Background: an optimization exercise with open tools, aiming at small area and a short achievable clock period. Do not read the settings as production practice.
RTL that was checked went through simulation tests only; none was proved equivalent to the original.
The series may have gaps, and a smaller design here may also do less where the tests do not look.
For runs 10 and 11, only the layout was checked, not whether the RTL still works.

`flow/constraint.sdc`:
```
create_clock -name core_clock -period 34.0 [get_ports {clk}]
set_input_delay 6.8000 -clock core_clock [delete_from_list [all_inputs] [get_ports {clk}]]
set_output_delay 6.8000 -clock core_clock [all_outputs]
set_load 0.01 [all_outputs]
```
`flow/config.mk`:
```
export PLATFORM = sky130hd
export DESIGN_NAME = simon_for
export DESIGN_NICKNAME = simon_for
export VERILOG_FILES = /design/flow/design.v
export SDC_FILE = /design/flow/constraint.sdc
export NUM_CORES = 4
export LEC_CHECK = 0
export CAP_MARGIN = 20
export CORE_MARGIN = 2
export CORE_UTILIZATION = 40
export PLACE_DENSITY = 0.6
export SLEW_MARGIN = 20
export SYNTH_HIERARCHICAL = 1
export SYNTH_MINIMUM_KEEP_SIZE = 0
```
`flow/run.sh`:
```
#!/bin/bash
# synth_recipe.tcl (not shown) runs the flow's synth.tcl, then flattens the netlist and writes it again
# the make line also repeats each setting of config.mk as NAME=value (left out here)
make -C /OpenROAD-flow-scripts/flow DESIGN_CONFIG=/design/flow/config.mk WORK_HOME=/design/flow/orfs CLKGATE_MAP_FILE= SYNTH_SCRIPT=/design/flow/synth_recipe.tcl finish
```
`flow/design.v`:
```
module simon_xor2(input a, input b, output y);
    assign y = a ^ b;
endmodule
module simon_xnor2(input a, input b, output y);
    assign y = ~(a ^ b);
endmodule
module simon_nand2(input a, input b, output y);
    assign y = ~(a & b);
endmodule
module simon_inv(input a, output y);
    assign y = ~a;
endmodule
module simon_key_for(
    input  [63:0]  keytext,
    output [447:0] key_total    
);
    localparam [61:0] Z = 62'b01100111000011010100100010111110110011100001101010010001011111;
    wire [511:0] k;    
    wire [511:0] m;    
    assign k[63:0] = keytext;
    genvar i, j;
    generate
        for (i = 1; i < 31; i = i + 1) begin : g_m
            for (j = 0; j < 16; j = j + 1) begin : g_b
                simon_xor2 u_m(.a(k[16*i+j]), .b(k[16*i+(j+1)%16]), .y(m[16*i+j]));
            end
        end
        for (i = 0; i < 28; i = i + 1) begin : g_k
            wire [15:0] early;
            for (j = 0; j < 16; j = j + 1) begin : g_b
                if (j >= 2 || (j == 0 && Z[i])) begin : g_inv
                    simon_xnor2 u_e(.a(k[16*i+j]), .b(m[16*(i+1)+j]), .y(early[j]));
                end else begin : g_keep
                    simon_xor2 u_e(.a(k[16*i+j]), .b(m[16*(i+1)+j]), .y(early[j]));
                end
                wire kn;
                simon_xnor2 u_k(.a(early[j]), .b(m[16*(i+3)+(j+3)%16]), .y(kn));
                simon_inv   u_d(.a(kn), .y(k[16*(i+4)+j]));
            end
        end
    endgenerate
    assign key_total = k[511:64];
endmodule
module simon_for(
    input  [31:0] plaintext,
    input  [63:0] keytext,
    input         clk,
    output reg [31:0] ciphertext
);
    wire [447:0] key_total;
    wire [511:0] rk = {key_total, keytext};    
    simon_key_for key_generate(
        .keytext(keytext),
        .key_total(key_total)
    );
    wire [16*33-1:0] x;    
    assign x[15:0] = plaintext[31:16];
    wire [16*33-1:0] y = {x[16*32-1:0], plaintext[15:0]};
    genvar i, j;
    generate
        for (i = 0; i < 32; i = i + 1) begin : g_round
            wire [15:0] yk, w, n, xn;
            for (j = 0; j < 16; j = j + 1) begin : g_b
                simon_xor2  u_yk(.a(y[16*i+j]), .b(rk[16*i + j]), .y(yk[j]));
                simon_xor2  u_w (.a(yk[j]), .b(x[16*i+(j+14)%16]), .y(w[j]));
                simon_nand2 u_n (.a(x[16*i+(j+15)%16]), .b(x[16*i+(j+8)%16]), .y(n[j]));
                simon_xor2  u_x (.a(w[j]), .b(n[j]), .y(xn[j]));
                simon_inv   u_d (.a(xn[j]), .y(x[16*(i+1)+j]));
            end
        end
    endgenerate
    always @(posedge clk)
        ciphertext <= x[16*31 +: 32];
endmodule
```
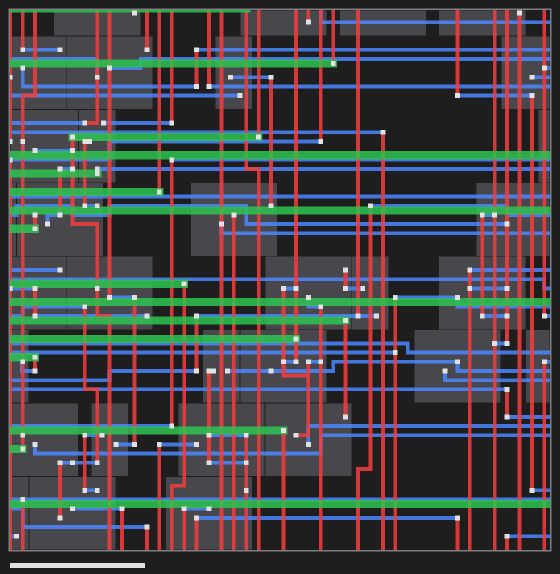
Figure 1: run 1, close-up of the layout.
The bar under the picture is 5 µm long. Window x 204 to 224, y 204 to 224 µm. Cells in grey, sequential cells in the stronger grey; small squares are vias.
legend:
  blue:
    layer: met1
  red:
    layer: met2
  green:
    layer: met3
sequential cells in the window: 0
cells with their middle in the window: 24
most frequent: xor2_1 (9), xnor2_1 (9), inv_1 (6)

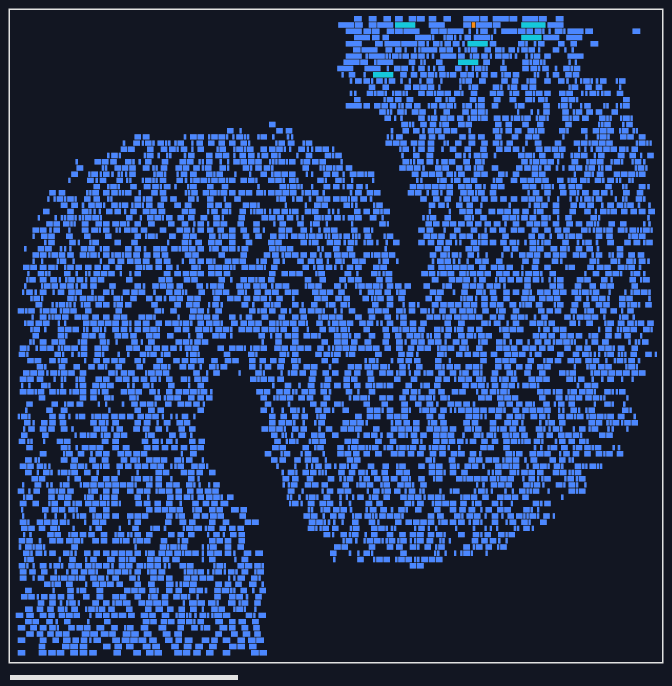
Figure 2: run 1, sizing map.
The bar under the picture is 100 µm long.
legend:
  orange:
    size: drive 2
    cells: 1
    share: 0.022%
  cyan:
    size: drive 6 and up
    cells: 6
    share: 0.13%
  blue:
    size: drive 1 or less
    cells: 4545
    share: 100%
area delta synth->final: 8.72%
nonclk buf count: 128
Final Cell Area: 0.0344 mm²
worst setup margin: 6.73 ns

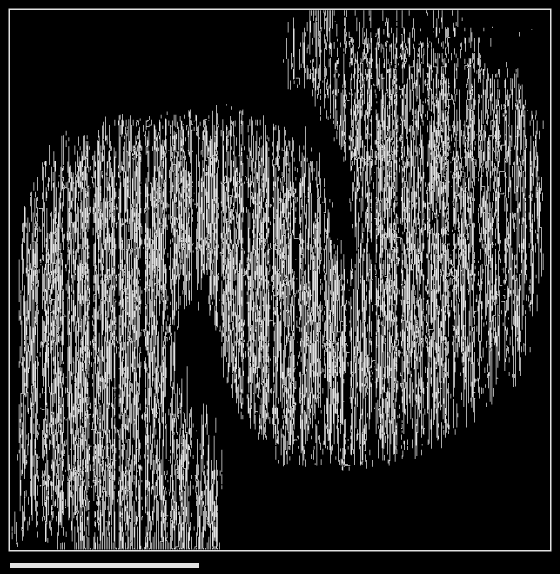
Figure 3: run 1, signal wires on met2.
The bar under the picture is 100 µm long.
main direction: vertical
wire length on this layer: 55.9 mm
share of all routed wire: 49%
Vias: 26009
grt met2 use: 0.486
Total Wirelength: 115000 µm

==> metrics.yaml, run 1 <==
flow_run:
  max-cap-violations: 0
floorplanning:
  die_w_um: 285
  initial_core_util: 0.402
  die_height_um: 285
  core-area_mm2: 0.0787
  ioPinCount: 129
  std_cell_rows: 103
  die_area_mm2: 0.0814
global_routing:
  grt_max_degree: 11
  gr-usage-all-layers: 0.272
  grt_pass1_wl_um: 169000
  grt-ovfl-total: 0
  antenna_found_initial: 1
  first_global_vias: 26825
placed_design:
  pre_cts_slack_ns: 7.31
  routabilityCongestion: 1.03
  place_hpwl_um: 101000
  portBuffers: 128
sta:
  finalSetupViolations: 0
  slew_headroom: 0.608
  setup_tns_ns: 0
  hold_viol_final: 0
  max_freq_mhz: 36.7
  tightestPinTransition_ns: 0.584
  period_minus_slack_ns: 27.27
  slew_violations: 0
  finalCritPeriodShare: 0.802
  rsz0062_at_grt: "no"
clock_tree:
  htree_levels: 2
  cts_sinks: 32
  cts_buffers: 5
  clkTransAtPathRegs_ns: 0.05
  postCtsHoldBufs: 0
  cts-resized-gates: 0
  cts_setup_buffers: 0
  clk_path_buf_depth: 2
  cts_tree: "done"
  cts_root_buffer: "clkbuf_16"
synth:
  synth_edf_count: 0
  netlist.area_leader.share: 0.569
  syn_avg_cell_area_um2: 7.17
  syn_area_mm2: 0.0317
  synth_ff_type: "dfxtp_1"
  yosysSeqAreaShare: 0.0202
  synth_most_common_cell: "xor2_1"
  syn_inst: 4416
  ys_types: 5
  ys_top_cells_by_area: "xor2_1 (57%), xnor2_1 (24%), inv_1 (11%)"
  ys_warn_count: 7
  async_flop_share: 0
  syn-num-nets: 4513
  synth_commonest_cells: "xor2_1 (2058), inv_1 (960), xnor2_1 (854)"
  ys_ff_latch: 32
  synth_top_cell_by_area: "xor2_1"
cells_and_area:
  regArea_um2: 641
  layout-drive-gt1-share: 0.00154
  largest_register_ffs: 32
  regMostFlops: "ciphertext"
  num-nets-final: 4648
  nFillCells: 8243
  top_regs: "ciphertext: 32 flops"
  multi_input_comb_area_mm2: 0.0274
critical_path:
  critPathCaptureType: "flip-flop"
  critPathLaunchType: "input pin"
  slowest_stage: "clkdlybuf4s50_1"
  worstSetupPathType: "input pin to flip-flop"
  cp.arrival_ns: 27.45
  path_common_cell: "xor2_1"
  crit_family: "XOR/XNOR gates"
  cp_max_fo: 4
  crit_required_ns: 34.17
  cp_num_buf_inv: 30
  critPathMaxStageDelay_ns: 0.54
outcome:
  outcome: "finished clean"
route:
  drt-pass1-iter-count: 5
  drc: 0
  initialDrtViolationCount: 2130
  wl_per_cell_um: 20.5
  ant_nets: 0
  vias_per_cell: 4.64
min_path:
  hold_path.class: "flip-flop to output pin"
[run 1: area by class of cell]
class | instances | share of cell area
clock inverter | 2 | 0.00102
sequential | 32 | 0.0186
timing repair buffer | 128 | 0.0372
multi-input combinational | 3424 | 0.797
inverter | 960 | 0.105
tap | 1050 | 0.0382
antenna | 1 | 0.0000727
clock buffer | 6 | 0.00374
[run 1: through the flow]
stage / instance area (µm²) / utilization / hold slack, ns / cells
after CTS: 34400 / 0.437 / 7.83 / 5602
after global placement: 34300 / 0.435 / 7.54 / 5594
after floorplan: 31700 / - / 7.10 / 4416
after detailed placement: 34300 / 0.435 / 7.53 / 5594
after global routing: 34400 / 0.437 / 7.85 / 5603
final: 34400 / 0.437 / 7.82 / 5603
[run 1: worst paths after layout]
path | cells after the start | slack (ns) | endpoint | from
min | 1 | 7.82 | ciphertext[2] | ciphertext[2]$_DFF_P_
max | 90 | 6.73 | ciphertext[25]$_DFF_P_ | keytext[16]
[run 1: modules after synthesis, one instance, submodules excluded, a selection]
module / times used / area (µm²) / cells inside / flip-flops and latches
simon_inv: 960 / 3.75 / 1 / 0
simon_for: 1 / 641 / 32 / 32
simon_nand2: 512 / 3.75 / 1 / 0
simon_xor2: 2058 / 8.76 / 1 / 0
simon_xnor2: 854 / 8.76 / 1 / 0
[run 1: kinds of logic after synthesis]
kind of cell	after synthesis	share of synthesized area
buf+inv	960	0.114
xor+xnor	2912	0.805
flops	32	0.0202
simple gates	512	0.0607
[run 1: per-layer routing]
| layer | vias up | part of all wire | track usage |
|---|---|---|---|
| met5 | - | 0 | 0 |
| met4 | 0 | 0.041 | 0.0982 |
| met3 | 222 | 0.051 | 0.0187 |
| met2 | 881 | 0.49 | 0.486 |
| met1 | 12313 | 0.42 | 0.343 |
| li1 | 12593 | - | - |
[run 1: layout by cell type, fill, tap and decap left out, drive strengths merged]
cell type and instances:
clkbuf 6, diode 1, clkdlybuf4s50 128, bufinv 1, xor2 2058, inv 960
clkinv 1, xnor2 854, nand2 512, dfxtp 32
==> run 2: changes to the inputs <==
--- a/flow/config.mk
+++ b/flow/config.mk
@@ -7,8 +7,8 @@
 export LEC_CHECK = 0
 export CAP_MARGIN = 20
 export CORE_MARGIN = 2
-export CORE_UTILIZATION = 40
-export PLACE_DENSITY = 0.6
+export CORE_UTILIZATION = 70
+export PLACE_DENSITY = 0.8
 export SLEW_MARGIN = 20
 export SYNTH_HIERARCHICAL = 1
 export SYNTH_MINIMUM_KEEP_SIZE = 0
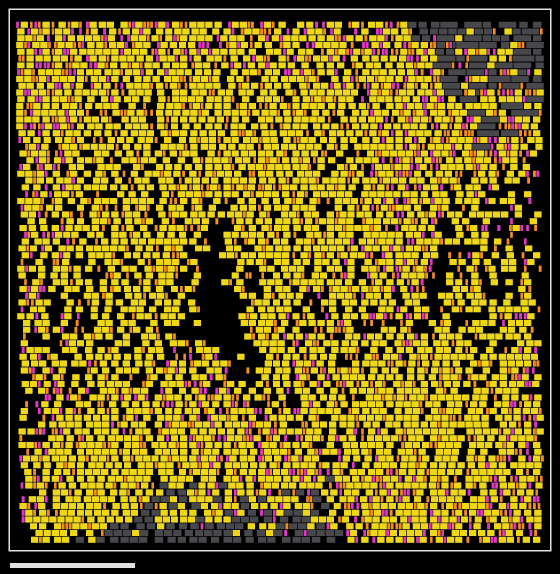
Figure 4: run 2, gate families picked out.
The bar under the picture is 50 µm long.
legend:
  magenta:
    family: NAND gates
    cells: 512
    where: all over the die
  orange:
    family: inverters
    cells: 960
    where: all over the die
  yellow:
    family: XOR/XNOR gates
    cells: 2912
    where: all over the die
most common cell after layout, fill and taps aside: xor2_1
multi-input gate share of total cell area: 0.810
final cell count without fillers: 5144

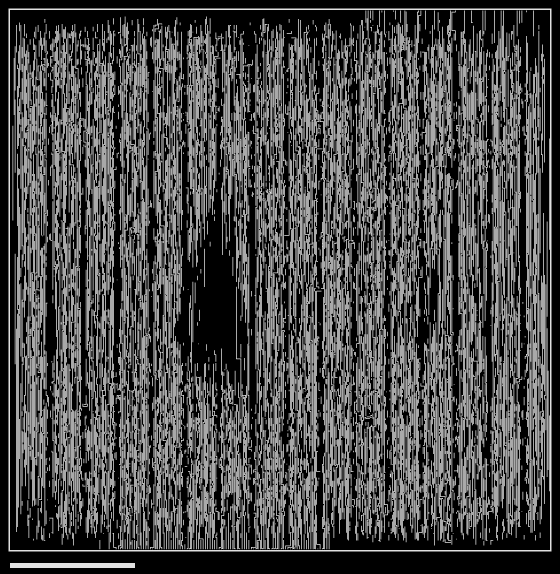
Figure 5: run 2, signal wires on met2.
The bar under the picture is 50 µm long.
main direction: vertical
wire length on this layer: 53.5 mm
Total Wirelength: 117000 µm
grt met2 use: 0.816
Vias: 28409

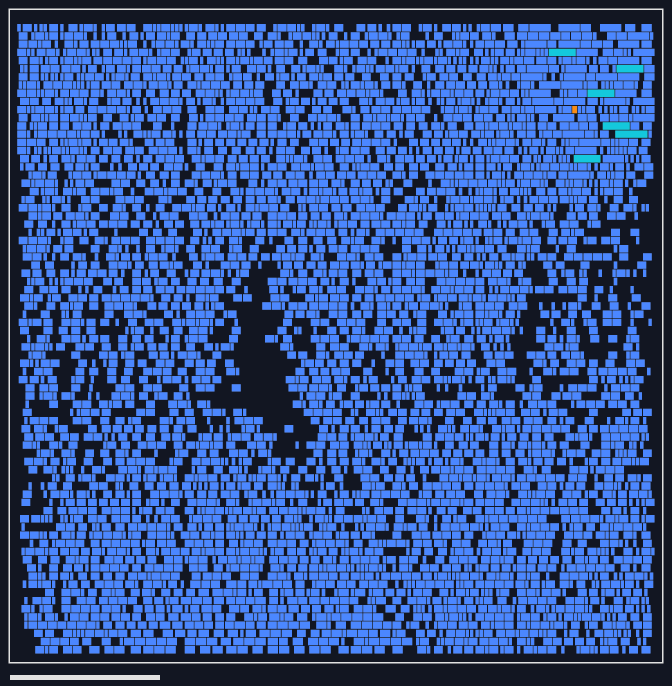
Figure 6: run 2, sizing map.
The bar under the picture is 50 µm long.
legend:
  orange:
    size: drive 2
    cells: 1
    share: 0.022%
  cyan:
    size: drive 6 and up
    cells: 6
    share: 0.13%
  blue:
    size: drive 1 or less
    cells: 4545
    share: 100%
Final Cell Area: 0.0339 mm²
worst setup margin: 5.88 ns
area delta synth->final: 6.90%

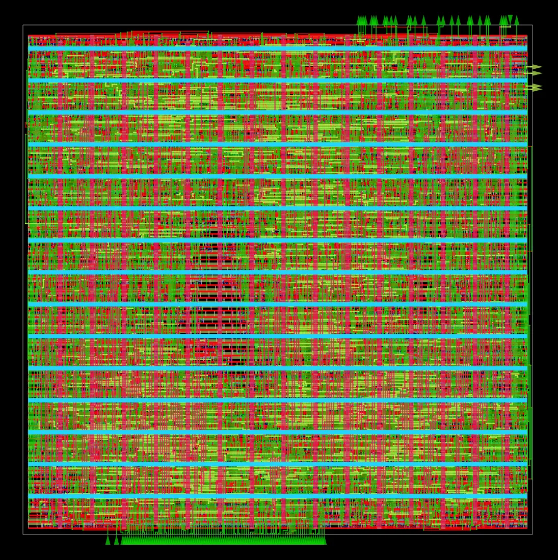
Figure 7: run 2, finished layout with every layer on.
row count: 77
die area: 0.0470 mm²

==> metrics.yaml, run 2 <==
floorplanning:
  die_height_um: 217  # was 285 µm
  die_w_um: 217  # was 285 µm
  ioPinCount: 129  # unchanged
  core-area_mm2: 0.0444  # was 0.0787 mm²
  initial_core_util: 0.713  # was 0.402
synth:
  netlist.area_leader.share: 0.569  # unchanged
  ys_types: 5  # unchanged
  syn_area_mm2: 0.0317  # unchanged
  ys_top_cells_by_area: "xor2_1 (57%), xnor2_1 (24%), inv_1 (11%)"  # unchanged
  synth_ff_type: "dfxtp_1"  # unchanged
  ys_ff_latch: 32  # unchanged
  synth_commonest_cells: "xor2_1 (2058), inv_1 (960), xnor2_1 (854)"  # unchanged
  yosysSeqAreaShare: 0.0202  # unchanged
  async_flop_share: 0  # unchanged
  synth_most_common_cell: "xor2_1"  # unchanged
  syn_avg_cell_area_um2: 7.17  # unchanged
  synth_edf_count: 0  # unchanged
  synth_top_cell_by_area: "xor2_1"  # unchanged
  ys_warn_count: 7  # unchanged
placed_design:
  routabilityCongestion: 1.13  # was 1.03
  place_hpwl_um: 100000  # was 101000 µm
route:
  vias_per_cell: 5.52  # was 4.64
  initialDrtViolationCount: 3326  # was 2130
  drc: 0  # unchanged
  wl_met3_um: 11600  # was 5850 µm
  wl_per_cell_um: 22.7  # was 20.5 µm
  dr_wl_met2_um: 53500  # was 55900 µm
  top_layer: "met4"  # unchanged
critical_path:
  slowest_stage: "clkdlybuf4s50_1"  # unchanged
  critPathCaptureType: "flip-flop"  # unchanged
  crit_required_ns: 34.16  # was 34.17 ns
  cp_max_fo: 4  # unchanged
  path_common_cell: "xor2_1"  # unchanged
  cp_num_buf_inv: 30  # unchanged
flow_run:
  max-cap-violations: 0  # unchanged
sta:
  slew_headroom: 0.242  # was 0.608
  hold_viol_final: 0  # unchanged
  rsz0062_at_grt: "no"  # unchanged
  finalSetupViolations: 0  # unchanged
  setup_tns_ns: 0  # unchanged
  max_freq_mhz: 35.6  # was 36.7 MHz
cells_and_area:
  largest_register_ffs: 32  # unchanged
  diodes: 0  # was 1
  multi_input_comb_area_mm2: 0.0274  # unchanged
  num-nets-final: 4648  # unchanged
  regMostFlops: "ciphertext"  # unchanged
  layout-drive-gt1-share: 0.00154  # unchanged
outcome:
  outcome: "finished clean"  # unchanged
clock_tree:
  cts_root_buffer: "clkbuf_16"  # unchanged
  clk_path_buf_depth: 2  # unchanged
  cts_tree: "done"  # unchanged
global_routing:
  grt_max_degree: 11  # unchanged
  first_global_vias: 28956  # was 26825
  gr-usage-all-layers: 0.481  # was 0.272
run 2: changes by cell type in the layout (fill, tap and decap cells not counted):
cell	before	now
diode_2	1	0
run 2: per-stage QoR:
stage / setup slack, ns / area [µm²] / std cells / hold WS (ns) / utilization
after global routing: 5.34 / 33900 / 5144 / 7.85 / 0.762
after global placement: 7.31 / 33700 / 5136 / 7.54 / 0.759
after detailed placement: 7.07 / 33700 / 5136 / 7.54 / 0.759
final: 5.88 / 33900 / 5144 / 7.83 / 0.762
after floorplan: 12.72 / 31700 / 4416 / 7.10 / -
after CTS: 7.28 / 33900 / 5144 / 7.83 / 0.762
run 2: logic make-up (layout without fill, tap and decap cells):
| kind of cell | after synthesis | after routing | synth area share |
|---|---|---|---|
| xor+xnor | 2912 | 2912 | 0.805 |
| buf+inv | 960 | 1096 | 0.114 |
| flops | 32 | 32 | 0.0202 |
| simple gates | 512 | 512 | 0.0607 |
run 2: worst paths after layout:
| path | start | end | cells past startpoint |
|---|---|---|---|
| setup / recovery | keytext[18] | ciphertext[28]$_DFF_P_ | 90 |
| hold / removal | ciphertext[21]$_DFF_P_ | ciphertext[21] | 1 |
run 2: layer usage:
metal  vias to the layer above  GRT usage
met3                       675     0.0933
met1                     13204      0.538
met2                      1937      0.816
li1                      12593          -
met4                         0      0.348
met5                         -          0
run 2: layout make-up:
cell class                 count  share of cell area
clock buffer                   6             0.00381
clock inverter                 2             0.00103
inverter                     960               0.106
multi-input combinational   3424               0.810
sequential                    32              0.0189
tap                          592              0.0219
timing repair buffer         128              0.0378
run 2: modules after synthesis, one instance, submodules excluded, a selection:
module / times used / cells / flip-flops and latches
simon_nand2: 512 / 1 / 0
simon_for: 1 / 32 / 32
simon_xnor2: 854 / 1 / 0
simon_inv: 960 / 1 / 0
simon_xor2: 2058 / 1 / 0
==> run 3: changes to the inputs <==
==> flow/flow/run.sh (new file) <==
#!/bin/bash
# The standard layout, except that the port buffers are buf_2 cells: the default pick
# (a clkdlybuf4s50_1 delay cell) is twice the area and slow on the input paths.
set -euo pipefail
bash standard.sh "BUFFER_PORTS_ARGS=-buffer_cell sky130_fd_sc_hd__buf_2" finish > make_finish.log 2>&1
==> flow/standard.sh (new file) <==
#!/bin/bash
# synth_recipe.tcl (not shown) runs the flow's synth.tcl, then flattens the netlist and writes it again
# the make line also repeats each setting of config.mk as NAME=value (left out here)
make -C /OpenROAD-flow-scripts/flow DESIGN_CONFIG=/design/flow/config.mk WORK_HOME=/design/flow/orfs CLKGATE_MAP_FILE= SYNTH_SCRIPT=/design/flow/synth_recipe.tcl "${@:-finish}"
--- a/flow/config.mk
+++ b/flow/config.mk
@@ -7,8 +7,8 @@
 export LEC_CHECK = 0
 export CAP_MARGIN = 20
 export CORE_MARGIN = 2
-export CORE_UTILIZATION = 70
-export PLACE_DENSITY = 0.8
+export CORE_UTILIZATION = 40
+export PLACE_DENSITY = 0.6
 export SLEW_MARGIN = 20
 export SYNTH_HIERARCHICAL = 1
 export SYNTH_MINIMUM_KEEP_SIZE = 0
removed: flow/run.sh
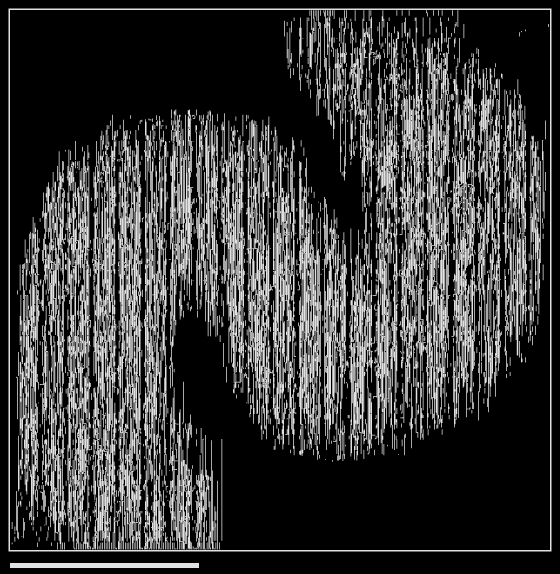
Figure 8: run 3, signal wires on met2.
The bar under the picture is 100 µm long.
nets with wire on the layer: 3754
wire length on this layer: 54.4 mm
main direction: vertical
Total Wirelength: 113000 µm
Vias: 26231

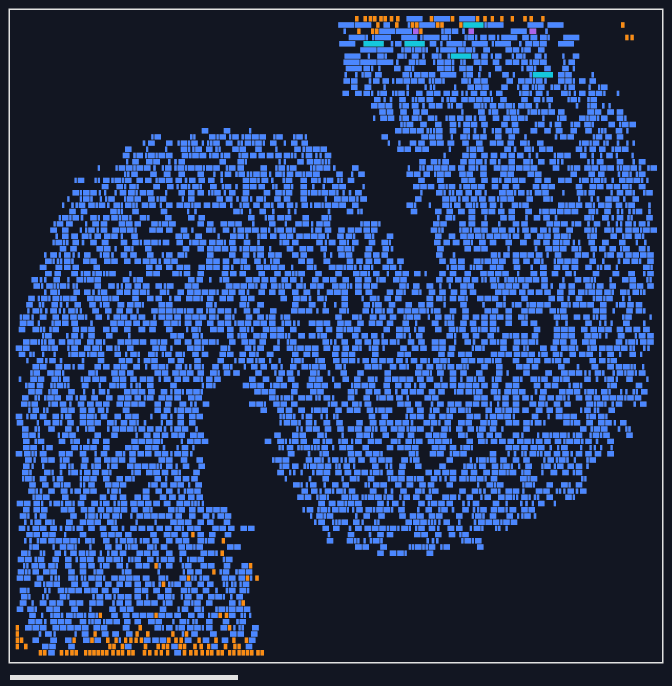
Figure 9: run 3, sizing map.
The bar under the picture is 100 µm long.
legend:
  cyan:
    size: drive 6 and up
    cells: 5
    share: 0.11%
  blue:
    size: drive 1 or less
    cells: 4416
    share: 97%
  orange:
    size: drive 2
    cells: 128
    share: 2.8%
  purple:
    size: drive 3 to 4
    cells: 3
    share: 0.066%
worst setup margin: 7.37 ns
area delta synth->final: 6.64%
Final Cell Area: 0.0338 mm²

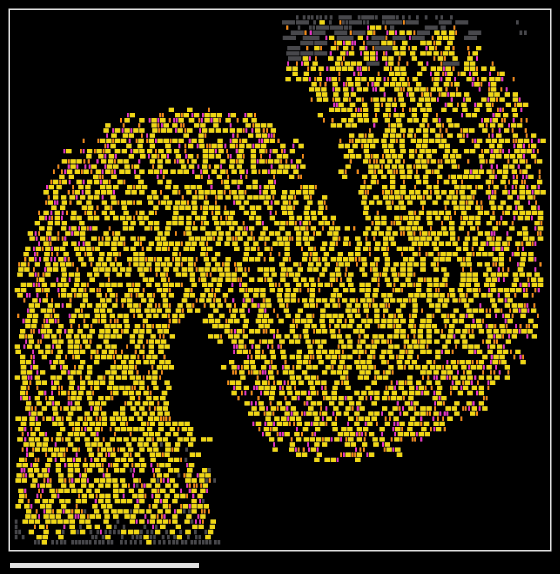
Figure 10: run 3, gate families picked out.
The bar under the picture is 100 µm long.
legend:
  magenta:
    family: NAND gates
    cells: 512
    where: all over the die
  yellow:
    family: XOR/XNOR gates
    cells: 2912
  orange:
    family: inverters
    cells: 960
multi-input gate share of total cell area: 0.812
final cell count without fillers: 5602

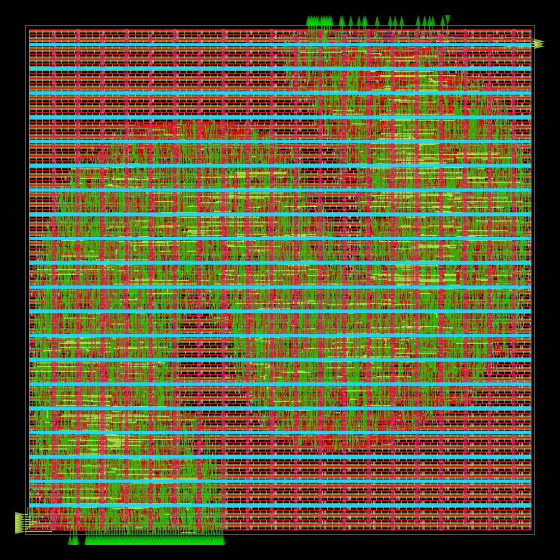
Figure 11: run 3, finished layout with every layer on.
die area: 0.0814 mm²
boundary pin count: 129

==> metrics.yaml, run 3 <==
outcome:
  outcome: "finished clean"  # unchanged
cells_and_area:
  top_regs: "ciphertext: 32 flops"  # unchanged
  regArea_um2: 641  # unchanged
  post-route-util: 0.429  # was 0.762
  diodes: 0  # unchanged
  num-nets-final: 4648  # unchanged
  layout-drive-gt1-share: 0.0299  # was 0.00154
  final_cell_mix: "xor2_1 (2058), inv_1 (960), xnor2_1 (854)"  # unchanged
  largest_register_ffs: 32  # unchanged
  multi_input_comb_area_mm2: 0.0274  # unchanged
  final_common_cell: "xor2_1"  # unchanged
  nFillCells: 8350  # was 3496
  regMostFlops: "ciphertext"  # unchanged
critical_path:
  slowest_stage: "xor2_1"  # was clkdlybuf4s50_1
  crit_required_ns: 34.17  # was 34.16 ns
  path_common_cell: "xor2_1"  # unchanged
  critPathMaxStageDelay_ns: 0.46  # was 0.68 ns
  crit_family: "XOR/XNOR gates"  # unchanged
  cp.arrival_ns: 26.80  # was 28.29 ns
  critPathCaptureType: "flip-flop"  # unchanged
  crit_path_start: "keytext[29]"  # was keytext[18]
  worstSetupPathType: "input pin to flip-flop"  # unchanged
  critPathLaunchType: "input pin"  # unchanged
  cp_num_buf_inv: 30  # unchanged
  cp_max_fo: 4  # unchanged
sta:
  setup_tns_ns: 0  # unchanged
  tightestPinTransition_ns: 0.546  # was 1.13 ns
  period_minus_slack_ns: 26.63  # was 28.12 ns
  finalCritPeriodShare: 0.783  # was 0.827
  max_freq_mhz: 37.6  # was 35.6 MHz
  hold_viol_final: 0  # unchanged
  rsz0062_at_grt: "no"  # unchanged
  slew_violations: 0  # unchanged
  finalSetupViolations: 0  # unchanged
  slew_headroom: 0.633  # was 0.242
flow_run:
  max-cap-violations: 0  # unchanged
placed_design:
  routabilityCongestion: 1.03  # was 1.13
  portBuffers: 128  # unchanged
  placedCellCount: 5594  # was 5136
  place_hpwl_um: 99100  # was 100000 µm
  placed_cell_area_mm2: 0.0336  # was 0.0337 mm²
  pre_cts_slack_ns: 7.88  # was 7.07 ns
clock_tree:
  cts_buffers: 5  # unchanged
  cts_tree: "done"  # unchanged
  cts_sinks: 32  # unchanged
  postCtsHoldBufs: 0  # unchanged
  htree_levels: 2  # unchanged
  cts_root_buffer: "clkbuf_16"  # unchanged
  clkTransAtPathRegs_ns: 0.05  # about the same
  clk_path_buf_depth: 2  # unchanged
  cts-resized-gates: 0  # unchanged
  cts_setup_buffers: 0  # unchanged
min_path:
  hold_path.class: "flip-flop to output pin"  # unchanged
  hold_start: "ciphertext[27]$_DFF_P_"  # was ciphertext[21]$_DFF_P_
synth:
  syn_avg_cell_area_um2: 7.17  # unchanged
  synth_ff_type: "dfxtp_1"  # unchanged
  ys_ff_latch: 32  # unchanged
  ys_warn_count: 7  # unchanged
  syn_area_mm2: 0.0317  # unchanged
  synth_most_common_cell: "xor2_1"  # unchanged
  yosysSeqAreaShare: 0.0202  # unchanged
  ys_top_cells_by_area: "xor2_1 (57%), xnor2_1 (24%), inv_1 (11%)"  # unchanged
  syn-num-nets: 4513  # unchanged
  async_flop_share: 0  # unchanged
  ys_types: 5  # unchanged
  synth_commonest_cells: "xor2_1 (2058), inv_1 (960), xnor2_1 (854)"  # unchanged
  netlist.area_leader.share: 0.569  # unchanged
  syn_inst: 4416  # unchanged
  synth_edf_count: 0  # unchanged
  synth_top_cell_by_area: "xor2_1"  # unchanged
floorplanning:
  initial_core_util: 0.402  # was 0.713
  die_w_um: 285  # was 217 µm
  core-area_mm2: 0.0787  # was 0.0444 mm²
  std_cell_rows: 103  # was 77
  die_height_um: 285  # was 217 µm
route:
  wl_per_cell_um: 20.2  # was 22.7 µm
  drt-pass1-iter-count: 5  # was 6
  vias_per_cell: 4.68  # was 5.52
  drc: 0  # unchanged
  initialDrtViolationCount: 2135  # was 3326
  ant_nets: 0  # unchanged
global_routing:
  grt-ovfl-total: 0  # unchanged
  antenna_found_initial: 0  # unchanged
  grt_max_degree: 13  # was 11
  first_global_vias: 26713  # was 28956
  gr-usage-all-layers: 0.269  # was 0.481
  grt_pass1_wl_um: 168000  # was 173000 µm
## run 3: cell counts after synthesis
Identical to the previous run, type by type.
## run 3: per-stage QoR
step           hold WS, ns
2_1_floorplan         7.10
3_3_place_gp          7.20
3_5_place_dp          7.19
4_1_cts               7.50
5_1_grt               7.51
6_report              7.49
## run 3: path summary, 6_finish.rpt
kind / cells past startpoint / slack [ns] / to
worst min-delay path: 1 / 7.49 / ciphertext[27]
worst max-delay path: 90 / 7.37 / ciphertext[24]$_DFF_P_
## run 3: cell type report
| class | count | share of cell area |
|---|---|---|
| multi-input combinational | 3424 | 0.812 |
| timing repair buffer | 128 | 0.0190 |
| tap | 1050 | 0.0389 |
| clock inverter | 3 | 0.000704 |
| inverter | 960 | 0.107 |
| clock buffer | 5 | 0.00370 |
| sequential | 32 | 0.0190 |
## run 3: logic make-up (layout without fill, tap and decap cells)
| family | count (synthesis) | count (layout) | share of synthesized area |
|---|---|---|---|
| and+or+nand+nor | 512 | 512 | 0.0607 |
| DFF | 32 | 32 | 0.0202 |
| buffers and inverters | 960 | 1096 | 0.114 |
| xor gates and xnor gates | 2912 | 2912 | 0.805 |
## run 3: Yosys stat by module (local to each module, per instance), a selection
module	area, µm²	cells	flops+latches
simon_xor2	8.76	1	0
simon_xnor2	8.76	1	0
simon_nand2	3.75	1	0
simon_for	641	32	32
simon_inv	3.75	1	0
## run 3: per-layer routing
metal	part of all wire	track usage	up-vias
met5	0	0	-
met4	0.045	0.107	0
li1	-	-	12587
met3	0.058	0.0214	260
met2	0.48	0.473	996
met1	0.42	0.337	12388
==> run 4: changes to the inputs <==
==> flow/flow/run.sh (replaced) <==
#!/bin/bash
set -euo pipefail
here=$(pwd)
bash standard.sh synth > make_synth.log 2>&1
ODB=$here/orfs/results/$FLOW_PLATFORM/simon_for/base/1_synth.odb \
  openroad -no_init -exit flow/swap_inv.tcl > openroad_swap_inv.log 2>&1
bash standard.sh "BUFFER_PORTS_ARGS=-buffer_cell sky130_fd_sc_hd__buf_2" SETUP_SLACK_MARGIN=10.8 finish > make_finish.log 2>&1
==> flow/flow/swap_inv.tcl (new file) <==
# swap every inv_1 for inv_2 (same area, twice the drive)
read_db $::env(ODB)
set db [ord::get_db]
set to [$db findMaster sky130_fd_sc_hd__inv_2]
set n 0
foreach inst [[ord::get_db_block] getInsts] {
  if {[[$inst getMaster] getName] eq "sky130_fd_sc_hd__inv_1"} {
    $inst swapMaster $to
    incr n
  }
}
puts "swapped $n inv_1 to inv_2"
write_db $::env(ODB)
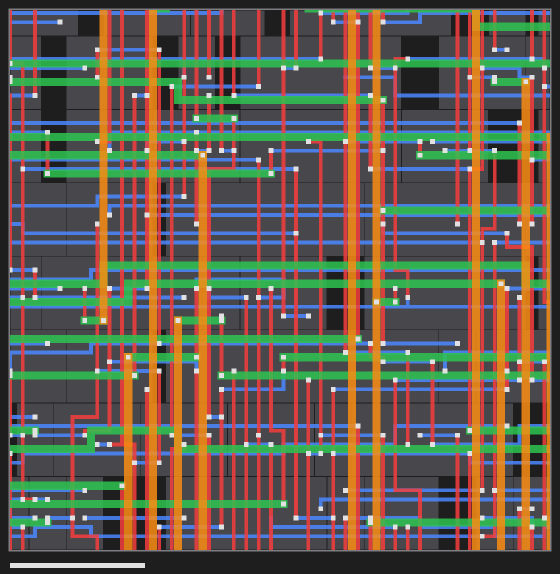
Figure 12: run 4, close-up of the layout.
The bar under the picture is 5 µm long. Window x 204 to 224, y 204 to 224 µm. Cells in grey, sequential cells in the stronger grey; small squares are vias.
legend:
  green:
    layer: met3
  blue:
    layer: met1
  orange:
    layer: met4
  red:
    layer: met2
cells with their middle in the window: 32
most frequent: xnor2_1 (9), inv_2 (8)
sequential cells in the window: 0

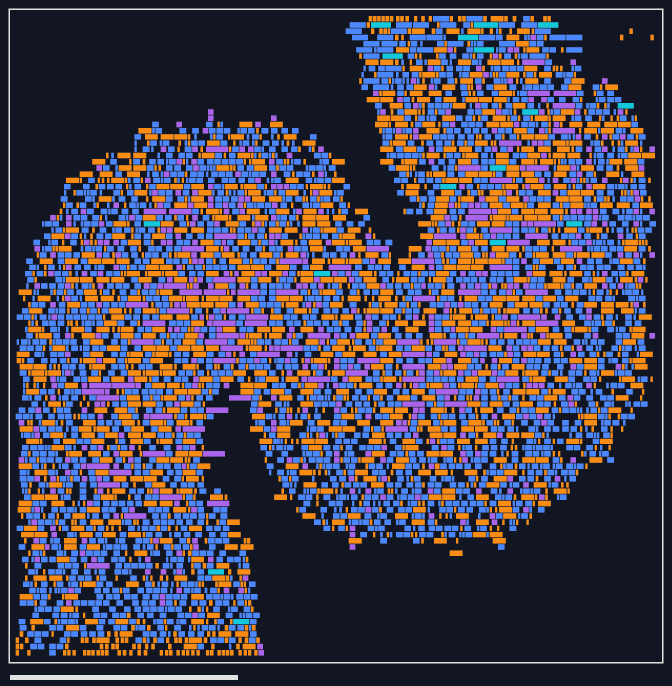
Figure 13: run 4, sizing map.
The bar under the picture is 100 µm long.
legend:
  purple:
    size: drive 3 to 4
    cells: 571
    share: 11%
  blue:
    size: drive 1 or less
    cells: 2613
    share: 52%
  orange:
    size: drive 2
    cells: 1827
    share: 36%
  cyan:
    size: drive 6 and up
    cells: 16
    share: 0.32%
area delta synth->final: 41.5%
Final Cell Area: 0.0448 mm²
worst setup margin: 10.23 ns
nonclk buf count: 603

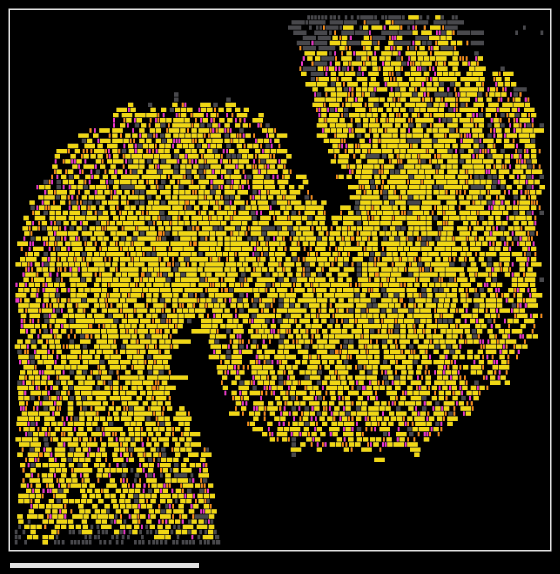
Figure 14: run 4, gate families picked out.
The bar under the picture is 100 µm long.
legend:
  orange:
    family: inverters
    cells: 960
  yellow:
    family: XOR/XNOR gates
    cells: 2912
  magenta:
    family: NAND gates
    cells: 512
    where: all over the die
final cell count without fillers: 6077
multi-input gate share of total cell area: 0.775

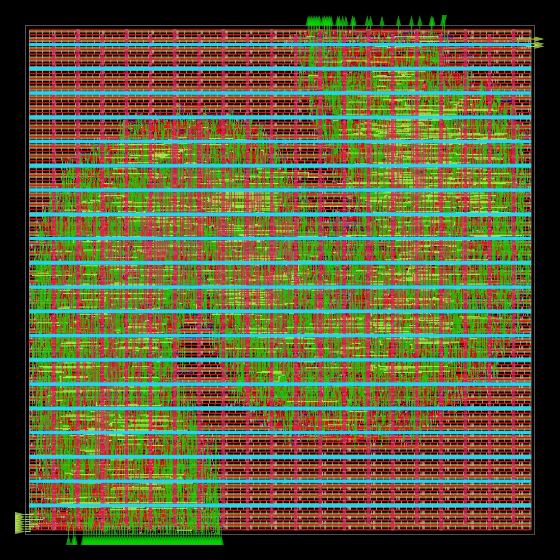
Figure 15: run 4, finished layout with every layer on.
post-layout util: 0.569
row count: 103
die width: 285 µm

==> metrics.yaml, run 4 <==
global_routing:
  grt-ovfl-total: 0  # unchanged
  grt_max_degree: 12  # was 13
  grt.met1_usage: 0.333  # was 0.337
  grt_use_met2: 0.478  # was 0.473
  gr-usage-all-layers: 0.268  # was 0.269
  antenna_found_initial: 0  # unchanged
  grt.met3_usage: 0.0214  # about the same
  top_usage_layer: "met2"  # unchanged
  first_global_vias: 26853  # was 26713
  grt_pass1_wl_um: 167000  # was 168000 µm
synth:
  syn_inst: 4416  # unchanged
  netlist.area_leader.share: 0.569  # unchanged
  syn_avg_cell_area_um2: 7.17  # unchanged
  yosysSeqAreaShare: 0.0202  # unchanged
  ys_warn_count: 7  # unchanged
  synth_top_cell_by_area: "xor2_1"  # unchanged
  synth_most_common_cell: "xor2_1"  # unchanged
  async_flop_share: 0  # unchanged
  synth_edf_count: 0  # unchanged
  syn_area_mm2: 0.0317  # unchanged
  ys_ff_latch: 32  # unchanged
  ys_top_cells_by_area: "xor2_1 (57%), xnor2_1 (24%), inv_1 (11%)"  # unchanged
  synth_commonest_cells: "xor2_1 (2058), inv_1 (960), xnor2_1 (854)"  # unchanged
  synth_ff_type: "dfxtp_1"  # unchanged
  ys_types: 5  # unchanged
  syn-num-nets: 4513  # unchanged
sta:
  slew_headroom: 0.614  # was 0.633
  max_freq_mhz: 42.1  # was 37.6 MHz
  finalCritPeriodShare: 0.699  # was 0.783
  hold_viol_final: 0  # unchanged
  period_minus_slack_ns: 23.77  # was 26.63 ns
  setup_tns_ns: 0  # unchanged
  slew_violations: 0  # unchanged
  tightestPinTransition_ns: 0.575  # was 0.546 ns
  rsz0062_at_grt: "yes"  # was no
  finalSetupViolations: 0  # unchanged
route:
  routed_wl_um: 126000  # was 113000 µm
  vias: 29030  # was 26231
  initialDrtViolationCount: 2427  # was 2135
  drc: 0  # unchanged
  vias_per_cell: 4.78  # was 4.68
  wl_per_cell_um: 20.8  # was 20.2 µm
  ant_nets: 0  # unchanged
  drt-pass1-iter-count: 5  # unchanged
flow_run:
  max-cap-violations: 0  # unchanged
floorplanning:
  core-area_mm2: 0.0787  # unchanged
  initial_core_util: 0.402  # unchanged
  die_area_mm2: 0.0814  # unchanged
  ioPinCount: 129  # unchanged
clock_tree:
  cts_tree: "done"  # unchanged
  htree_levels: 2  # unchanged
  cts_buffers: 5  # unchanged
  clk_path_buf_depth: 2  # unchanged
  cts_root_buffer: "clkbuf_16"  # unchanged
  cts_sinks: 32  # unchanged
  clkTransAtPathRegs_ns: 0.05  # about the same
  postCtsHoldBufs: 0  # unchanged
cells_and_area:
  final_common_cell: "xor2_1"  # unchanged
  layout-drive-gt1-share: 0.480  # was 0.0299
  final_cell_mix: "xor2_1 (1282), inv_2 (943), xnor2_1 (789)"  # was xor2_1 (2058), inv_1 (960), xnor2_1 (854)
  num-nets-final: 5123  # was 4648
  diodes: 0  # unchanged
  regMostFlops: "ciphertext"  # unchanged
  top_regs: "ciphertext: 32 flops"  # unchanged
  largest_register_ffs: 32  # unchanged
placed_design:
  routabilityCongestion: 1.04  # was 1.03
  placed_cell_area_mm2: 0.0336  # unchanged
  pre_cts_slack_ns: 9.77  # was 7.88 ns
  place_hpwl_um: 98200  # was 99100 µm
  portBuffers: 128  # unchanged
critical_path:
  crit_required_ns: 34.17  # about the same
  cp_max_fo: 4  # unchanged
  critPathLaunchType: "input pin"  # unchanged
  cp.arrival_ns: 23.94  # was 26.80 ns
  critPathMaxStageDelay_ns: 0.28  # was 0.46 ns
  critPathCaptureType: "flip-flop"  # unchanged
  worstSetupPathType: "input pin to flip-flop"  # unchanged
  slowest_stage: "xnor2_1"  # was xor2_1
  path_common_cell: "inv_2"  # was xor2_1
outcome:
  outcome: "finished clean"  # unchanged
min_path:
  hold_path.class: "flip-flop to output pin"  # unchanged
==> run 4: cell count changes in the layout (fill, tap and decap cells not counted), sizes merged <==
cell      change
buf         +473
bufinv        +1
clkinvlp      -1
clkbuf        +2
==> run 4: through the flow <==
step | hold slack [ns] | std cells
detailed placement | 7.20 | 5594
global route | 7.51 | 6077
floorplan | 7.10 | 4416
CTS | 7.50 | 5602
global placement | 7.20 | 5594
finish | 7.49 | 6077
==> run 4: cell type report <==
| type | count | area (µm²) |
|---|---|---|
| clock buffer | 5 | 125 |
| timing repair buffer | 603 | 4340 |
| tap | 1050 | 1310 |
| inverter | 960 | 3650 |
| clock inverter | 3 | 42.5 |
| sequential | 32 | 641 |
| multi-input combinational | 3424 | 34700 |
| fill | 6568 | 33900 |
==> run 4: critical path: cells and delay by family <==
family,cells,cell delay [ns]
xor+xnor,60,12.86
buf+inv,30,4.19
==> run 4: cell families after synthesis <==
| logic type | after synthesis | share of synthesized area |
|---|---|---|
| buf+inv | 960 | 0.114 |
| simple gates | 512 | 0.0607 |
| xor+xnor | 2912 | 0.805 |
| flops | 32 | 0.0202 |
==> run 4: final timing paths <==
check                             start                      to  slack [ns]  depth (start not counted)
setup / recovery            keytext[17]  ciphertext[28]$_DFF_P_       10.23                         90
hold / removal    ciphertext[3]$_DFF_P_           ciphertext[3]        7.49                          1
==> run 4: timing repair <==
action                                  4_1_cts  5_1_grt
pin swaps                                     2      681
resized for setup                           101      847
buffers inserted                              0      475
gates cloned                                  0        0
endpoints found under the setup margin       32       32
hold endpoints to repair                      0        0
==> run 4: Yosys stat by module, one instance, submodules excluded, excerpt <==
| module | cell area [µm²] | cells | times used | flops+latches |
|---|---|---|---|---|
| simon_for | 641 | 32 | 1 | 32 |
| simon_xnor2 | 8.76 | 1 | 854 | 0 |
| simon_xor2 | 8.76 | 1 | 2058 | 0 |
| simon_inv | 3.75 | 1 | 960 | 0 |
| simon_nand2 | 3.75 | 1 | 512 | 0 |
==> run 4: per-layer routing <==
metal	vias up	wire, µm
met5	-	0
met4	0	9000
li1	12881	-
met3	535	9190
met2	1502	60900
met1	14112	47300
==> run 5: changes to the inputs <==
==> flow/flow/run.sh (replaced) <==
#!/bin/bash
# The standard layout with two changes of cell choice, not of the circuit:
#  - after the standard synthesis, every inv_1 becomes an inv_2 (same area, twice the
#    drive; the inverters drive the design's fanout-4 nets);
#  - the port buffers are buf_2 cells instead of the default clkdlybuf4s50_1 delay cell,
#    which is twice the area and slow on the input paths.
set -euo pipefail
here=$(pwd)
bash standard.sh synth > make_synth.log 2>&1
ODB=$here/orfs/results/$FLOW_PLATFORM/simon_for/base/1_synth.odb \
  openroad -no_init -exit flow/swap_inv.tcl > openroad_swap_inv.log 2>&1
bash standard.sh "BUFFER_PORTS_ARGS=-buffer_cell sky130_fd_sc_hd__buf_2" finish > make_finish.log 2>&1
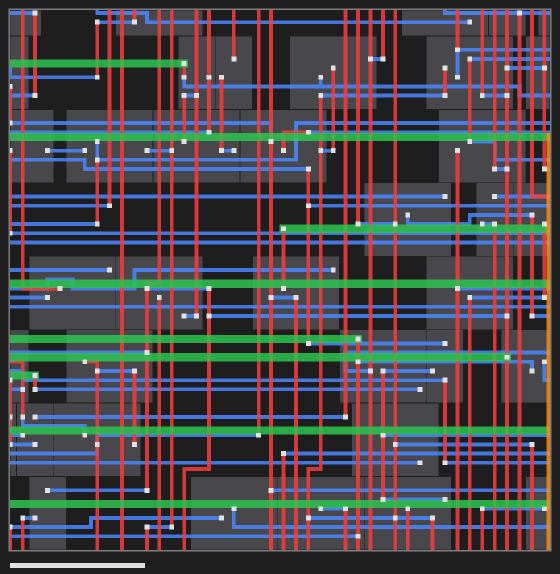
Figure 16: run 5, close-up of the layout.
The bar under the picture is 5 µm long. Window x 204 to 224, y 204 to 224 µm. Cells in grey, sequential cells in the stronger grey; small squares are vias.
legend:
  red:
    layer: met2
  green:
    layer: met3
  blue:
    layer: met1
  orange:
    layer: met4
sequential cells in the window: 0
cells with their middle in the window: 27
most frequent: xor2_1 (10), xnor2_1 (10), inv_2 (6)

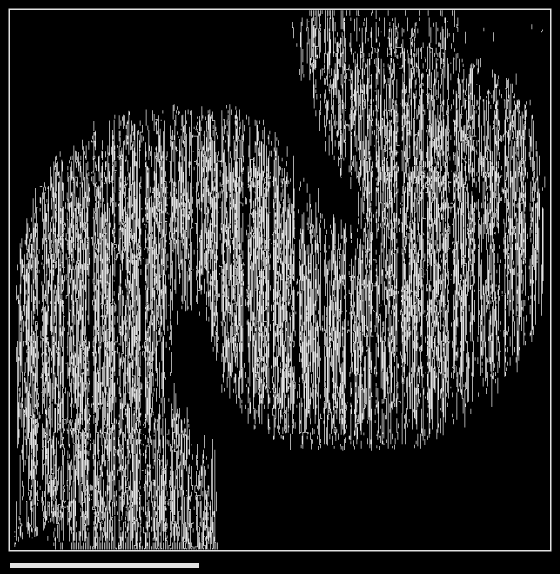
Figure 17: run 5, signal wires on met2.
The bar under the picture is 100 µm long.
wire length on this layer: 53.7 mm
nets with wire on the layer: 3689
Total Wirelength: 111000 µm
grt met2 use: 0.472
Vias: 25747

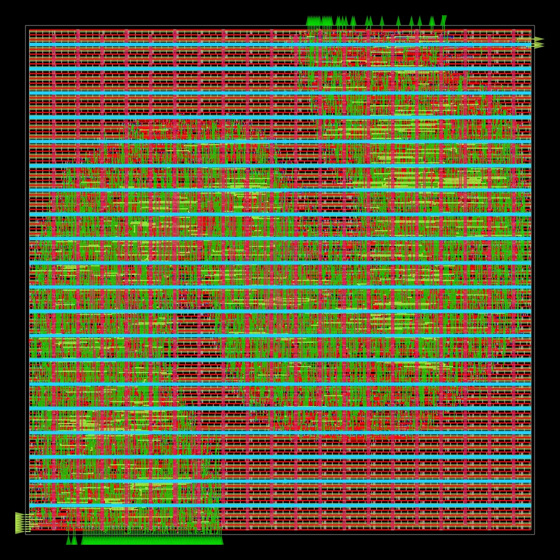
Figure 18: run 5, finished layout with every layer on.
DIE HEIGHT: 285 µm
post-layout util: 0.429
Final Cell Area: 0.0338 mm²
final cell count without fillers: 5603

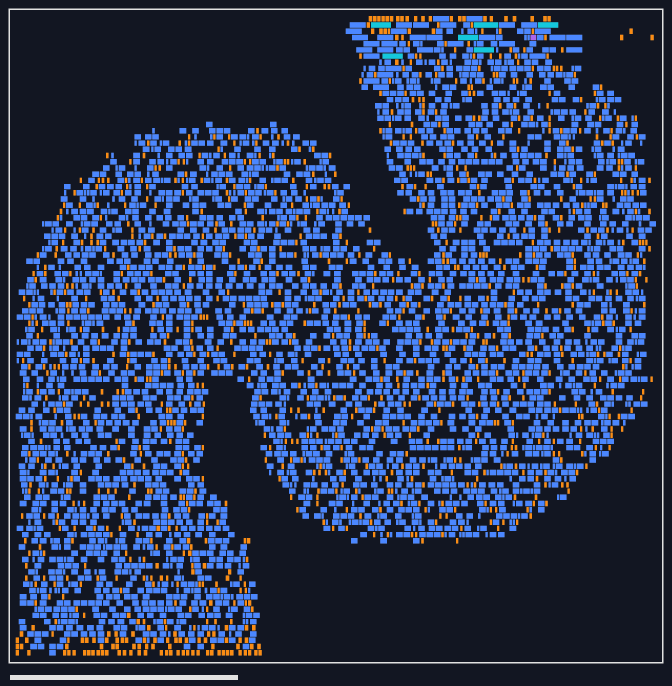
Figure 19: run 5, sizing map.
The bar under the picture is 100 µm long.
legend:
  purple:
    size: drive 3 to 4
    cells: 1
    share: 0.022%
  cyan:
    size: drive 6 and up
    cells: 6
    share: 0.13%
  blue:
    size: drive 1 or less
    cells: 3456
    share: 76%
  orange:
    size: drive 2
    cells: 1089
    share: 24%
area delta synth->final: 6.71%
worst setup margin: 9.62 ns

==> metrics.yaml, run 5 <==
critical_path:
  critPathCaptureType: "flip-flop"  # unchanged
  critPathLaunchType: "input pin"  # unchanged
  crit_required_ns: 34.18  # was 34.17 ns
  path_common_cell: "xor2_1"  # was inv_2
  critPathMaxStageDelay_ns: 0.42  # was 0.28 ns
  cp.arrival_ns: 24.55  # was 23.94 ns
  worstSetupPathType: "input pin to flip-flop"  # unchanged
  cp_max_fo: 4  # unchanged
  slowest_stage: "xor2_1"  # was xnor2_1
sta:
  tightestPinTransition_ns: 0.507  # was 0.575 ns
  period_minus_slack_ns: 24.38  # was 23.77 ns
  setup_tns_ns: 0  # unchanged
  finalCritPeriodShare: 0.717  # was 0.699
  hold_viol_final: 0  # unchanged
  slew_violations: 0  # unchanged
  rsz0062_at_grt: "no"  # was yes
  finalSetupViolations: 0  # unchanged
  slew_headroom: 0.659  # was 0.614
  max_freq_mhz: 41.0  # was 42.1 MHz
  whs_ns: 7.49  # about the same
placed_design:
  portBuffers: 128  # unchanged
  placed_cell_area_mm2: 0.0336  # unchanged
  place_hpwl_um: 98200  # unchanged
  routabilityCongestion: 1.04  # unchanged
synth:
  ys_warn_count: 7  # unchanged
  yosysSeqAreaShare: 0.0202  # unchanged
  synth_commonest_cells: "xor2_1 (2058), inv_1 (960), xnor2_1 (854)"  # unchanged
  syn_inst: 4416  # unchanged
  syn_avg_cell_area_um2: 7.17  # unchanged
  syn-num-nets: 4513  # unchanged
  synth_ff_type: "dfxtp_1"  # unchanged
  ys_types: 5  # unchanged
  async_flop_share: 0  # unchanged
  synth_top_cell_by_area: "xor2_1"  # unchanged
  netlist.area_leader.share: 0.569  # unchanged
  synth_most_common_cell: "xor2_1"  # unchanged
  ys_top_cells_by_area: "xor2_1 (57%), xnor2_1 (24%), inv_1 (11%)"  # unchanged
  synth_edf_count: 0  # unchanged
  ys_ff_latch: 32  # unchanged
  syn_area_mm2: 0.0317  # unchanged
route:
  vias_per_cell: 4.60  # was 4.78
  ant_nets: 0  # unchanged
  drt-pass1-iter-count: 5  # unchanged
  initialDrtViolationCount: 1886  # was 2427
  wl_per_cell_um: 19.9  # was 20.8 µm
  drc: 0  # unchanged
cells_and_area:
  top_regs: "ciphertext: 32 flops"  # unchanged
  largest_register_ffs: 32  # unchanged
  num-nets-final: 4648  # was 5123
  layout-drive-gt1-share: 0.241  # was 0.480
  final_common_cell: "xor2_1"  # unchanged
  regMostFlops: "ciphertext"  # unchanged
  final_cell_mix: "xor2_1 (2058), inv_2 (960), xnor2_1 (854)"  # was xor2_1 (1282), inv_2 (943), xnor2_1 (789)
flow_run:
  max-cap-violations: 0  # unchanged
clock_tree:
  cts_root_buffer: "clkbuf_16"  # unchanged
  postCtsHoldBufs: 0  # unchanged
  clkTransAtPathRegs_ns: 0.05  # about the same
  cts_buffers: 5  # unchanged
  htree_levels: 2  # unchanged
  cts_setup_buffers: 0  # unchanged
  cts-resized-gates: 0  # was 101
  cts_tree: "done"  # unchanged
  clk_path_buf_depth: 2  # unchanged
  cts_sinks: 32  # unchanged
floorplanning:
  die_area_mm2: 0.0814  # unchanged
  ioPinCount: 129  # unchanged
  die_w_um: 285  # unchanged
  core-area_mm2: 0.0787  # unchanged
  initial_core_util: 0.402  # unchanged
  std_cell_rows: 103  # unchanged
min_path:
  hold_path.class: "flip-flop to output pin"  # unchanged
global_routing:
  grt_max_degree: 12  # unchanged
  grt-ovfl-total: 0  # unchanged
  first_global_vias: 26642  # was 26853
  antenna_found_initial: 1  # was 0
  gr-usage-all-layers: 0.266  # was 0.268
  grt_pass1_wl_um: 165000  # was 167000 µm
outcome:
  outcome: "finished clean"  # unchanged
[run 5: cell type report]
cell class              count  area [µm²]
clock buffers               5         125
inverters                 960        3600
well taps                1050        1310
flip-flops and latches     32         641
multi-input cells        3424       27400
repair buffers            128         641
diodes                      1        2.50
fillers                  8295       44900
clock inverters             3        42.5
[run 5: critical path: cells and delay by family]
family | cells | cell delay [ns]
buf+inv | 30 | 4.04
xor+xnor | 59 | 13.64
[run 5: worst paths after layout]
| path | slack, ns | end | cells past startpoint | start |
|---|---|---|---|---|
| worst max-delay path | 9.62 | ciphertext[22]$_DFF_P_ | 89 | keytext[54] |
| worst min-delay path | 7.49 | ciphertext[3] | 1 | ciphertext[3]$_DFF_P_ |
[run 5: through the flow]
| step | std cells | util | worst slack [ns] |
|---|---|---|---|
| after global routing | 5603 | 0.429 | 8.59 |
| after CTS | 5602 | 0.429 | 10.01 |
| after global placement | 5594 | 0.427 | 9.81 |
| after floorplan | 4416 | - | 13.12 |
| final | 5603 | 0.429 | 9.62 |
| after detailed placement | 5594 | 0.427 | 9.77 |
[run 5: cells by family (layout without fill, tap and decap cells)]
group / Yosys count / count (layout) / share of synthesized area
xor+xnor: 2912 / 2912 / 0.805
buf+inv: 960 / 1096 / 0.114
simple gates: 512 / 512 / 0.0607
flops: 32 / 32 / 0.0202
other cells: 0 / 1 / 0
[run 5: per-module statistics from Yosys (local to each module, per instance), a selection]
module       cells  flops+latches
simon_xor2       1              0
simon_nand2      1              0
simon_xnor2      1              0
simon_inv        1              0
simon_for       32             32
[run 5: layer usage]
layer	up-vias	routed length [µm]	global-route usage
met5	-	0	0
met4	0	5000	0.106
met3	261	6100	0.0294
met2	866	53700	0.472
met1	11986	46500	0.325
li1	12634	-	-
==> run 6: changes to the inputs <==
--- a/flow/config.mk
+++ b/flow/config.mk
@@ -8,7 +8,7 @@
 export CAP_MARGIN = 20
 export CORE_MARGIN = 2
 export CORE_UTILIZATION = 40
-export PLACE_DENSITY = 0.6
+export PLACE_DENSITY = 0.8
 export SLEW_MARGIN = 20
 export SYNTH_HIERARCHICAL = 1
 export SYNTH_MINIMUM_KEEP_SIZE = 0
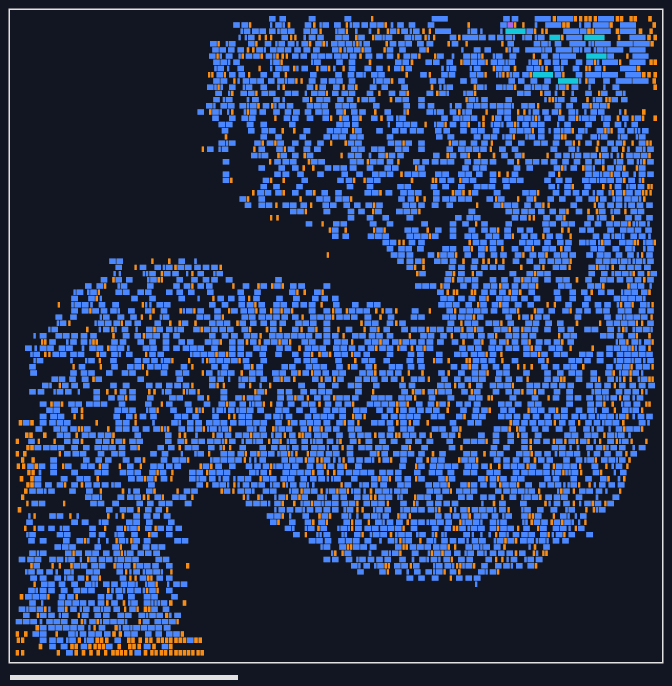
Figure 20: run 6, sizing map.
The bar under the picture is 100 µm long.
legend:
  blue:
    size: drive 1 or less
    cells: 3457
    share: 76%
  cyan:
    size: drive 6 and up
    cells: 6
    share: 0.13%
  orange:
    size: drive 2
    cells: 1088
    share: 24%
  purple:
    size: drive 3 to 4
    cells: 1
    share: 0.022%
worst setup margin: 8.38 ns
nonclk buf count: 128
area delta synth->final: 6.65%

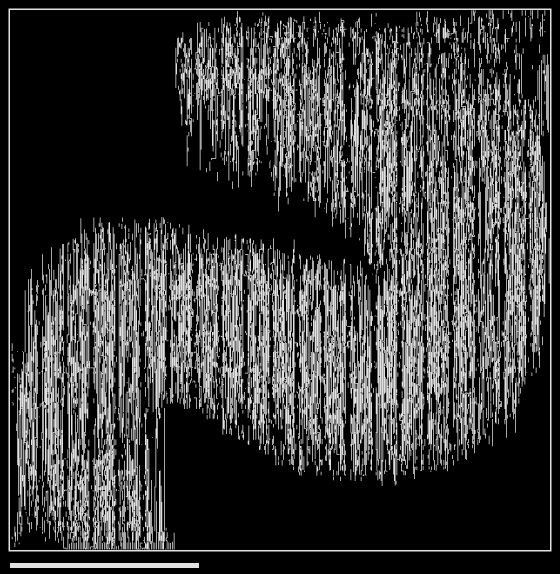
Figure 21: run 6, signal wires on met2.
The bar under the picture is 100 µm long.
longest straight run: 90.1 µm
main direction: vertical
nets with wire on the layer: 3679
Vias: 26645
Total Wirelength: 122000 µm
grt met2 use: 0.484

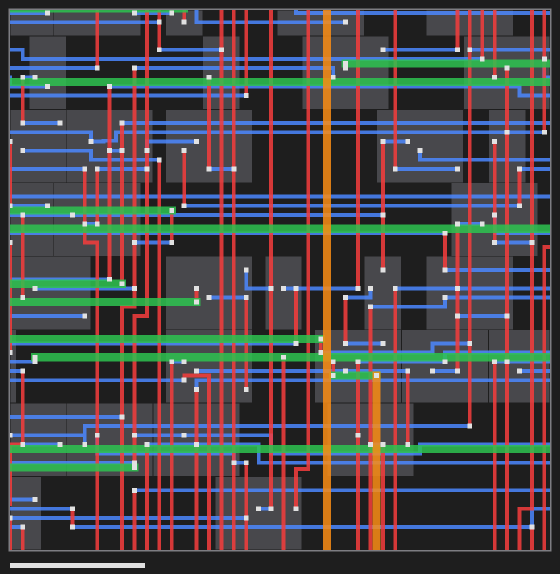
Figure 22: run 6, close-up of the layout.
The bar under the picture is 5 µm long. Window x 204 to 224, y 204 to 224 µm. Cells in grey, sequential cells in the stronger grey; small squares are vias.
legend:
  orange:
    layer: met4
  blue:
    layer: met1
  red:
    layer: met2
  green:
    layer: met3
cells with their middle in the window: 26
sequential cells in the window: 0
most frequent: xnor2_1 (11), xor2_1 (10), inv_2 (5)

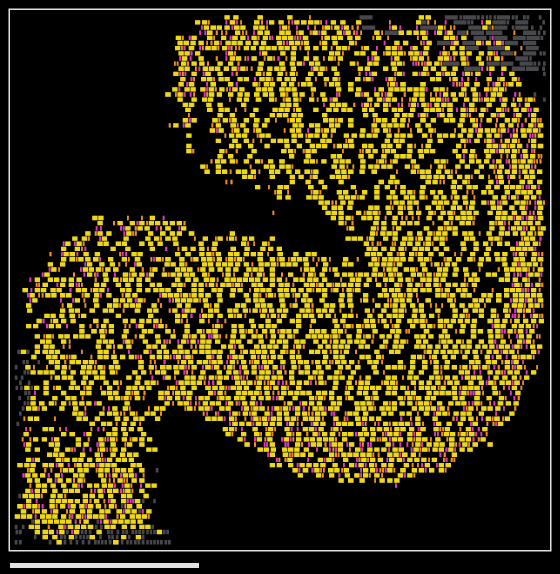
Figure 23: run 6, gate families picked out.
The bar under the picture is 100 µm long.
legend:
  magenta:
    family: NAND gates
    cells: 512
    where: all over the die
  orange:
    family: inverters
    cells: 960
    where: all over the die
  yellow:
    family: XOR/XNOR gates
    cells: 2912
    where: all over the die
final cell count without fillers: 5602
multi-input gate share of total cell area: 0.812

==> metrics.yaml, run 6 <==
synth:
  synth_commonest_cells: "xor2_1 (2058), inv_1 (960), xnor2_1 (854)"  # unchanged
  syn_inst: 4416  # unchanged
  ys_top_cells_by_area: "xor2_1 (57%), xnor2_1 (24%), inv_1 (11%)"  # unchanged
  ys_types: 5  # unchanged
  ys_ff_latch: 32  # unchanged
  synth_ff_type: "dfxtp_1"  # unchanged
  syn_area_mm2: 0.0317  # unchanged
  syn_avg_cell_area_um2: 7.17  # unchanged
  netlist.area_leader.share: 0.569  # unchanged
  async_flop_share: 0  # unchanged
  synth_most_common_cell: "xor2_1"  # unchanged
  ys_warn_count: 7  # unchanged
  yosysSeqAreaShare: 0.0202  # unchanged
  synth_edf_count: 0  # unchanged
critical_path:
  worstSetupPathType: "input pin to flip-flop"  # unchanged
  critPathMaxStageDelay_ns: 0.56  # was 0.42 ns
  cp_max_fo: 4  # unchanged
  path_common_cell: "xor2_1"  # unchanged
  cp.arrival_ns: 25.79  # was 24.55 ns
  slowest_stage: "xor2_1"  # unchanged
  critPathLaunchType: "input pin"  # unchanged
  crit_required_ns: 34.17  # was 34.18 ns
  critPathCaptureType: "flip-flop"  # unchanged
route:
  top_layer: "met4"  # unchanged
  wl_per_cell_um: 21.8  # was 19.9 µm
  drc: 0  # unchanged
  wl_met1_um: 51500  # was 46500 µm
  wl_met3_um: 9300  # was 6100 µm
  vias_per_cell: 4.76  # was 4.60
  initialDrtViolationCount: 2463  # was 1886
  dr_wl_met2_um: 55400  # was 53700 µm
placed_design:
  routabilityCongestion: 1.06  # was 1.04
  portBuffers: 128  # unchanged
  pre_cts_slack_ns: 8.67  # was 9.77 ns
  place_hpwl_um: 108000  # was 98200 µm
clock_tree:
  cts-resized-gates: 0  # unchanged
  clk_path_buf_depth: 2  # unchanged
  htree_levels: 2  # unchanged
  cts_sinks: 32  # unchanged
  cts_setup_buffers: 0  # unchanged
  cts_root_buffer: "clkbuf_16"  # unchanged
  clkTransAtPathRegs_ns: 0.05  # about the same
  cts_buffers: 5  # unchanged
  postCtsHoldBufs: 0  # unchanged
  cts_tree: "done"  # unchanged
cells_and_area:
  final_cell_mix: "xor2_1 (2058), inv_2 (960), xnor2_1 (854)"  # unchanged
  layout-drive-gt1-share: 0.241  # about the same
  largest_register_ffs: 32  # unchanged
  diodes: 0  # was 1
  final_common_cell: "xor2_1"  # unchanged
  top_regs: "ciphertext: 32 flops"  # unchanged
  num-nets-final: 4648  # unchanged
  regMostFlops: "ciphertext"  # unchanged
sta:
  finalSetupViolations: 0  # unchanged
  slew_violations: 0  # unchanged
  setup_tns_ns: 0  # unchanged
  period_minus_slack_ns: 25.62  # was 24.38 ns
  hold_viol_final: 0  # unchanged
  finalCritPeriodShare: 0.754  # was 0.717
  slew_headroom: 0.554  # was 0.659
  tightestPinTransition_ns: 0.664  # was 0.507 ns
  max_freq_mhz: 39.0  # was 41.0 MHz
  rsz0062_at_grt: "no"  # unchanged
floorplanning:
  ioPinCount: 129  # unchanged
  initial_core_util: 0.402  # unchanged
  die_w_um: 285  # unchanged
  core-area_mm2: 0.0787  # unchanged
  die_height_um: 285  # unchanged
  die_area_mm2: 0.0814  # unchanged
  std_cell_rows: 103  # unchanged
global_routing:
  first_global_vias: 26844  # was 26642
  grt_max_degree: 11  # was 12
  grt_pass1_wl_um: 179000  # was 165000 µm
  antenna_found_initial: 0  # was 1
  grt-ovfl-total: 0  # unchanged
  gr-usage-all-layers: 0.292  # was 0.266
outcome:
  outcome: "finished clean"  # unchanged
flow_run:
  max-cap-violations: 0  # unchanged
min_path:
  hold_path.class: "flip-flop to output pin"  # unchanged
## run 6: cell counts after synthesis
No cell type changed its count.
## run 6: worst paths after layout
path / startpoint / end / slack (ns) / cells past startpoint
worst min-delay path: ciphertext[14]$_DFF_P_ / ciphertext[14] / 7.48 / 1
worst max-delay path: keytext[23] / ciphertext[31]$_DFF_P_ / 8.38 / 90
## run 6: final cells by class
cell class,instances,area (µm²)
fill,8272,45000
multi-input combinational,3424,27400
inverter,960,3600
tap,1050,1310
sequential,32,641
timing repair buffer,128,641
clock buffer,7,143
clock inverter,1,7.51
## run 6: stage by stage
step,instance area (µm²),instances,util,hold slack [ns]
final,33800,5602,0.429,7.48
after global routing,33800,5602,0.429,7.50
after CTS,33800,5602,0.429,7.49
after detailed placement,33600,5594,0.427,7.19
after global placement,33600,5594,0.427,7.19
after floorplan,31700,4416,-,7.10
## run 6: critical path: cells and delay by family
family / cells / cell delay, ns
buffers and inverters: 30 / 4.16
XOR/XNOR: 60 / 14.76
## run 6: kinds of logic after synthesis
| group | Yosys count | share of synthesized area |
|---|---|---|
| XOR/XNOR | 2912 | 0.805 |
| flip-flops | 32 | 0.0202 |
| AND/OR/NAND/NOR | 512 | 0.0607 |
| buffers and inverters | 960 | 0.114 |
## run 6: per-module statistics from Yosys (local to each module, per instance), excerpt
| module | copies in the design | cells inside | flip-flops and latches |
|---|---|---|---|
| simon_inv | 960 | 1 | 0 |
| simon_nand2 | 512 | 1 | 0 |
| simon_xor2 | 2058 | 1 | 0 |
| simon_for | 1 | 32 | 32 |
| simon_xnor2 | 854 | 1 | 0 |
## run 6: layer usage
layer,up-vias,global-route usage
li1,12626,-
met5,-,0
met2,1229,0.484
met3,296,0.0372
met1,12494,0.379
met4,0,0.123
==> run 7: changes to the inputs <==
--- a/flow/config.mk
+++ b/flow/config.mk
@@ -8,7 +8,7 @@
 export CAP_MARGIN = 20
 export CORE_MARGIN = 2
 export CORE_UTILIZATION = 40
-export PLACE_DENSITY = 0.8
+export PLACE_DENSITY = 0.45
 export SLEW_MARGIN = 20
 export SYNTH_HIERARCHICAL = 1
 export SYNTH_MINIMUM_KEEP_SIZE = 0
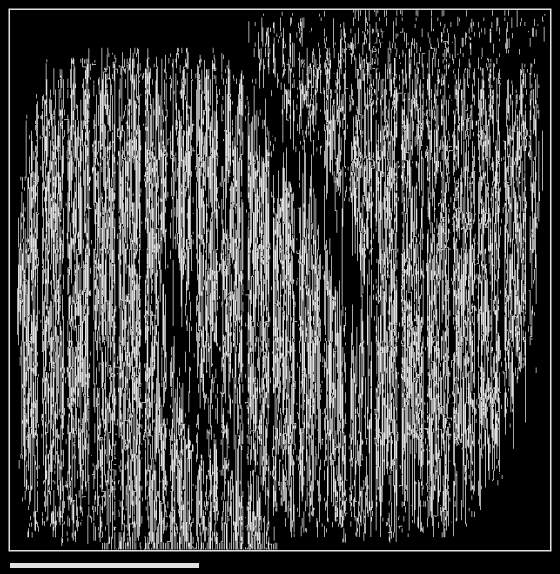
Figure 24: run 7, signal wires on met2.
The bar under the picture is 100 µm long.
share of all routed wire: 50%
longest straight run: 94.2 µm
main direction: vertical
Total Wirelength: 134000 µm
grt met2 use: 0.582

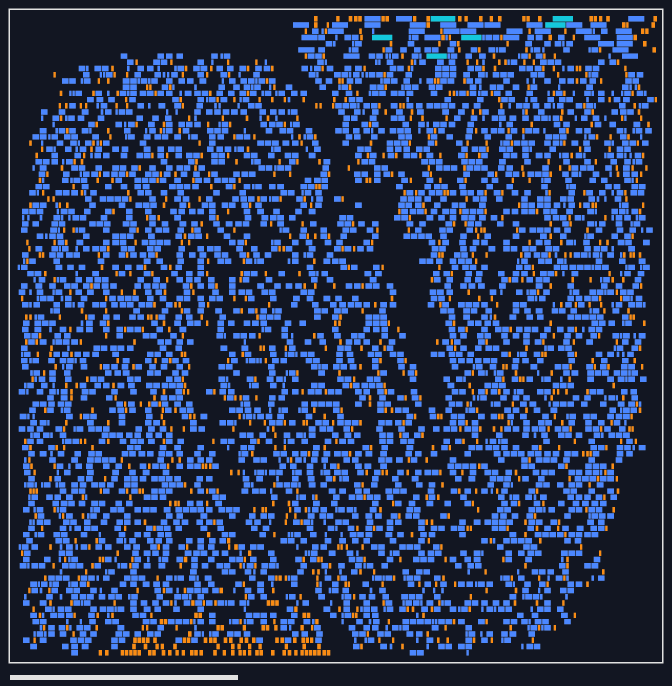
Figure 25: run 7, sizing map.
The bar under the picture is 100 µm long.
legend:
  blue:
    size: drive 1 or less
    cells: 3457
    share: 76%
  orange:
    size: drive 2
    cells: 1089
    share: 24%
  cyan:
    size: drive 6 and up
    cells: 6
    share: 0.13%
worst setup margin: 9.22 ns
Final Cell Area: 0.0338 mm²

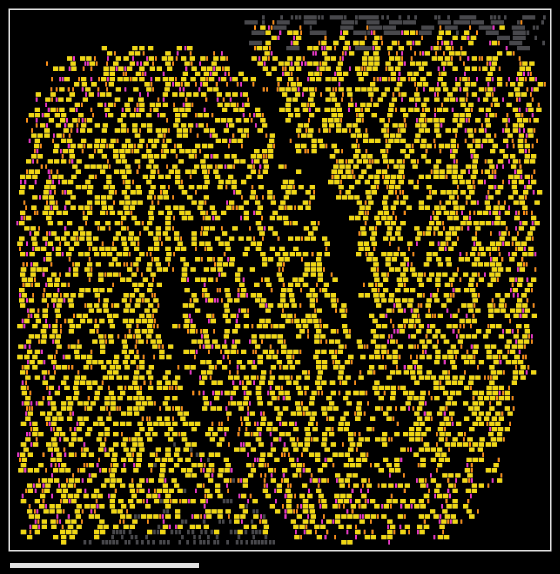
Figure 26: run 7, gate families picked out.
The bar under the picture is 100 µm long.
legend:
  orange:
    family: inverters
    cells: 960
    where: all over the die
  magenta:
    family: NAND gates
    cells: 512
    where: all over the die
  yellow:
    family: XOR/XNOR gates
    cells: 2912
    where: all over the die
final cell count without fillers: 5604
multi-input gate share of total cell area: 0.812

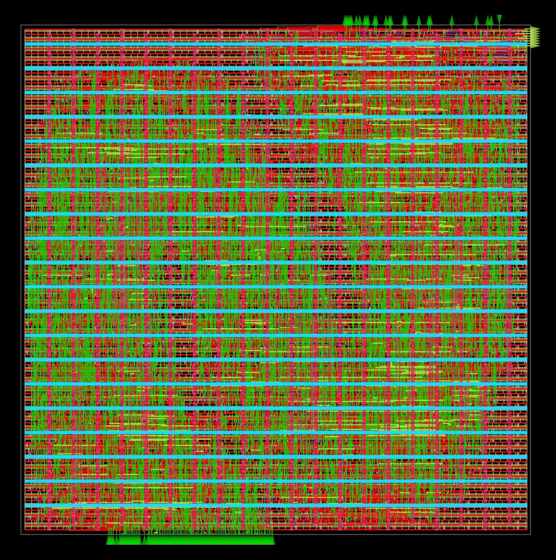
Figure 27: run 7, finished layout with every layer on.
post-layout util: 0.429

==> metrics.yaml, run 7 <==
global_routing:
  gr-usage-all-layers: 0.322  # was 0.292
  antenna_found_initial: 2  # was 0
  grt_pass1_wl_um: 192000  # was 179000 µm
  grt_max_degree: 11  # unchanged
  first_global_vias: 26971  # was 26844
  grt-ovfl-total: 0  # unchanged
placed_design:
  pre_cts_slack_ns: 9.39  # was 8.67 ns
  place_hpwl_um: 118000  # was 108000 µm
  routabilityCongestion: 1.00  # was 1.06
  portBuffers: 128  # unchanged
route:
  initialDrtViolationCount: 1818  # was 2463
  vias: 25899  # was 26645
  ant_nets: 0  # unchanged
  drc: 0  # unchanged
  vias_per_cell: 4.62  # was 4.76
  wl_per_cell_um: 23.8  # was 21.8 µm
  drt-pass1-iter-count: 5  # was 6
clock_tree:
  clk_path_buf_depth: 2  # unchanged
  cts_tree: "done"  # unchanged
  cts_buffers: 5  # unchanged
  cts_root_buffer: "clkbuf_16"  # unchanged
  postCtsHoldBufs: 0  # unchanged
  cts_sinks: 32  # unchanged
  clkTransAtPathRegs_ns: 0.05  # about the same
  cts_setup_buffers: 0  # unchanged
  cts-resized-gates: 0  # unchanged
  htree_levels: 2  # unchanged
critical_path:
  worstSetupPathType: "input pin to flip-flop"  # unchanged
  crit_family: "XOR/XNOR gates"  # unchanged
  cp_num_buf_inv: 30  # unchanged
  slowest_stage: "xor2_1"  # unchanged
  path_common_cell: "xor2_1"  # unchanged
  crit_required_ns: 34.17  # about the same
  critPathCaptureType: "flip-flop"  # unchanged
  critPathLaunchType: "input pin"  # unchanged
  critPathMaxStageDelay_ns: 0.46  # was 0.56 ns
  cp.arrival_ns: 24.96  # was 25.79 ns
  cp_max_fo: 4  # unchanged
sta:
  max_freq_mhz: 40.4  # was 39.0 MHz
  tightestPinTransition_ns: 0.719  # was 0.664 ns
  slew_headroom: 0.517  # was 0.554
  slew_violations: 0  # unchanged
  rsz0062_at_grt: "no"  # unchanged
  finalSetupViolations: 0  # unchanged
  period_minus_slack_ns: 24.78  # was 25.62 ns
  hold_viol_final: 0  # unchanged
  finalCritPeriodShare: 0.729  # was 0.754
  setup_tns_ns: 0  # unchanged
min_path:
  hold_path.class: "flip-flop to output pin"  # unchanged
floorplanning:
  die_area_mm2: 0.0814  # unchanged
  die_w_um: 285  # unchanged
  core-area_mm2: 0.0787  # unchanged
  initial_core_util: 0.402  # unchanged
  std_cell_rows: 103  # unchanged
  ioPinCount: 129  # unchanged
  die_height_um: 285  # unchanged
synth:
  syn_inst: 4416  # unchanged
  netlist.area_leader.share: 0.569  # unchanged
  syn-num-nets: 4513  # unchanged
  ys_types: 5  # unchanged
  synth_edf_count: 0  # unchanged
  ys_ff_latch: 32  # unchanged
  synth_top_cell_by_area: "xor2_1"  # unchanged
  ys_warn_count: 7  # unchanged
  yosysSeqAreaShare: 0.0202  # unchanged
  async_flop_share: 0  # unchanged
  synth_most_common_cell: "xor2_1"  # unchanged
  ys_top_cells_by_area: "xor2_1 (57%), xnor2_1 (24%), inv_1 (11%)"  # unchanged
  synth_ff_type: "dfxtp_1"  # unchanged
  syn_avg_cell_area_um2: 7.17  # unchanged
  synth_commonest_cells: "xor2_1 (2058), inv_1 (960), xnor2_1 (854)"  # unchanged
  syn_area_mm2: 0.0317  # unchanged
cells_and_area:
  regArea_um2: 641  # unchanged
  syn_to_final_growth_pct: 6.70  # was 6.65%
  layout-drive-gt1-share: 0.241  # unchanged
  final_common_cell: "xor2_1"  # unchanged
  nFillCells: 8580  # was 8272
  multi_input_comb_area_mm2: 0.0274  # unchanged
  regMostFlops: "ciphertext"  # unchanged
  top_regs: "ciphertext: 32 flops"  # unchanged
  final_cell_mix: "xor2_1 (2058), inv_2 (960), xnor2_1 (854)"  # unchanged
  num-nets-final: 4648  # unchanged
  largest_register_ffs: 32  # unchanged
outcome:
  outcome: "finished clean"  # unchanged
flow_run:
  max-cap-violations: 0  # unchanged
run 7: Yosys stat by module, one instance, submodules excluded, excerpt:
module / cell area (µm²) / times used
simon_nand2: 3.75 / 512
simon_xnor2: 8.76 / 854
simon_for: 641 / 1
simon_xor2: 8.76 / 2058
simon_inv: 3.75 / 960
run 7: logic make-up after synthesis:
group / synth area share
buffers and inverters: 0.114
and+or+nand+nor: 0.0607
DFF: 0.0202
xor gates and xnor gates: 0.805
run 7: through the flow:
stage / util / area, µm² / std cells / hold WS, ns
2_1_floorplan: - / 31700 / 4416 / 7.10
3_3_place_gp: 0.427 / 33600 / 5594 / 7.19
3_5_place_dp: 0.427 / 33600 / 5594 / 7.19
4_1_cts: 0.429 / 33800 / 5602 / 7.49
5_1_grt: 0.429 / 33800 / 5604 / 7.50
6_report: 0.429 / 33800 / 5604 / 7.49
run 7: area by class of cell:
type | instances | share of cell area
clock inverter | 2 | 0.00104
antenna | 2 | 0.000148
sequential | 32 | 0.0190
timing repair buffer | 128 | 0.0190
multi-input combinational | 3424 | 0.812
inverter | 960 | 0.107
clock buffer | 6 | 0.00381
tap | 1050 | 0.0389
run 7: per-layer routing:
layer / up-vias / GRT usage / wire [µm]
met5: - / 0 / 0
met2: 666 / 0.582 / 66100
met3: 179 / 0.0250 / 5540
met4: 0 / 0.0954 / 4600
li1: 12641 / - / -
met1: 12413 / 0.405 / 57200
run 7: path summary, 6_finish.rpt:
check | start | to | cells after the start
hold / removal | ciphertext[14]$_DFF_P_ | ciphertext[14] | 1
setup / recovery | keytext[16] | ciphertext[27]$_DFF_P_ | 90
==> run 8: changes to the inputs <==
--- a/flow/config.mk
+++ b/flow/config.mk
@@ -7,8 +7,8 @@
 export LEC_CHECK = 0
 export CAP_MARGIN = 20
 export CORE_MARGIN = 2
-export CORE_UTILIZATION = 40
-export PLACE_DENSITY = 0.45
+export CORE_UTILIZATION = 55
+export PLACE_DENSITY = 0.7
 export SLEW_MARGIN = 20
 export SYNTH_HIERARCHICAL = 1
 export SYNTH_MINIMUM_KEEP_SIZE = 0
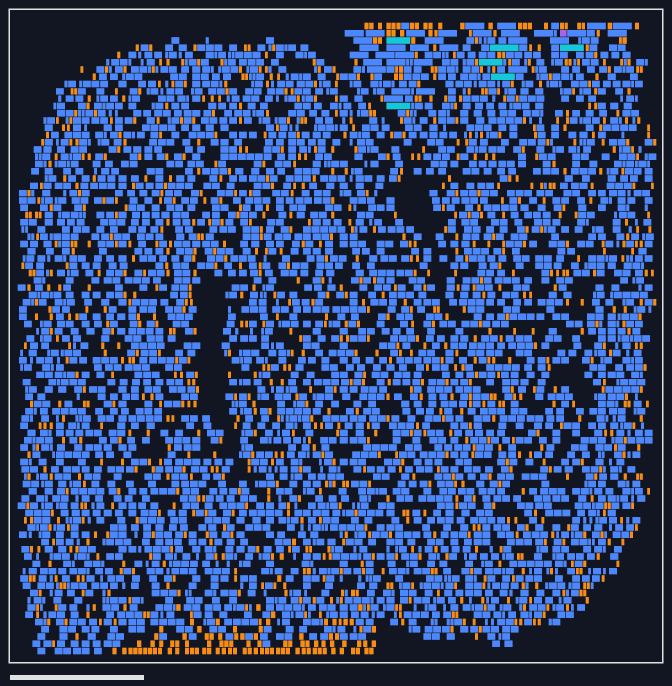
Figure 28: run 8, sizing map.
The bar under the picture is 50 µm long.
legend:
  purple:
    size: drive 3 to 4
    cells: 1
    share: 0.022%
  orange:
    size: drive 2
    cells: 1089
    share: 24%
  cyan:
    size: drive 6 and up
    cells: 6
    share: 0.13%
  blue:
    size: drive 1 or less
    cells: 3456
    share: 76%
worst setup margin: 9.14 ns
Final Cell Area: 0.0334 mm²
area delta synth->final: 5.54%

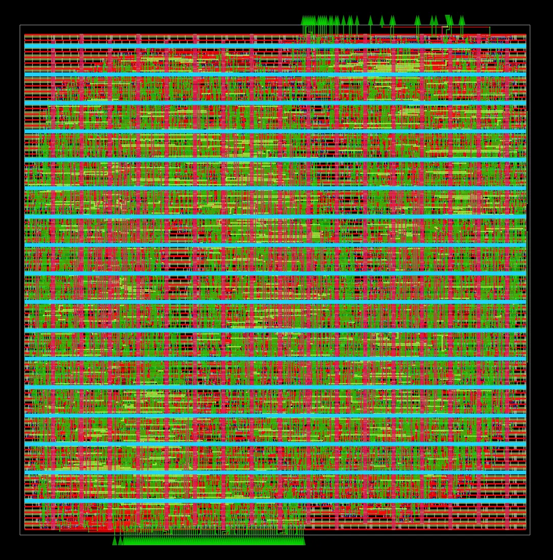
Figure 29: run 8, finished layout with every layer on.
die width: 244 µm
final cell count without fillers: 5308
Total Wirelength: 116000 µm
die area: 0.0595 mm²
row count: 87

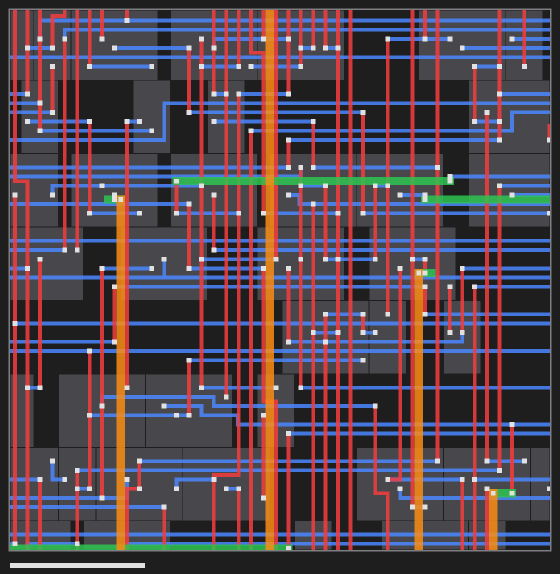
Figure 30: run 8, close-up of the layout.
The bar under the picture is 5 µm long. Window x 173 to 193, y 173 to 193 µm. Cells in grey, sequential cells in the stronger grey; small squares are vias.
legend:
  red:
    layer: met2
  orange:
    layer: met4
  blue:
    layer: met1
  green:
    layer: met3
most frequent: xnor2_1 (12), xor2_1 (11), inv_2 (8)
sequential cells in the window: 0
cells with their middle in the window: 32

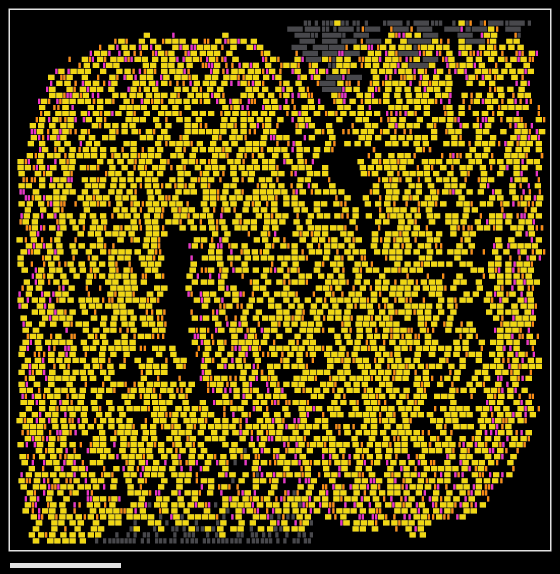
Figure 31: run 8, gate families picked out.
The bar under the picture is 50 µm long.
legend:
  yellow:
    family: XOR/XNOR gates
    cells: 2912
    where: all over the die
  orange:
    family: inverters
    cells: 960
    where: all over the die
  magenta:
    family: NAND gates
    cells: 512
    where: all over the die
multi-input gate share of total cell area: 0.821

==> metrics.yaml, run 8 <==
cells_and_area:
  regArea_um2: 641  # unchanged
  nFillCells: 5627  # was 8580
  final_common_cell: "xor2_1"  # unchanged
  num-nets-final: 4648  # unchanged
  regMostFlops: "ciphertext"  # unchanged
  multi_input_comb_area_mm2: 0.0274  # unchanged
  top_regs: "ciphertext: 32 flops"  # unchanged
  diodes: 0  # was 2
  layout-drive-gt1-share: 0.241  # about the same
  final_cell_mix: "xor2_1 (2058), inv_2 (960), xnor2_1 (854)"  # unchanged
  largest_register_ffs: 32  # unchanged
sta:
  slew_violations: 0  # unchanged
  finalCritPeriodShare: 0.731  # was 0.729
  max_freq_mhz: 40.2  # was 40.4 MHz
  slew_headroom: 0.627  # was 0.517
  setup_tns_ns: 0  # unchanged
  whs_ns: 7.49  # about the same
  tightestPinTransition_ns: 0.555  # was 0.719 ns
  finalSetupViolations: 0  # unchanged
  period_minus_slack_ns: 24.86  # was 24.78 ns
  rsz0062_at_grt: "no"  # unchanged
  hold_viol_final: 0  # unchanged
critical_path:
  cp_max_fo: 4  # unchanged
  worstSetupPathType: "input pin to flip-flop"  # unchanged
  cp_num_buf_inv: 30  # unchanged
  critPathLaunchType: "input pin"  # unchanged
  cp.arrival_ns: 25.04  # was 24.96 ns
  crit_required_ns: 34.18  # was 34.17 ns
  critPathCaptureType: "flip-flop"  # unchanged
  critPathMaxStageDelay_ns: 0.44  # was 0.46 ns
  crit_path_start: "keytext[28]"  # was keytext[16]
  slowest_stage: "xor2_1"  # unchanged
  crit_family: "XOR/XNOR gates"  # unchanged
  path_common_cell: "xor2_1"  # unchanged
min_path:
  hold_path.class: "flip-flop to output pin"  # unchanged
  hold_path_end: "ciphertext[27]"  # was ciphertext[14]
  hold_start: "ciphertext[27]$_DFF_P_"  # was ciphertext[14]$_DFF_P_
  hold_depth: 1  # unchanged
floorplanning:
  initial_core_util: 0.558  # was 0.402
  ioPinCount: 129  # unchanged
  core-area_mm2: 0.0567  # was 0.0787 mm²
synth:
  synth_most_common_cell: "xor2_1"  # unchanged
  ys_types: 5  # unchanged
  ys_warn_count: 7  # unchanged
  syn_avg_cell_area_um2: 7.17  # unchanged
  yosysSeqAreaShare: 0.0202  # unchanged
  syn_area_mm2: 0.0317  # unchanged
  ys_top_cells_by_area: "xor2_1 (57%), xnor2_1 (24%), inv_1 (11%)"  # unchanged
  syn-num-nets: 4513  # unchanged
  syn_inst: 4416  # unchanged
  netlist.area_leader.share: 0.569  # unchanged
  synth_edf_count: 0  # unchanged
  async_flop_share: 0  # unchanged
  synth_commonest_cells: "xor2_1 (2058), inv_1 (960), xnor2_1 (854)"  # unchanged
  synth_ff_type: "dfxtp_1"  # unchanged
  ys_ff_latch: 32  # unchanged
  synth_top_cell_by_area: "xor2_1"  # unchanged
clock_tree:
  cts_buffers: 5  # unchanged
  clkTransAtPathRegs_ns: 0.05  # about the same
  clk_path_buf_depth: 2  # unchanged
  cts_tree: "done"  # unchanged
  cts-resized-gates: 0  # unchanged
  htree_levels: 2  # unchanged
  cts_root_buffer: "clkbuf_16"  # unchanged
  postCtsHoldBufs: 0  # unchanged
  cts_sinks: 32  # unchanged
  cts_setup_buffers: 0  # unchanged
route:
  vias: 26455  # was 25899
  initialDrtViolationCount: 2070  # was 1818
  vias_per_cell: 4.98  # was 4.62
  ant_nets: 0  # unchanged
  wl_per_cell_um: 21.9  # was 23.8 µm
  drt-pass1-iter-count: 7  # was 5
  drc: 0  # unchanged
placed_design:
  placed_cell_area_mm2: 0.0333  # was 0.0336 mm²
  routabilityCongestion: 1.09  # was 1.00
  place_hpwl_um: 101000  # was 118000 µm
  pre_cts_slack_ns: 9.48  # was 9.39 ns
  portBuffers: 128  # unchanged
global_routing:
  grt-ovfl-total: 0  # unchanged
  antenna_found_initial: 0  # was 2
  gr-usage-all-layers: 0.378  # was 0.322
  grt_max_degree: 12  # was 11
  first_global_vias: 26893  # was 26971
  grt_pass1_wl_um: 171000  # was 192000 µm
outcome:
  outcome: "finished clean"  # unchanged
flow_run:
  max-cap-violations: 0  # unchanged
run 8: changes by cell type in the layout (fill, tap and decap cells not counted):
cell | before | now
clkbuf_1 | 1 | 0
diode_2 | 2 | 0
clkinvlp_4 | 0 | 1
run 8: cell type report:
type | count | area share
well taps | 756 | 0.0283
multi-input cells | 3424 | 0.821
clock buffers | 5 | 0.00374
flip-flops and latches | 32 | 0.0192
inverters | 960 | 0.108
repair buffers | 128 | 0.0192
clock inverters | 3 | 0.00127
run 8: Yosys stat by module, one instance, submodules excluded, a selection:
module	flip-flops and latches	cell area, µm²	copies in the design
simon_xnor2	0	8.76	854
simon_inv	0	3.75	960
simon_for	32	641	1
simon_xor2	0	8.76	2058
simon_nand2	0	3.75	512
run 8: worst max path at each step:
stage / end / cells after the start
after floorplan: ciphertext[19]$_DFF_P_ / 89
after global placement: ciphertext[24]$_DFF_P_ / 90
after detailed placement: ciphertext[24]$_DFF_P_ / 90
after CTS: ciphertext[24]$_DFF_P_ / 90
after global routing: ciphertext[29]$_DFF_P_ / 90
final: ciphertext[24]$_DFF_P_ / 90
run 8: kinds of logic after synthesis:
| logic type | after synthesis | synth area share |
|---|---|---|
| XOR/XNOR | 2912 | 0.805 |
| buffers and inverters | 960 | 0.114 |
| flip-flops | 32 | 0.0202 |
| AND/OR/NAND/NOR | 512 | 0.0607 |
run 8: metal layers:
metal / vias to the layer above / routed length [µm] / global-route usage
met5: - / 0 / 0
met4: 0 / 6890 / 0.190
met3: 334 / 6930 / 0.0374
met2: 1096 / 56400 / 0.675
met1: 12401 / 45800 / 0.450
li1: 12624 / - / -
run 8: through the flow:
step	utilization	instances
floorplan	-	4416
global placement	0.586	5300
global route	0.589	5308
finish	0.589	5308
CTS	0.589	5308
detailed placement	0.586	5300
==> run 9: changes to the inputs <==
--- a/flow/config.mk
+++ b/flow/config.mk
@@ -7,8 +7,8 @@
 export LEC_CHECK = 0
 export CAP_MARGIN = 20
 export CORE_MARGIN = 2
-export CORE_UTILIZATION = 55
-export PLACE_DENSITY = 0.7
+export CORE_UTILIZATION = 25
+export PLACE_DENSITY = 0.35
 export SLEW_MARGIN = 20
 export SYNTH_HIERARCHICAL = 1
 export SYNTH_MINIMUM_KEEP_SIZE = 0
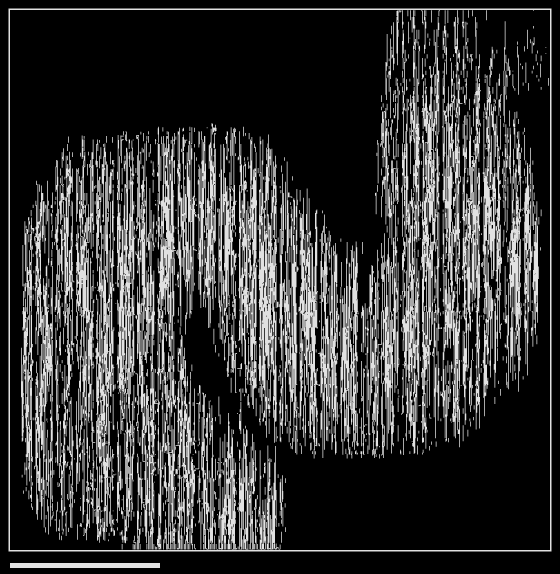
Figure 32: run 9, signal wires on met2.
The bar under the picture is 100 µm long.
longest straight run: 111 µm
main direction: vertical
share of all routed wire: 50%
nets with wire on the layer: 3613
grt met2 use: 0.372
Total Wirelength: 136000 µm

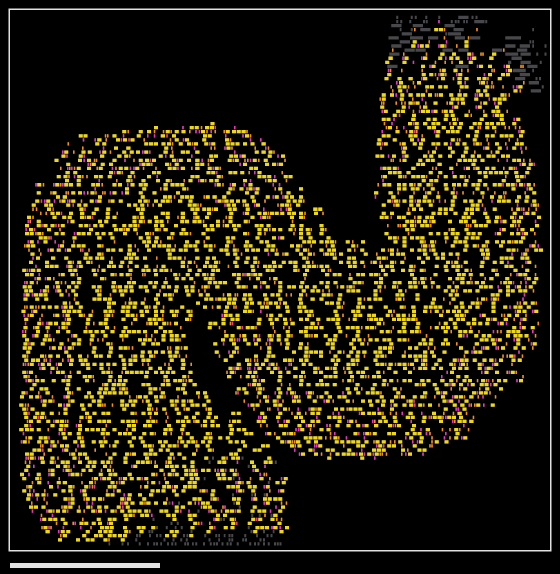
Figure 33: run 9, gate families picked out.
The bar under the picture is 100 µm long.
legend:
  yellow:
    family: XOR/XNOR gates
    cells: 2912
  orange:
    family: inverters
    cells: 960
  magenta:
    family: NAND gates
    cells: 512
    where: all over the die
multi-input gate share of total cell area: 0.794
final cell count without fillers: 6202

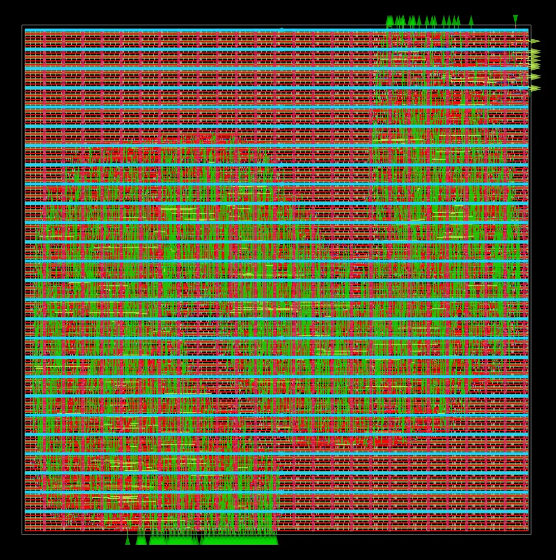
Figure 34: run 9, finished layout with every layer on.
die width: 360 µm
Final Cell Area: 0.0345 mm²
post-layout util: 0.275
row count: 130

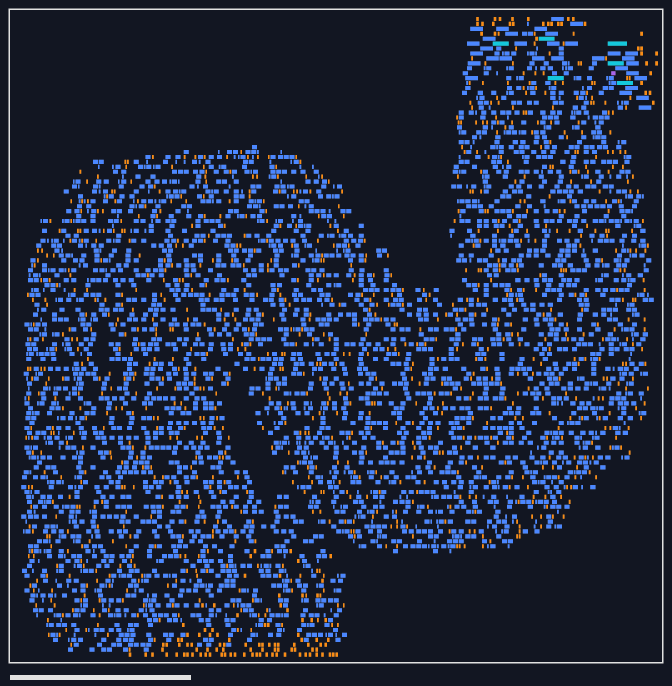
Figure 35: run 9, sizing map.
The bar under the picture is 100 µm long.
legend:
  cyan:
    size: drive 6 and up
    cells: 6
    share: 0.13%
  purple:
    size: drive 3 to 4
    cells: 1
    share: 0.022%
  blue:
    size: drive 1 or less
    cells: 3456
    share: 76%
  orange:
    size: drive 2
    cells: 1089
    share: 24%
worst setup margin: 9.14 ns
area delta synth->final: 9.07%

==> metrics.yaml, run 9 <==
synth:
  ys_ff_latch: 32  # unchanged
  synth_commonest_cells: "xor2_1 (2058), inv_1 (960), xnor2_1 (854)"  # unchanged
  synth_top_family_by_area: "XOR/XNOR gates"  # unchanged
  synth_top_cell_by_area: "xor2_1"  # unchanged
  synth_ff_type: "dfxtp_1"  # unchanged
  syn_inst: 4416  # unchanged
  async_flop_share: 0  # unchanged
  synth_fa_ha_area_frac: 0  # unchanged
  yosysSeqAreaShare: 0.0202  # unchanged
  ys_types: 5  # unchanged
  yosys.area_share.simple: 0.0607  # unchanged
  synth_edf_count: 0  # unchanged
  syn_area_mm2: 0.0317  # unchanged
cells_and_area:
  final_cell_mix: "xor2_1 (2058), inv_2 (960), xnor2_1 (854)"  # unchanged
  top_regs: "ciphertext: 32 flops"  # unchanged
  layout-drive-gt1-share: 0.241  # unchanged
  diodes: 0  # unchanged
  largest_register_ffs: 32  # unchanged
  regMostFlops: "ciphertext"  # unchanged
  num-nets-final: 4648  # unchanged
sta:
  finalCritPeriodShare: 0.731  # about the same
  finalSetupViolations: 0  # unchanged
  whs_ns: 7.48  # was 7.49 ns
  period_minus_slack_ns: 24.86  # about the same
  slew_headroom: 0.614  # was 0.627
  tightestPinTransition_ns: 0.576  # was 0.555 ns
  rsz0062_at_grt: "no"  # unchanged
  max_freq_mhz: 40.2  # about the same
  hold_viol_final: 0  # unchanged
flow_run:
  max-cap-violations: 0  # unchanged
global_routing:
  grt_max_degree: 12  # unchanged
  antenna_found_initial: 0  # unchanged
  first_global_vias: 26709  # was 26893
placed_design:
  place_hpwl_um: 121000  # was 101000 µm
  portBuffers: 128  # unchanged
critical_path:
  slowest_stage: "xor2_1"  # unchanged
  critPathCaptureType: "flip-flop"  # unchanged
  crit_family: "XOR/XNOR gates"  # unchanged
  cp.arrival_ns: 25.03  # was 25.04 ns
  path_common_cell: "xor2_1"  # unchanged
  cp_max_fo: 4  # unchanged
route:
  wl_met3_um: 2910  # was 6930 µm
  vias_per_cell: 4.04  # was 4.98
  wl_met1_um: 62500  # was 45800 µm
  top_layer: "met4"  # unchanged
  drt-pass1-iter-count: 5  # was 7
  dr_wl_met2_um: 67600  # was 56400 µm
  wl_per_cell_um: 21.9  # about the same
  ant_nets: 0  # unchanged
outcome:
  outcome: "finished clean"  # unchanged
clock_tree:
  cts_tree: "done"  # unchanged
  cts-resized-gates: 0  # unchanged
  clk_path_buf_depth: 2  # unchanged
  postCtsHoldBufs: 0  # unchanged
  htree_levels: 2  # unchanged
  clkTransAtPathRegs_ns: 0.05  # about the same
floorplanning:
  initial_core_util: 0.252  # was 0.558
  ioPinCount: 129  # unchanged
  die_area_mm2: 0.130  # was 0.0595 mm²
min_path:
  hold_path.class: "flip-flop to output pin"  # unchanged
[run 9: cell counts after synthesis]
Identical to the previous run, type by type.
[run 9: Yosys stat by module (local to each module, per instance), excerpt]
module       flops+latches  times used  cells  cell area (µm²)
simon_for               32           1     32              641
simon_xnor2              0         854      1             8.76
simon_xor2               0        2058      1             8.76
simon_inv                0         960      1             3.75
simon_nand2              0         512      1             3.75
[run 9: layout make-up]
type / count / area (µm²)
fillers: 14276 / 91200
multi-input cells: 3424 / 27400
inverters: 960 / 3600
well taps: 1650 / 2060
flip-flops and latches: 32 / 641
repair buffers: 128 / 641
clock buffers: 5 / 125
clock inverters: 3 / 42.5
[run 9: logic make-up (layout without fill, tap and decap cells)]
| family | after synthesis | count (layout) |
|---|---|---|
| XOR/XNOR | 2912 | 2912 |
| flip-flops | 32 | 32 |
| buffers and inverters | 960 | 1096 |
| AND/OR/NAND/NOR | 512 | 512 |
[run 9: worst paths after layout]
| check | from | endpoint | slack (ns) | cells after the start |
|---|---|---|---|---|
| hold / removal | ciphertext[28]$_DFF_P_ | ciphertext[28] | 7.48 | 1 |
| setup / recovery | keytext[16] | ciphertext[28]$_DFF_P_ | 9.14 | 90 |
[run 9: stage by stage]
stage                     cell area, µm²  cells
after detailed placement           34400   6194
after global routing               34500   6202
final                              34500   6202
after global placement             34400   6194
after floorplan                    31700   4416
after CTS                          34500   6202
[run 9: layer usage]
layer  up-vias  global-route usage
li1      12605                   -
met1     11942               0.266
met2       379               0.372
met3       123             0.00938
met4         0              0.0403
met5         -                   0
==> run 10: changes to the inputs <==
--- a/flow/design.v
+++ b/flow/design.v
@@ -53,19 +53,25 @@
         .keytext(keytext),
         .key_total(key_total)
     );
-    wire [16*33-1:0] x;    
+    wire [16*33-1:0] x;     
+    wire [16*33-1:16] xn;   
     assign x[15:0] = plaintext[31:16];
     wire [16*33-1:0] y = {x[16*32-1:0], plaintext[15:0]};
     genvar i, j;
     generate
         for (i = 0; i < 32; i = i + 1) begin : g_round
-            wire [15:0] yk, w, n, xn;
+            wire [15:0] yk, w, n;
             for (j = 0; j < 16; j = j + 1) begin : g_b
                 simon_xor2  u_yk(.a(y[16*i+j]), .b(rk[16*i + j]), .y(yk[j]));
-                simon_xor2  u_w (.a(yk[j]), .b(x[16*i+(j+14)%16]), .y(w[j]));
                 simon_nand2 u_n (.a(x[16*i+(j+15)%16]), .b(x[16*i+(j+8)%16]), .y(n[j]));
-                simon_xor2  u_x (.a(w[j]), .b(n[j]), .y(xn[j]));
-                simon_inv   u_d (.a(xn[j]), .y(x[16*(i+1)+j]));
+                if (i == 0) begin : g_first
+                    simon_xor2  u_w (.a(yk[j]), .b(x[16*i+(j+14)%16]), .y(w[j]));
+                    simon_xor2  u_x (.a(w[j]), .b(n[j]), .y(xn[16*(i+1)+j]));
+                end else begin : g_next
+                    simon_xor2  u_w (.a(yk[j]), .b(xn[16*i+(j+14)%16]), .y(w[j]));
+                    simon_xnor2 u_x (.a(w[j]), .b(n[j]), .y(xn[16*(i+1)+j]));
+                end
+                simon_inv   u_d (.a(xn[16*(i+1)+j]), .y(x[16*(i+1)+j]));
             end
         end
     endgenerate
--- a/flow/config.mk
+++ b/flow/config.mk
@@ -7,8 +7,8 @@
 export LEC_CHECK = 0
 export CAP_MARGIN = 20
 export CORE_MARGIN = 2
-export CORE_UTILIZATION = 25
-export PLACE_DENSITY = 0.35
+export CORE_UTILIZATION = 40
+export PLACE_DENSITY = 0.6
 export SLEW_MARGIN = 20
 export SYNTH_HIERARCHICAL = 1
 export SYNTH_MINIMUM_KEEP_SIZE = 0
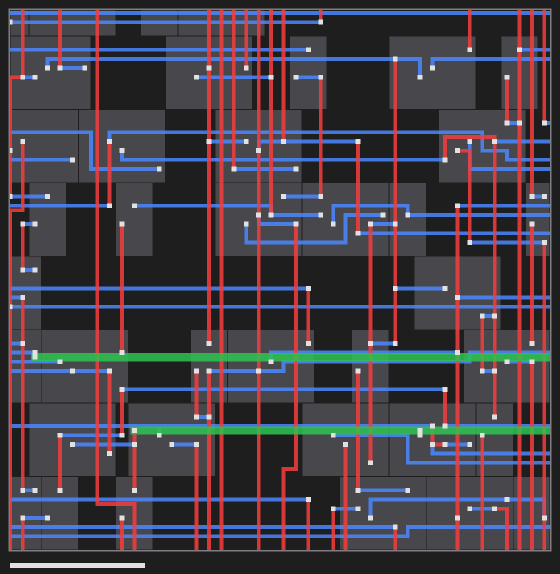
Figure 36: run 10, close-up of the layout.
The bar under the picture is 5 µm long. Window x 204 to 224, y 204 to 224 µm. Cells in grey, sequential cells in the stronger grey; small squares are vias.
legend:
  blue:
    layer: met1
  red:
    layer: met2
  green:
    layer: met3
cells with their middle in the window: 30
sequential cells in the window: 0
most frequent: xor2_1 (12), inv_2 (11), xnor2_1 (7)

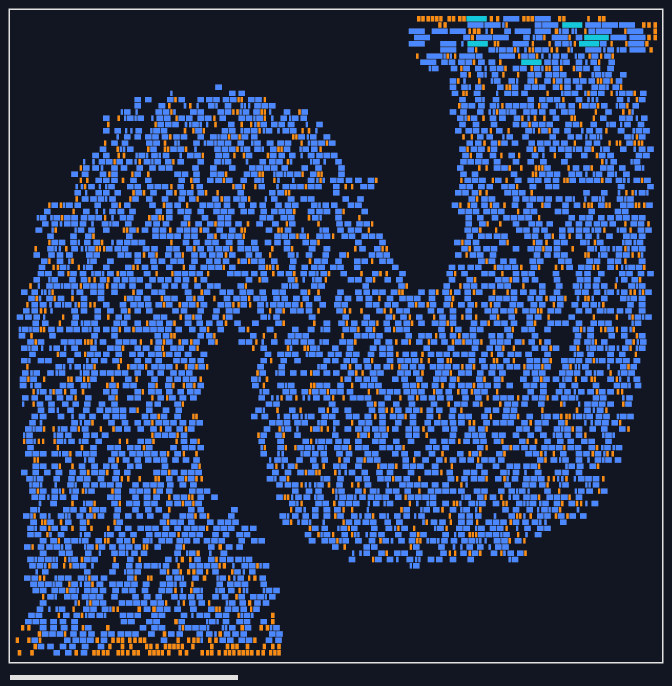
Figure 37: run 10, sizing map.
The bar under the picture is 100 µm long.
legend:
  orange:
    size: drive 2
    cells: 1089
    share: 24%
  cyan:
    size: drive 6 and up
    cells: 6
    share: 0.13%
  blue:
    size: drive 1 or less
    cells: 3457
    share: 76%
worst setup margin: 9.30 ns
area delta synth->final: 6.70%
Final Cell Area: 0.0338 mm²

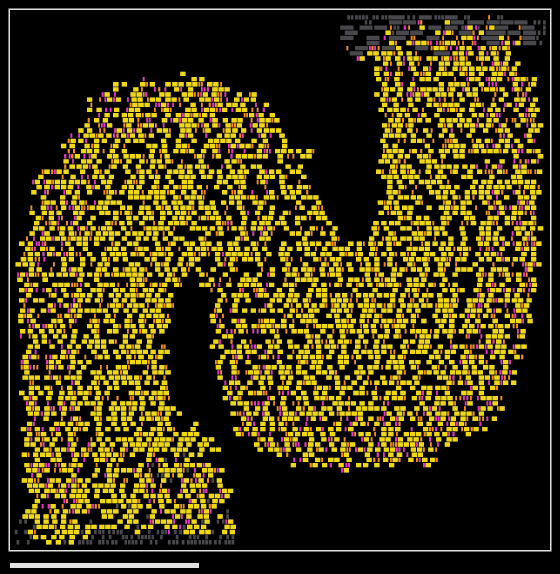
Figure 38: run 10, gate families picked out.
The bar under the picture is 100 µm long.
legend:
  magenta:
    family: NAND gates
    cells: 512
    where: all over the die
  orange:
    family: inverters
    cells: 960
    where: all over the die
  yellow:
    family: XOR/XNOR gates
    cells: 2912
    where: all over the die
final cell count without fillers: 5604
multi-input gate share of total cell area: 0.812

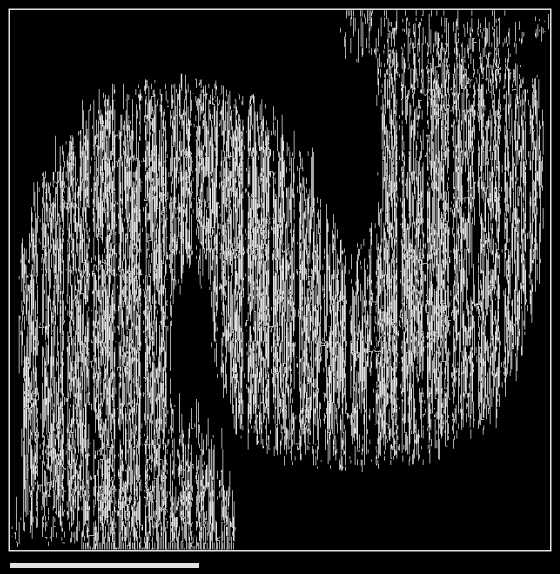
Figure 39: run 10, signal wires on met2.
The bar under the picture is 100 µm long.
wire length on this layer: 56.0 mm
share of all routed wire: 49%
Total Wirelength: 114000 µm
grt met2 use: 0.499
Vias: 25916

==> metrics.yaml, run 10 <==
synth:
  synth_most_common_cell: "xor2_1"  # unchanged
  ys_warn_count: 7  # unchanged
  syn_inst: 4416  # unchanged
  ys_ff_latch: 32  # unchanged
  netlist.area_leader.share: 0.432  # was 0.569
  ys_top_cells_by_area: "xor2_1 (43%), xnor2_1 (37%), inv_1 (11%)"  # was xor2_1 (57%), xnor2_1 (24%), inv_1 (11%)
  synth_commonest_cells: "xor2_1 (1562), xnor2_1 (1350), inv_1 (960)"  # was xor2_1 (2058), inv_1 (960), xnor2_1 (854)
  synth_edf_count: 0  # unchanged
  yosysSeqAreaShare: 0.0202  # unchanged
  synth_top_cell_by_area: "xor2_1"  # unchanged
  async_flop_share: 0  # unchanged
  syn_area_mm2: 0.0317  # unchanged
  syn-num-nets: 4513  # unchanged
  ys_types: 5  # unchanged
  synth_ff_type: "dfxtp_1"  # unchanged
  syn_avg_cell_area_um2: 7.17  # unchanged
floorplanning:
  std_cell_rows: 103  # was 130
  initial_core_util: 0.402  # was 0.252
  core-area_mm2: 0.0787  # was 0.126 mm²
  ioPinCount: 129  # unchanged
  die_height_um: 285  # was 360 µm
  die_area_mm2: 0.0814  # was 0.130 mm²
  die_w_um: 285  # was 360 µm
global_routing:
  grt_pass1_wl_um: 169000  # was 194000 µm
  first_global_vias: 27482  # was 26709
  grt_max_degree: 11  # was 12
  antenna_found_initial: 2  # was 0
  gr-usage-all-layers: 0.273  # was 0.204
  grt-ovfl-total: 0  # unchanged
critical_path:
  critPathCaptureType: "flip-flop"  # unchanged
  crit_family: "XOR/XNOR gates"  # unchanged
  worstSetupPathType: "input pin to flip-flop"  # unchanged
  crit_required_ns: 34.17  # about the same
  path_common_cell: "xor2_1"  # unchanged
  cp_num_cells: 89  # was 90
  critPathMaxStageDelay_ns: 0.36  # was 0.41 ns
  crit_end: "ciphertext[17]$_DFF_P_"  # was ciphertext[28]$_DFF_P_
  cp_max_fo: 4  # unchanged
  critPathLaunchType: "input pin"  # unchanged
  crit_path_start: "keytext[58]"  # was keytext[16]
  cp.arrival_ns: 24.88  # was 25.03 ns
  slowest_stage: "xor2_1"  # unchanged
  cp_num_buf_inv: 30  # unchanged
cells_and_area:
  num-nets-final: 4648  # unchanged
  regMostFlops: "ciphertext"  # unchanged
  top_regs: "ciphertext: 32 flops"  # unchanged
  layout-drive-gt1-share: 0.241  # about the same
  final_common_cell: "xor2_1"  # unchanged
  final_cell_mix: "xor2_1 (1562), xnor2_1 (1350), inv_2 (960)"  # was xor2_1 (2058), inv_2 (960), xnor2_1 (854)
  largest_register_ffs: 32  # unchanged
placed_design:
  routabilityCongestion: 1.02  # was 0.916
  place_hpwl_um: 102000  # was 121000 µm
  portBuffers: 128  # unchanged
clock_tree:
  postCtsHoldBufs: 0  # unchanged
  clk_path_buf_depth: 2  # unchanged
  cts-resized-gates: 0  # unchanged
  cts_tree: "done"  # unchanged
  clkTransAtPathRegs_ns: 0.05  # about the same
  cts_setup_buffers: 0  # unchanged
  htree_levels: 2  # unchanged
  cts_sinks: 32  # unchanged
  cts_buffers: 5  # unchanged
  cts_root_buffer: "clkbuf_16"  # unchanged
sta:
  setup_tns_ns: 0  # unchanged
  hold_viol_final: 0  # unchanged
  max_freq_mhz: 40.5  # was 40.2 MHz
  tightestPinTransition_ns: 0.659  # was 0.576 ns
  finalCritPeriodShare: 0.727  # was 0.731
  slew_headroom: 0.558  # was 0.614
  period_minus_slack_ns: 24.70  # was 24.86 ns
  finalSetupViolations: 0  # unchanged
  slew_violations: 0  # unchanged
  rsz0062_at_grt: "no"  # unchanged
outcome:
  outcome: "finished clean"  # unchanged
route:
  drc: 0  # unchanged
  ant_nets: 0  # unchanged
  vias_per_cell: 4.62  # was 4.04
  wl_per_cell_um: 20.3  # was 21.9 µm
  drt-pass1-iter-count: 5  # unchanged
  initialDrtViolationCount: 1642  # was 1424
min_path:
  hold_path.class: "flip-flop to output pin"  # unchanged
flow_run:
  max-cap-violations: 0  # unchanged
-- run 10: layer usage --
| metal | track usage | part of all wire | wire, µm | vias to the layer above |
|---|---|---|---|---|
| li1 | - | - | - | 12666 |
| met1 | 0.326 | 0.41 | 46700 | 12120 |
| met2 | 0.499 | 0.49 | 56000 | 840 |
| met3 | 0.0193 | 0.043 | 4880 | 290 |
| met4 | 0.121 | 0.053 | 6010 | 0 |
| met5 | 0 | 0 | 0 | - |
-- run 10: worst min path at each step --
stage | from | to | cells after the start
after global placement | ciphertext[2]$_DFF_P_ | ciphertext[2] | 1
after global routing | ciphertext[1]$_DFF_P_ | ciphertext[1] | 1
final | ciphertext[10]$_DFF_P_ | ciphertext[10] | 1
after detailed placement | ciphertext[26]$_DFF_P_ | ciphertext[26] | 1
after CTS | ciphertext[3]$_DFF_P_ | ciphertext[3] | 1
after floorplan | ciphertext[0]$_DFF_P_ | ciphertext[0] | 0
-- run 10: cell type report --
cell class / instances / area [µm²]
timing repair buffer: 128 / 641
clock inverter: 2 / 35.0
tap: 1050 / 1310
sequential: 32 / 641
inverter: 960 / 3600
antenna: 2 / 5.00
multi-input combinational: 3424 / 27400
clock buffer: 6 / 129
fill: 8273 / 44900
-- run 10: logic make-up after synthesis --
group / Yosys count / share of synthesized area
xor+xnor: 2912 / 0.805
buf+inv: 960 / 0.114
flops: 32 / 0.0202
simple gates: 512 / 0.0607
-- run 10: modules after synthesis, one instance, submodules excluded, excerpt --
module | cell area, µm² | flip-flops and latches | cells inside
simon_inv | 3.75 | 0 | 1
simon_xnor2 | 8.76 | 0 | 1
simon_nand2 | 3.75 | 0 | 1
simon_xor2 | 8.76 | 0 | 1
simon_for | 641 | 32 | 32
-- run 10: per-stage QoR --
stage                     setup slack (ns)  utilization  std cells  hold slack, ns  cell area (µm²)
final                                 9.30        0.429       5604            7.49            33800
after global routing                  8.39        0.429       5604            7.51            33800
after CTS                             9.77        0.429       5602            7.49            33800
after detailed placement              9.52        0.427       5594            7.20            33600
after global placement                9.34        0.427       5594            7.19            33600
after floorplan                      13.18            -       4416            7.10            31700
==> run 11: changes to the inputs <==
--- a/flow/design.v
+++ b/flow/design.v
@@ -15,14 +15,19 @@
     output [447:0] key_total    
 );
     localparam [61:0] Z = 62'b01100111000011010100100010111110110011100001101010010001011111;
-    wire [511:0] k;    
-    wire [511:0] m;    
+    wire [511:0] k;     
+    wire [511:64] kn;   
+    wire [511:0] m;     
     assign k[63:0] = keytext;
     genvar i, j;
     generate
         for (i = 1; i < 31; i = i + 1) begin : g_m
             for (j = 0; j < 16; j = j + 1) begin : g_b
-                simon_xor2 u_m(.a(k[16*i+j]), .b(k[16*i+(j+1)%16]), .y(m[16*i+j]));
+                if (i < 4) begin : g_in
+                    simon_xor2 u_m(.a(k[16*i+j]), .b(k[16*i+(j+1)%16]), .y(m[16*i+j]));
+                end else begin : g_kn
+                    simon_xor2 u_m(.a(kn[16*i+j]), .b(kn[16*i+(j+1)%16]), .y(m[16*i+j]));
+                end
             end
         end
         for (i = 0; i < 28; i = i + 1) begin : g_k
@@ -33,9 +38,8 @@
                 end else begin : g_keep
                     simon_xor2 u_e(.a(k[16*i+j]), .b(m[16*(i+1)+j]), .y(early[j]));
                 end
-                wire kn;
-                simon_xnor2 u_k(.a(early[j]), .b(m[16*(i+3)+(j+3)%16]), .y(kn));
-                simon_inv   u_d(.a(kn), .y(k[16*(i+4)+j]));
+                simon_xnor2 u_k(.a(early[j]), .b(m[16*(i+3)+(j+3)%16]), .y(kn[16*(i+4)+j]));
+                simon_inv   u_d(.a(kn[16*(i+4)+j]), .y(k[16*(i+4)+j]));
             end
         end
     endgenerate
==> flow/run.sh (new file) <==
#!/bin/bash
# synth_recipe.tcl (not shown) runs the flow's synth.tcl, then flattens the netlist and writes it again
# the make line also repeats each setting of config.mk as NAME=value (left out here)
make -C /OpenROAD-flow-scripts/flow DESIGN_CONFIG=/design/flow/config.mk WORK_HOME=/design/flow/orfs CLKGATE_MAP_FILE= SYNTH_SCRIPT=/design/flow/synth_recipe.tcl finish
removed: flow/flow/run.sh
removed: flow/flow/swap_inv.tcl
removed: flow/standard.sh
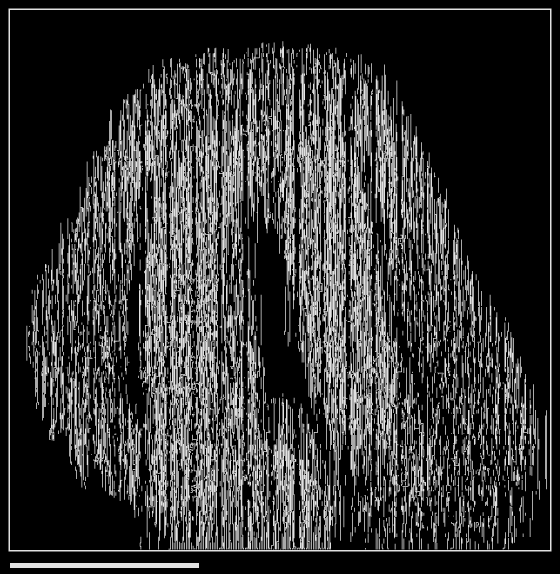
Figure 40: run 11, signal wires on met2.
The bar under the picture is 100 µm long.
longest straight run: 62.2 µm
wire length on this layer: 49.5 mm
nets with wire on the layer: 3986
grt met2 use: 0.430
Vias: 26367
Total Wirelength: 113000 µm

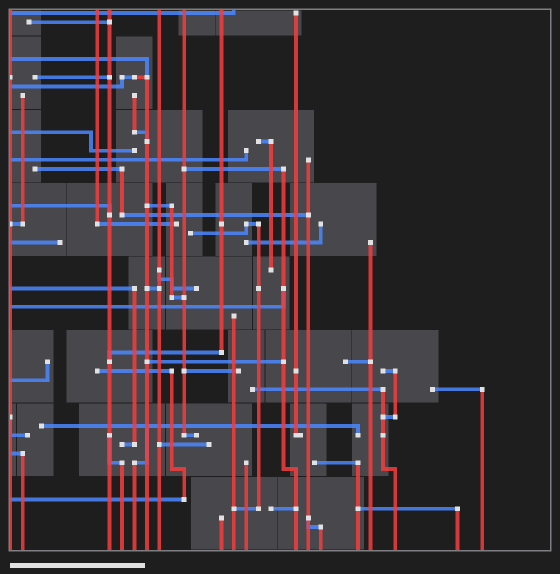
Figure 41: run 11, close-up of the layout.
The bar under the picture is 5 µm long. Window x 204 to 224, y 204 to 224 µm. Cells in grey, sequential cells in the stronger grey; small squares are vias.
legend:
  blue:
    layer: met1
  red:
    layer: met2
cells with their middle in the window: 24
sequential cells in the window: 0
most frequent: xor2_1 (8), xnor2_1 (6), nand2_1 (6)

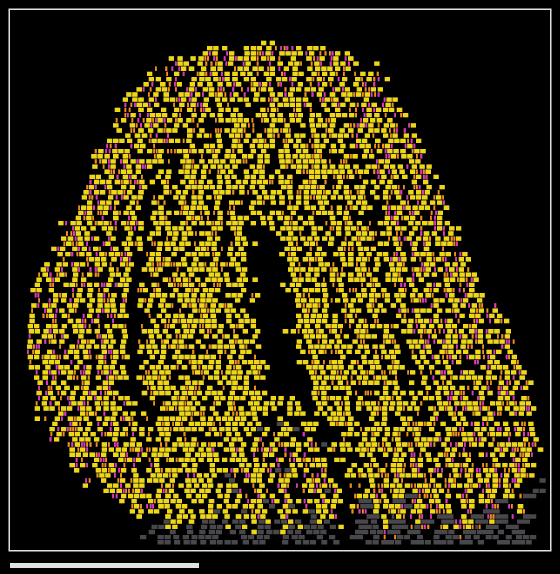
Figure 42: run 11, gate families picked out.
The bar under the picture is 100 µm long.
legend:
  yellow:
    family: XOR/XNOR gates
    cells: 2912
    where: all over the die
  orange:
    family: inverters
    cells: 960
    where: all over the die
  magenta:
    family: NAND gates
    cells: 512
    where: all over the die
multi-input gate share of total cell area: 0.797
final cell count without fillers: 5606

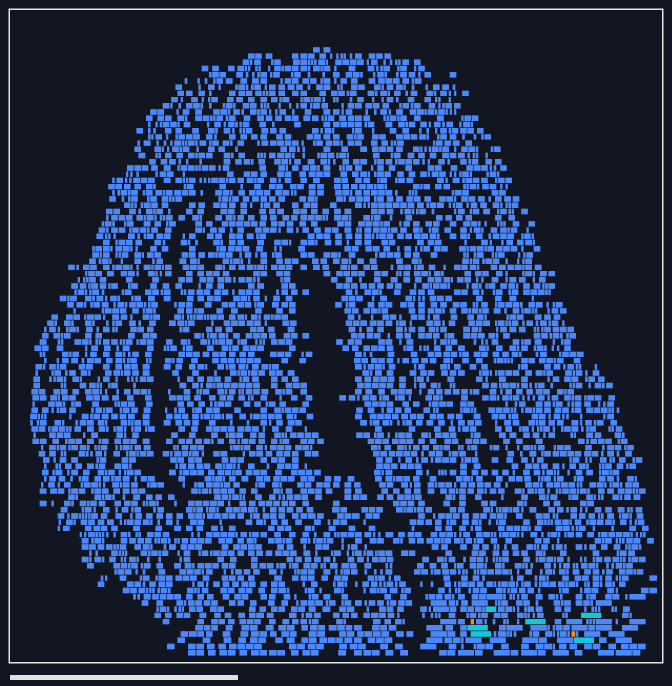
Figure 43: run 11, sizing map.
The bar under the picture is 100 µm long.
legend:
  orange:
    size: drive 2
    cells: 2
    share: 0.044%
  cyan:
    size: drive 6 and up
    cells: 6
    share: 0.13%
  blue:
    size: drive 1 or less
    cells: 4544
    share: 100%
worst setup margin: 5.23 ns
Final Cell Area: 0.0344 mm²
area delta synth->final: 8.70%

==> metrics.yaml, run 11 <==
outcome:
  outcome: "finished clean"  # unchanged
synth:
  ys_warn_count: 7  # unchanged
  synth_most_common_cell: "xor2_1"  # unchanged
  synth_top_family_by_area: "XOR/XNOR gates"  # unchanged
  syn_inst: 4416  # unchanged
  netlist.area_leader.share: 0.432  # unchanged
  syn_area_mm2: 0.0317  # unchanged
  synthMuxAreaShare: 0  # unchanged
  ys_top_cells_by_area: "xor2_1 (43%), xnor2_1 (37%), inv_1 (11%)"  # unchanged
  yosysSeqAreaShare: 0.0202  # unchanged
  synth_edf_count: 0  # unchanged
  synth-xor-area-share: 0.805  # unchanged
  async_flop_share: 0  # unchanged
  yosys.area_share.simple: 0.0607  # unchanged
route:
  wl_per_cell_um: 20.1  # was 20.3 µm
  wl_met3_um: 9450  # was 4880 µm
  wl_met1_um: 50100  # was 46700 µm
  vias_per_cell: 4.70  # was 4.62
  drt-pass1-iter-count: 5  # unchanged
  ant_nets: 0  # unchanged
  initialDrtViolationCount: 2926  # was 1642
sta:
  finalSetupViolations: 0  # unchanged
  tightestPinTransition_ns: 0.785  # was 0.659 ns
  slew_violations: 0  # unchanged
  period_minus_slack_ns: 28.77  # was 24.70 ns
  finalCritPeriodShare: 0.846  # was 0.727
  hold_viol_final: 0  # unchanged
  rsz0062_at_grt: "no"  # unchanged
global_routing:
  grt_max_degree: 11  # unchanged
  grt_pass1_wl_um: 165000  # was 169000 µm
  top_usage_layer: "met2"  # unchanged
  gr-usage-all-layers: 0.267  # was 0.273
clock_tree:
  htree_levels: 2  # unchanged
  cts_tree: "done"  # unchanged
  cts_buffers: 5  # unchanged
  cts_sinks: 32  # unchanged
cells_and_area:
  layout-drive-gt1-share: 0.00176  # was 0.241
  final_cell_mix: "xor2_1 (1562), xnor2_1 (1350), inv_1 (960)"  # was xor2_1 (1562), xnor2_1 (1350), inv_2 (960)
  regMostFlops: "ciphertext"  # unchanged
  top_regs: "ciphertext: 32 flops"  # unchanged
  largest_register_ffs: 32  # unchanged
critical_path:
  cp.arrival_ns: 28.94  # was 24.88 ns
  critPathCaptureType: "flip-flop"  # unchanged
  cp_max_fo: 4  # unchanged
  path_common_cell: "xnor2_1"  # was xor2_1
  worstSetupPathType: "input pin to flip-flop"  # unchanged
  crit_required_ns: 34.17  # about the same
floorplanning:
  core-area_mm2: 0.0787  # unchanged
  die_area_mm2: 0.0814  # unchanged
  initial_core_util: 0.402  # unchanged
  std_cell_rows: 103  # unchanged
  die_height_um: 285  # unchanged
-- run 11: changes by cell type in the layout (fill, tap and decap cells not counted), moves of 2 or more --
cell,previous run,this run
inv_2,960,0
buf_2,128,0
clkdlybuf4s50_1,0,128
inv_1,0,960
diode_2,2,4
-- run 11: Yosys stat by module (local to each module, per instance), excerpt --
module	area, µm²	flops+latches	copies in the design	cells inside
simon_xnor2	8.76	0	1350	1
simon_for	641	32	1	32
simon_xor2	8.76	0	1562	1
simon_inv	3.75	0	960	1
simon_nand2	3.75	0	512	1
-- run 11: worst max-delay path by stage --
| stage | start | end | slack, ns | depth (start not counted) |
|---|---|---|---|---|
| after CTS | keytext[28] | ciphertext[16]$_DFF_P_ | 6.37 | 64 |
| after global routing | keytext[28] | ciphertext[23]$_DFF_P_ | 5.13 | 64 |
| after floorplan | keytext[18] | ciphertext[29]$_DFF_P_ | 13.22 | 62 |
| after detailed placement | keytext[28] | ciphertext[16]$_DFF_P_ | 6.16 | 64 |
| after global placement | keytext[28] | ciphertext[17]$_DFF_P_ | 5.80 | 63 |
| final | keytext[28] | ciphertext[16]$_DFF_P_ | 5.23 | 64 |
-- run 11: layout make-up --
class                           instances  area (µm²)
Clock inverter                          2        10.0
Timing Repair Buffer                  128        1280
Multi-Input combinational cell       3424       27400
Clock buffer                            6         139
Fill cell                            8102       44300
Sequential cell                        32         641
Inverter                              960        3600
Tap cell                             1050        1310
Antenna cell                            4        10.0
-- run 11: critical path, delay by kind of cell --
kind	cells	cell delay [ns]
and+or+nand+nor	1	0.09
buffers and inverters	4	1.03
xor gates and xnor gates	59	20.97
-- run 11: cells by family (layout without fill, tap and decap cells) --
group / Yosys count / after routing
buffers and inverters: 960 / 1096
XOR/XNOR: 2912 / 2912
other: 0 / 4
flip-flops: 32 / 32
AND/OR/NAND/NOR: 512 / 512
-- run 11: through the flow --
| step | cells | hold slack, ns | util | instance area (µm²) |
|---|---|---|---|---|
| 2_1_floorplan | 4416 | 7.10 | - | 31700 |
| 3_5_place_dp | 5594 | 7.54 | 0.435 | 34300 |
| 3_3_place_gp | 5594 | 7.54 | 0.435 | 34300 |
| 6_report | 5606 | 7.82 | 0.437 | 34400 |
| 5_1_grt | 5606 | 7.84 | 0.437 | 34400 |
| 4_1_cts | 5602 | 7.83 | 0.437 | 34400 |

separate check: timing with driven ports:
No port has a modelled driver above. Below, the same layouts with a new extraction and two added sets of constraints.
Step 1 sets driving cells, clkbuf_16 on the clock port and buf_2 on the other inputs (assumed; they add their load-dependent delay and slew).
Step 2 also shifts input and output timing later by t, the mid clock arrival at the registers, as if the neighbouring blocks saw the same clock.
a / b / c = ideal / step 1 / step 2; a / b = the first two.
run	shift t [ns]	slack for setup (ns)	worst setup path after step 2	worst register clock-pin slew, ns
run 1	0.308	6.726 / 6.719 / 6.411	input to register	0.05 / 0.05
run 2	0.300	5.878 / 5.881 / 5.580	input to register	0.05 / 0.05
run 3	0.309	7.373 / 7.385 / 7.076	input to register	0.05 / 0.05
run 4	0.306	10.226 / 10.230 / 9.924	input to register	0.05 / 0.05
run 5	0.305	9.621 / 9.630 / 9.325	input to register	0.05 / 0.05
run 6	0.307	8.379 / 8.392 / 8.085	input to register	0.05 / 0.05
run 7	0.312	9.217 / 9.232 / 8.920	input to register	0.05 / 0.05
run 8	0.306	9.136 / 9.145 / 8.839	input to register	0.05 / 0.05
run 9	0.312	9.143 / 9.146 / 8.834	input to register	0.05 / 0.05
run 10	0.306	9.296 / 9.307 / 9.001	input to register	0.05 / 0.05
run 11	0.300	5.232 / 5.238 / 4.938	input to register	0.05 / 0.05
After both steps every run listed still meets setup and hold. The setup slack of run 1, which loses most, moves by -0.007 ns with the drivers and by -0.315 ns with both steps.
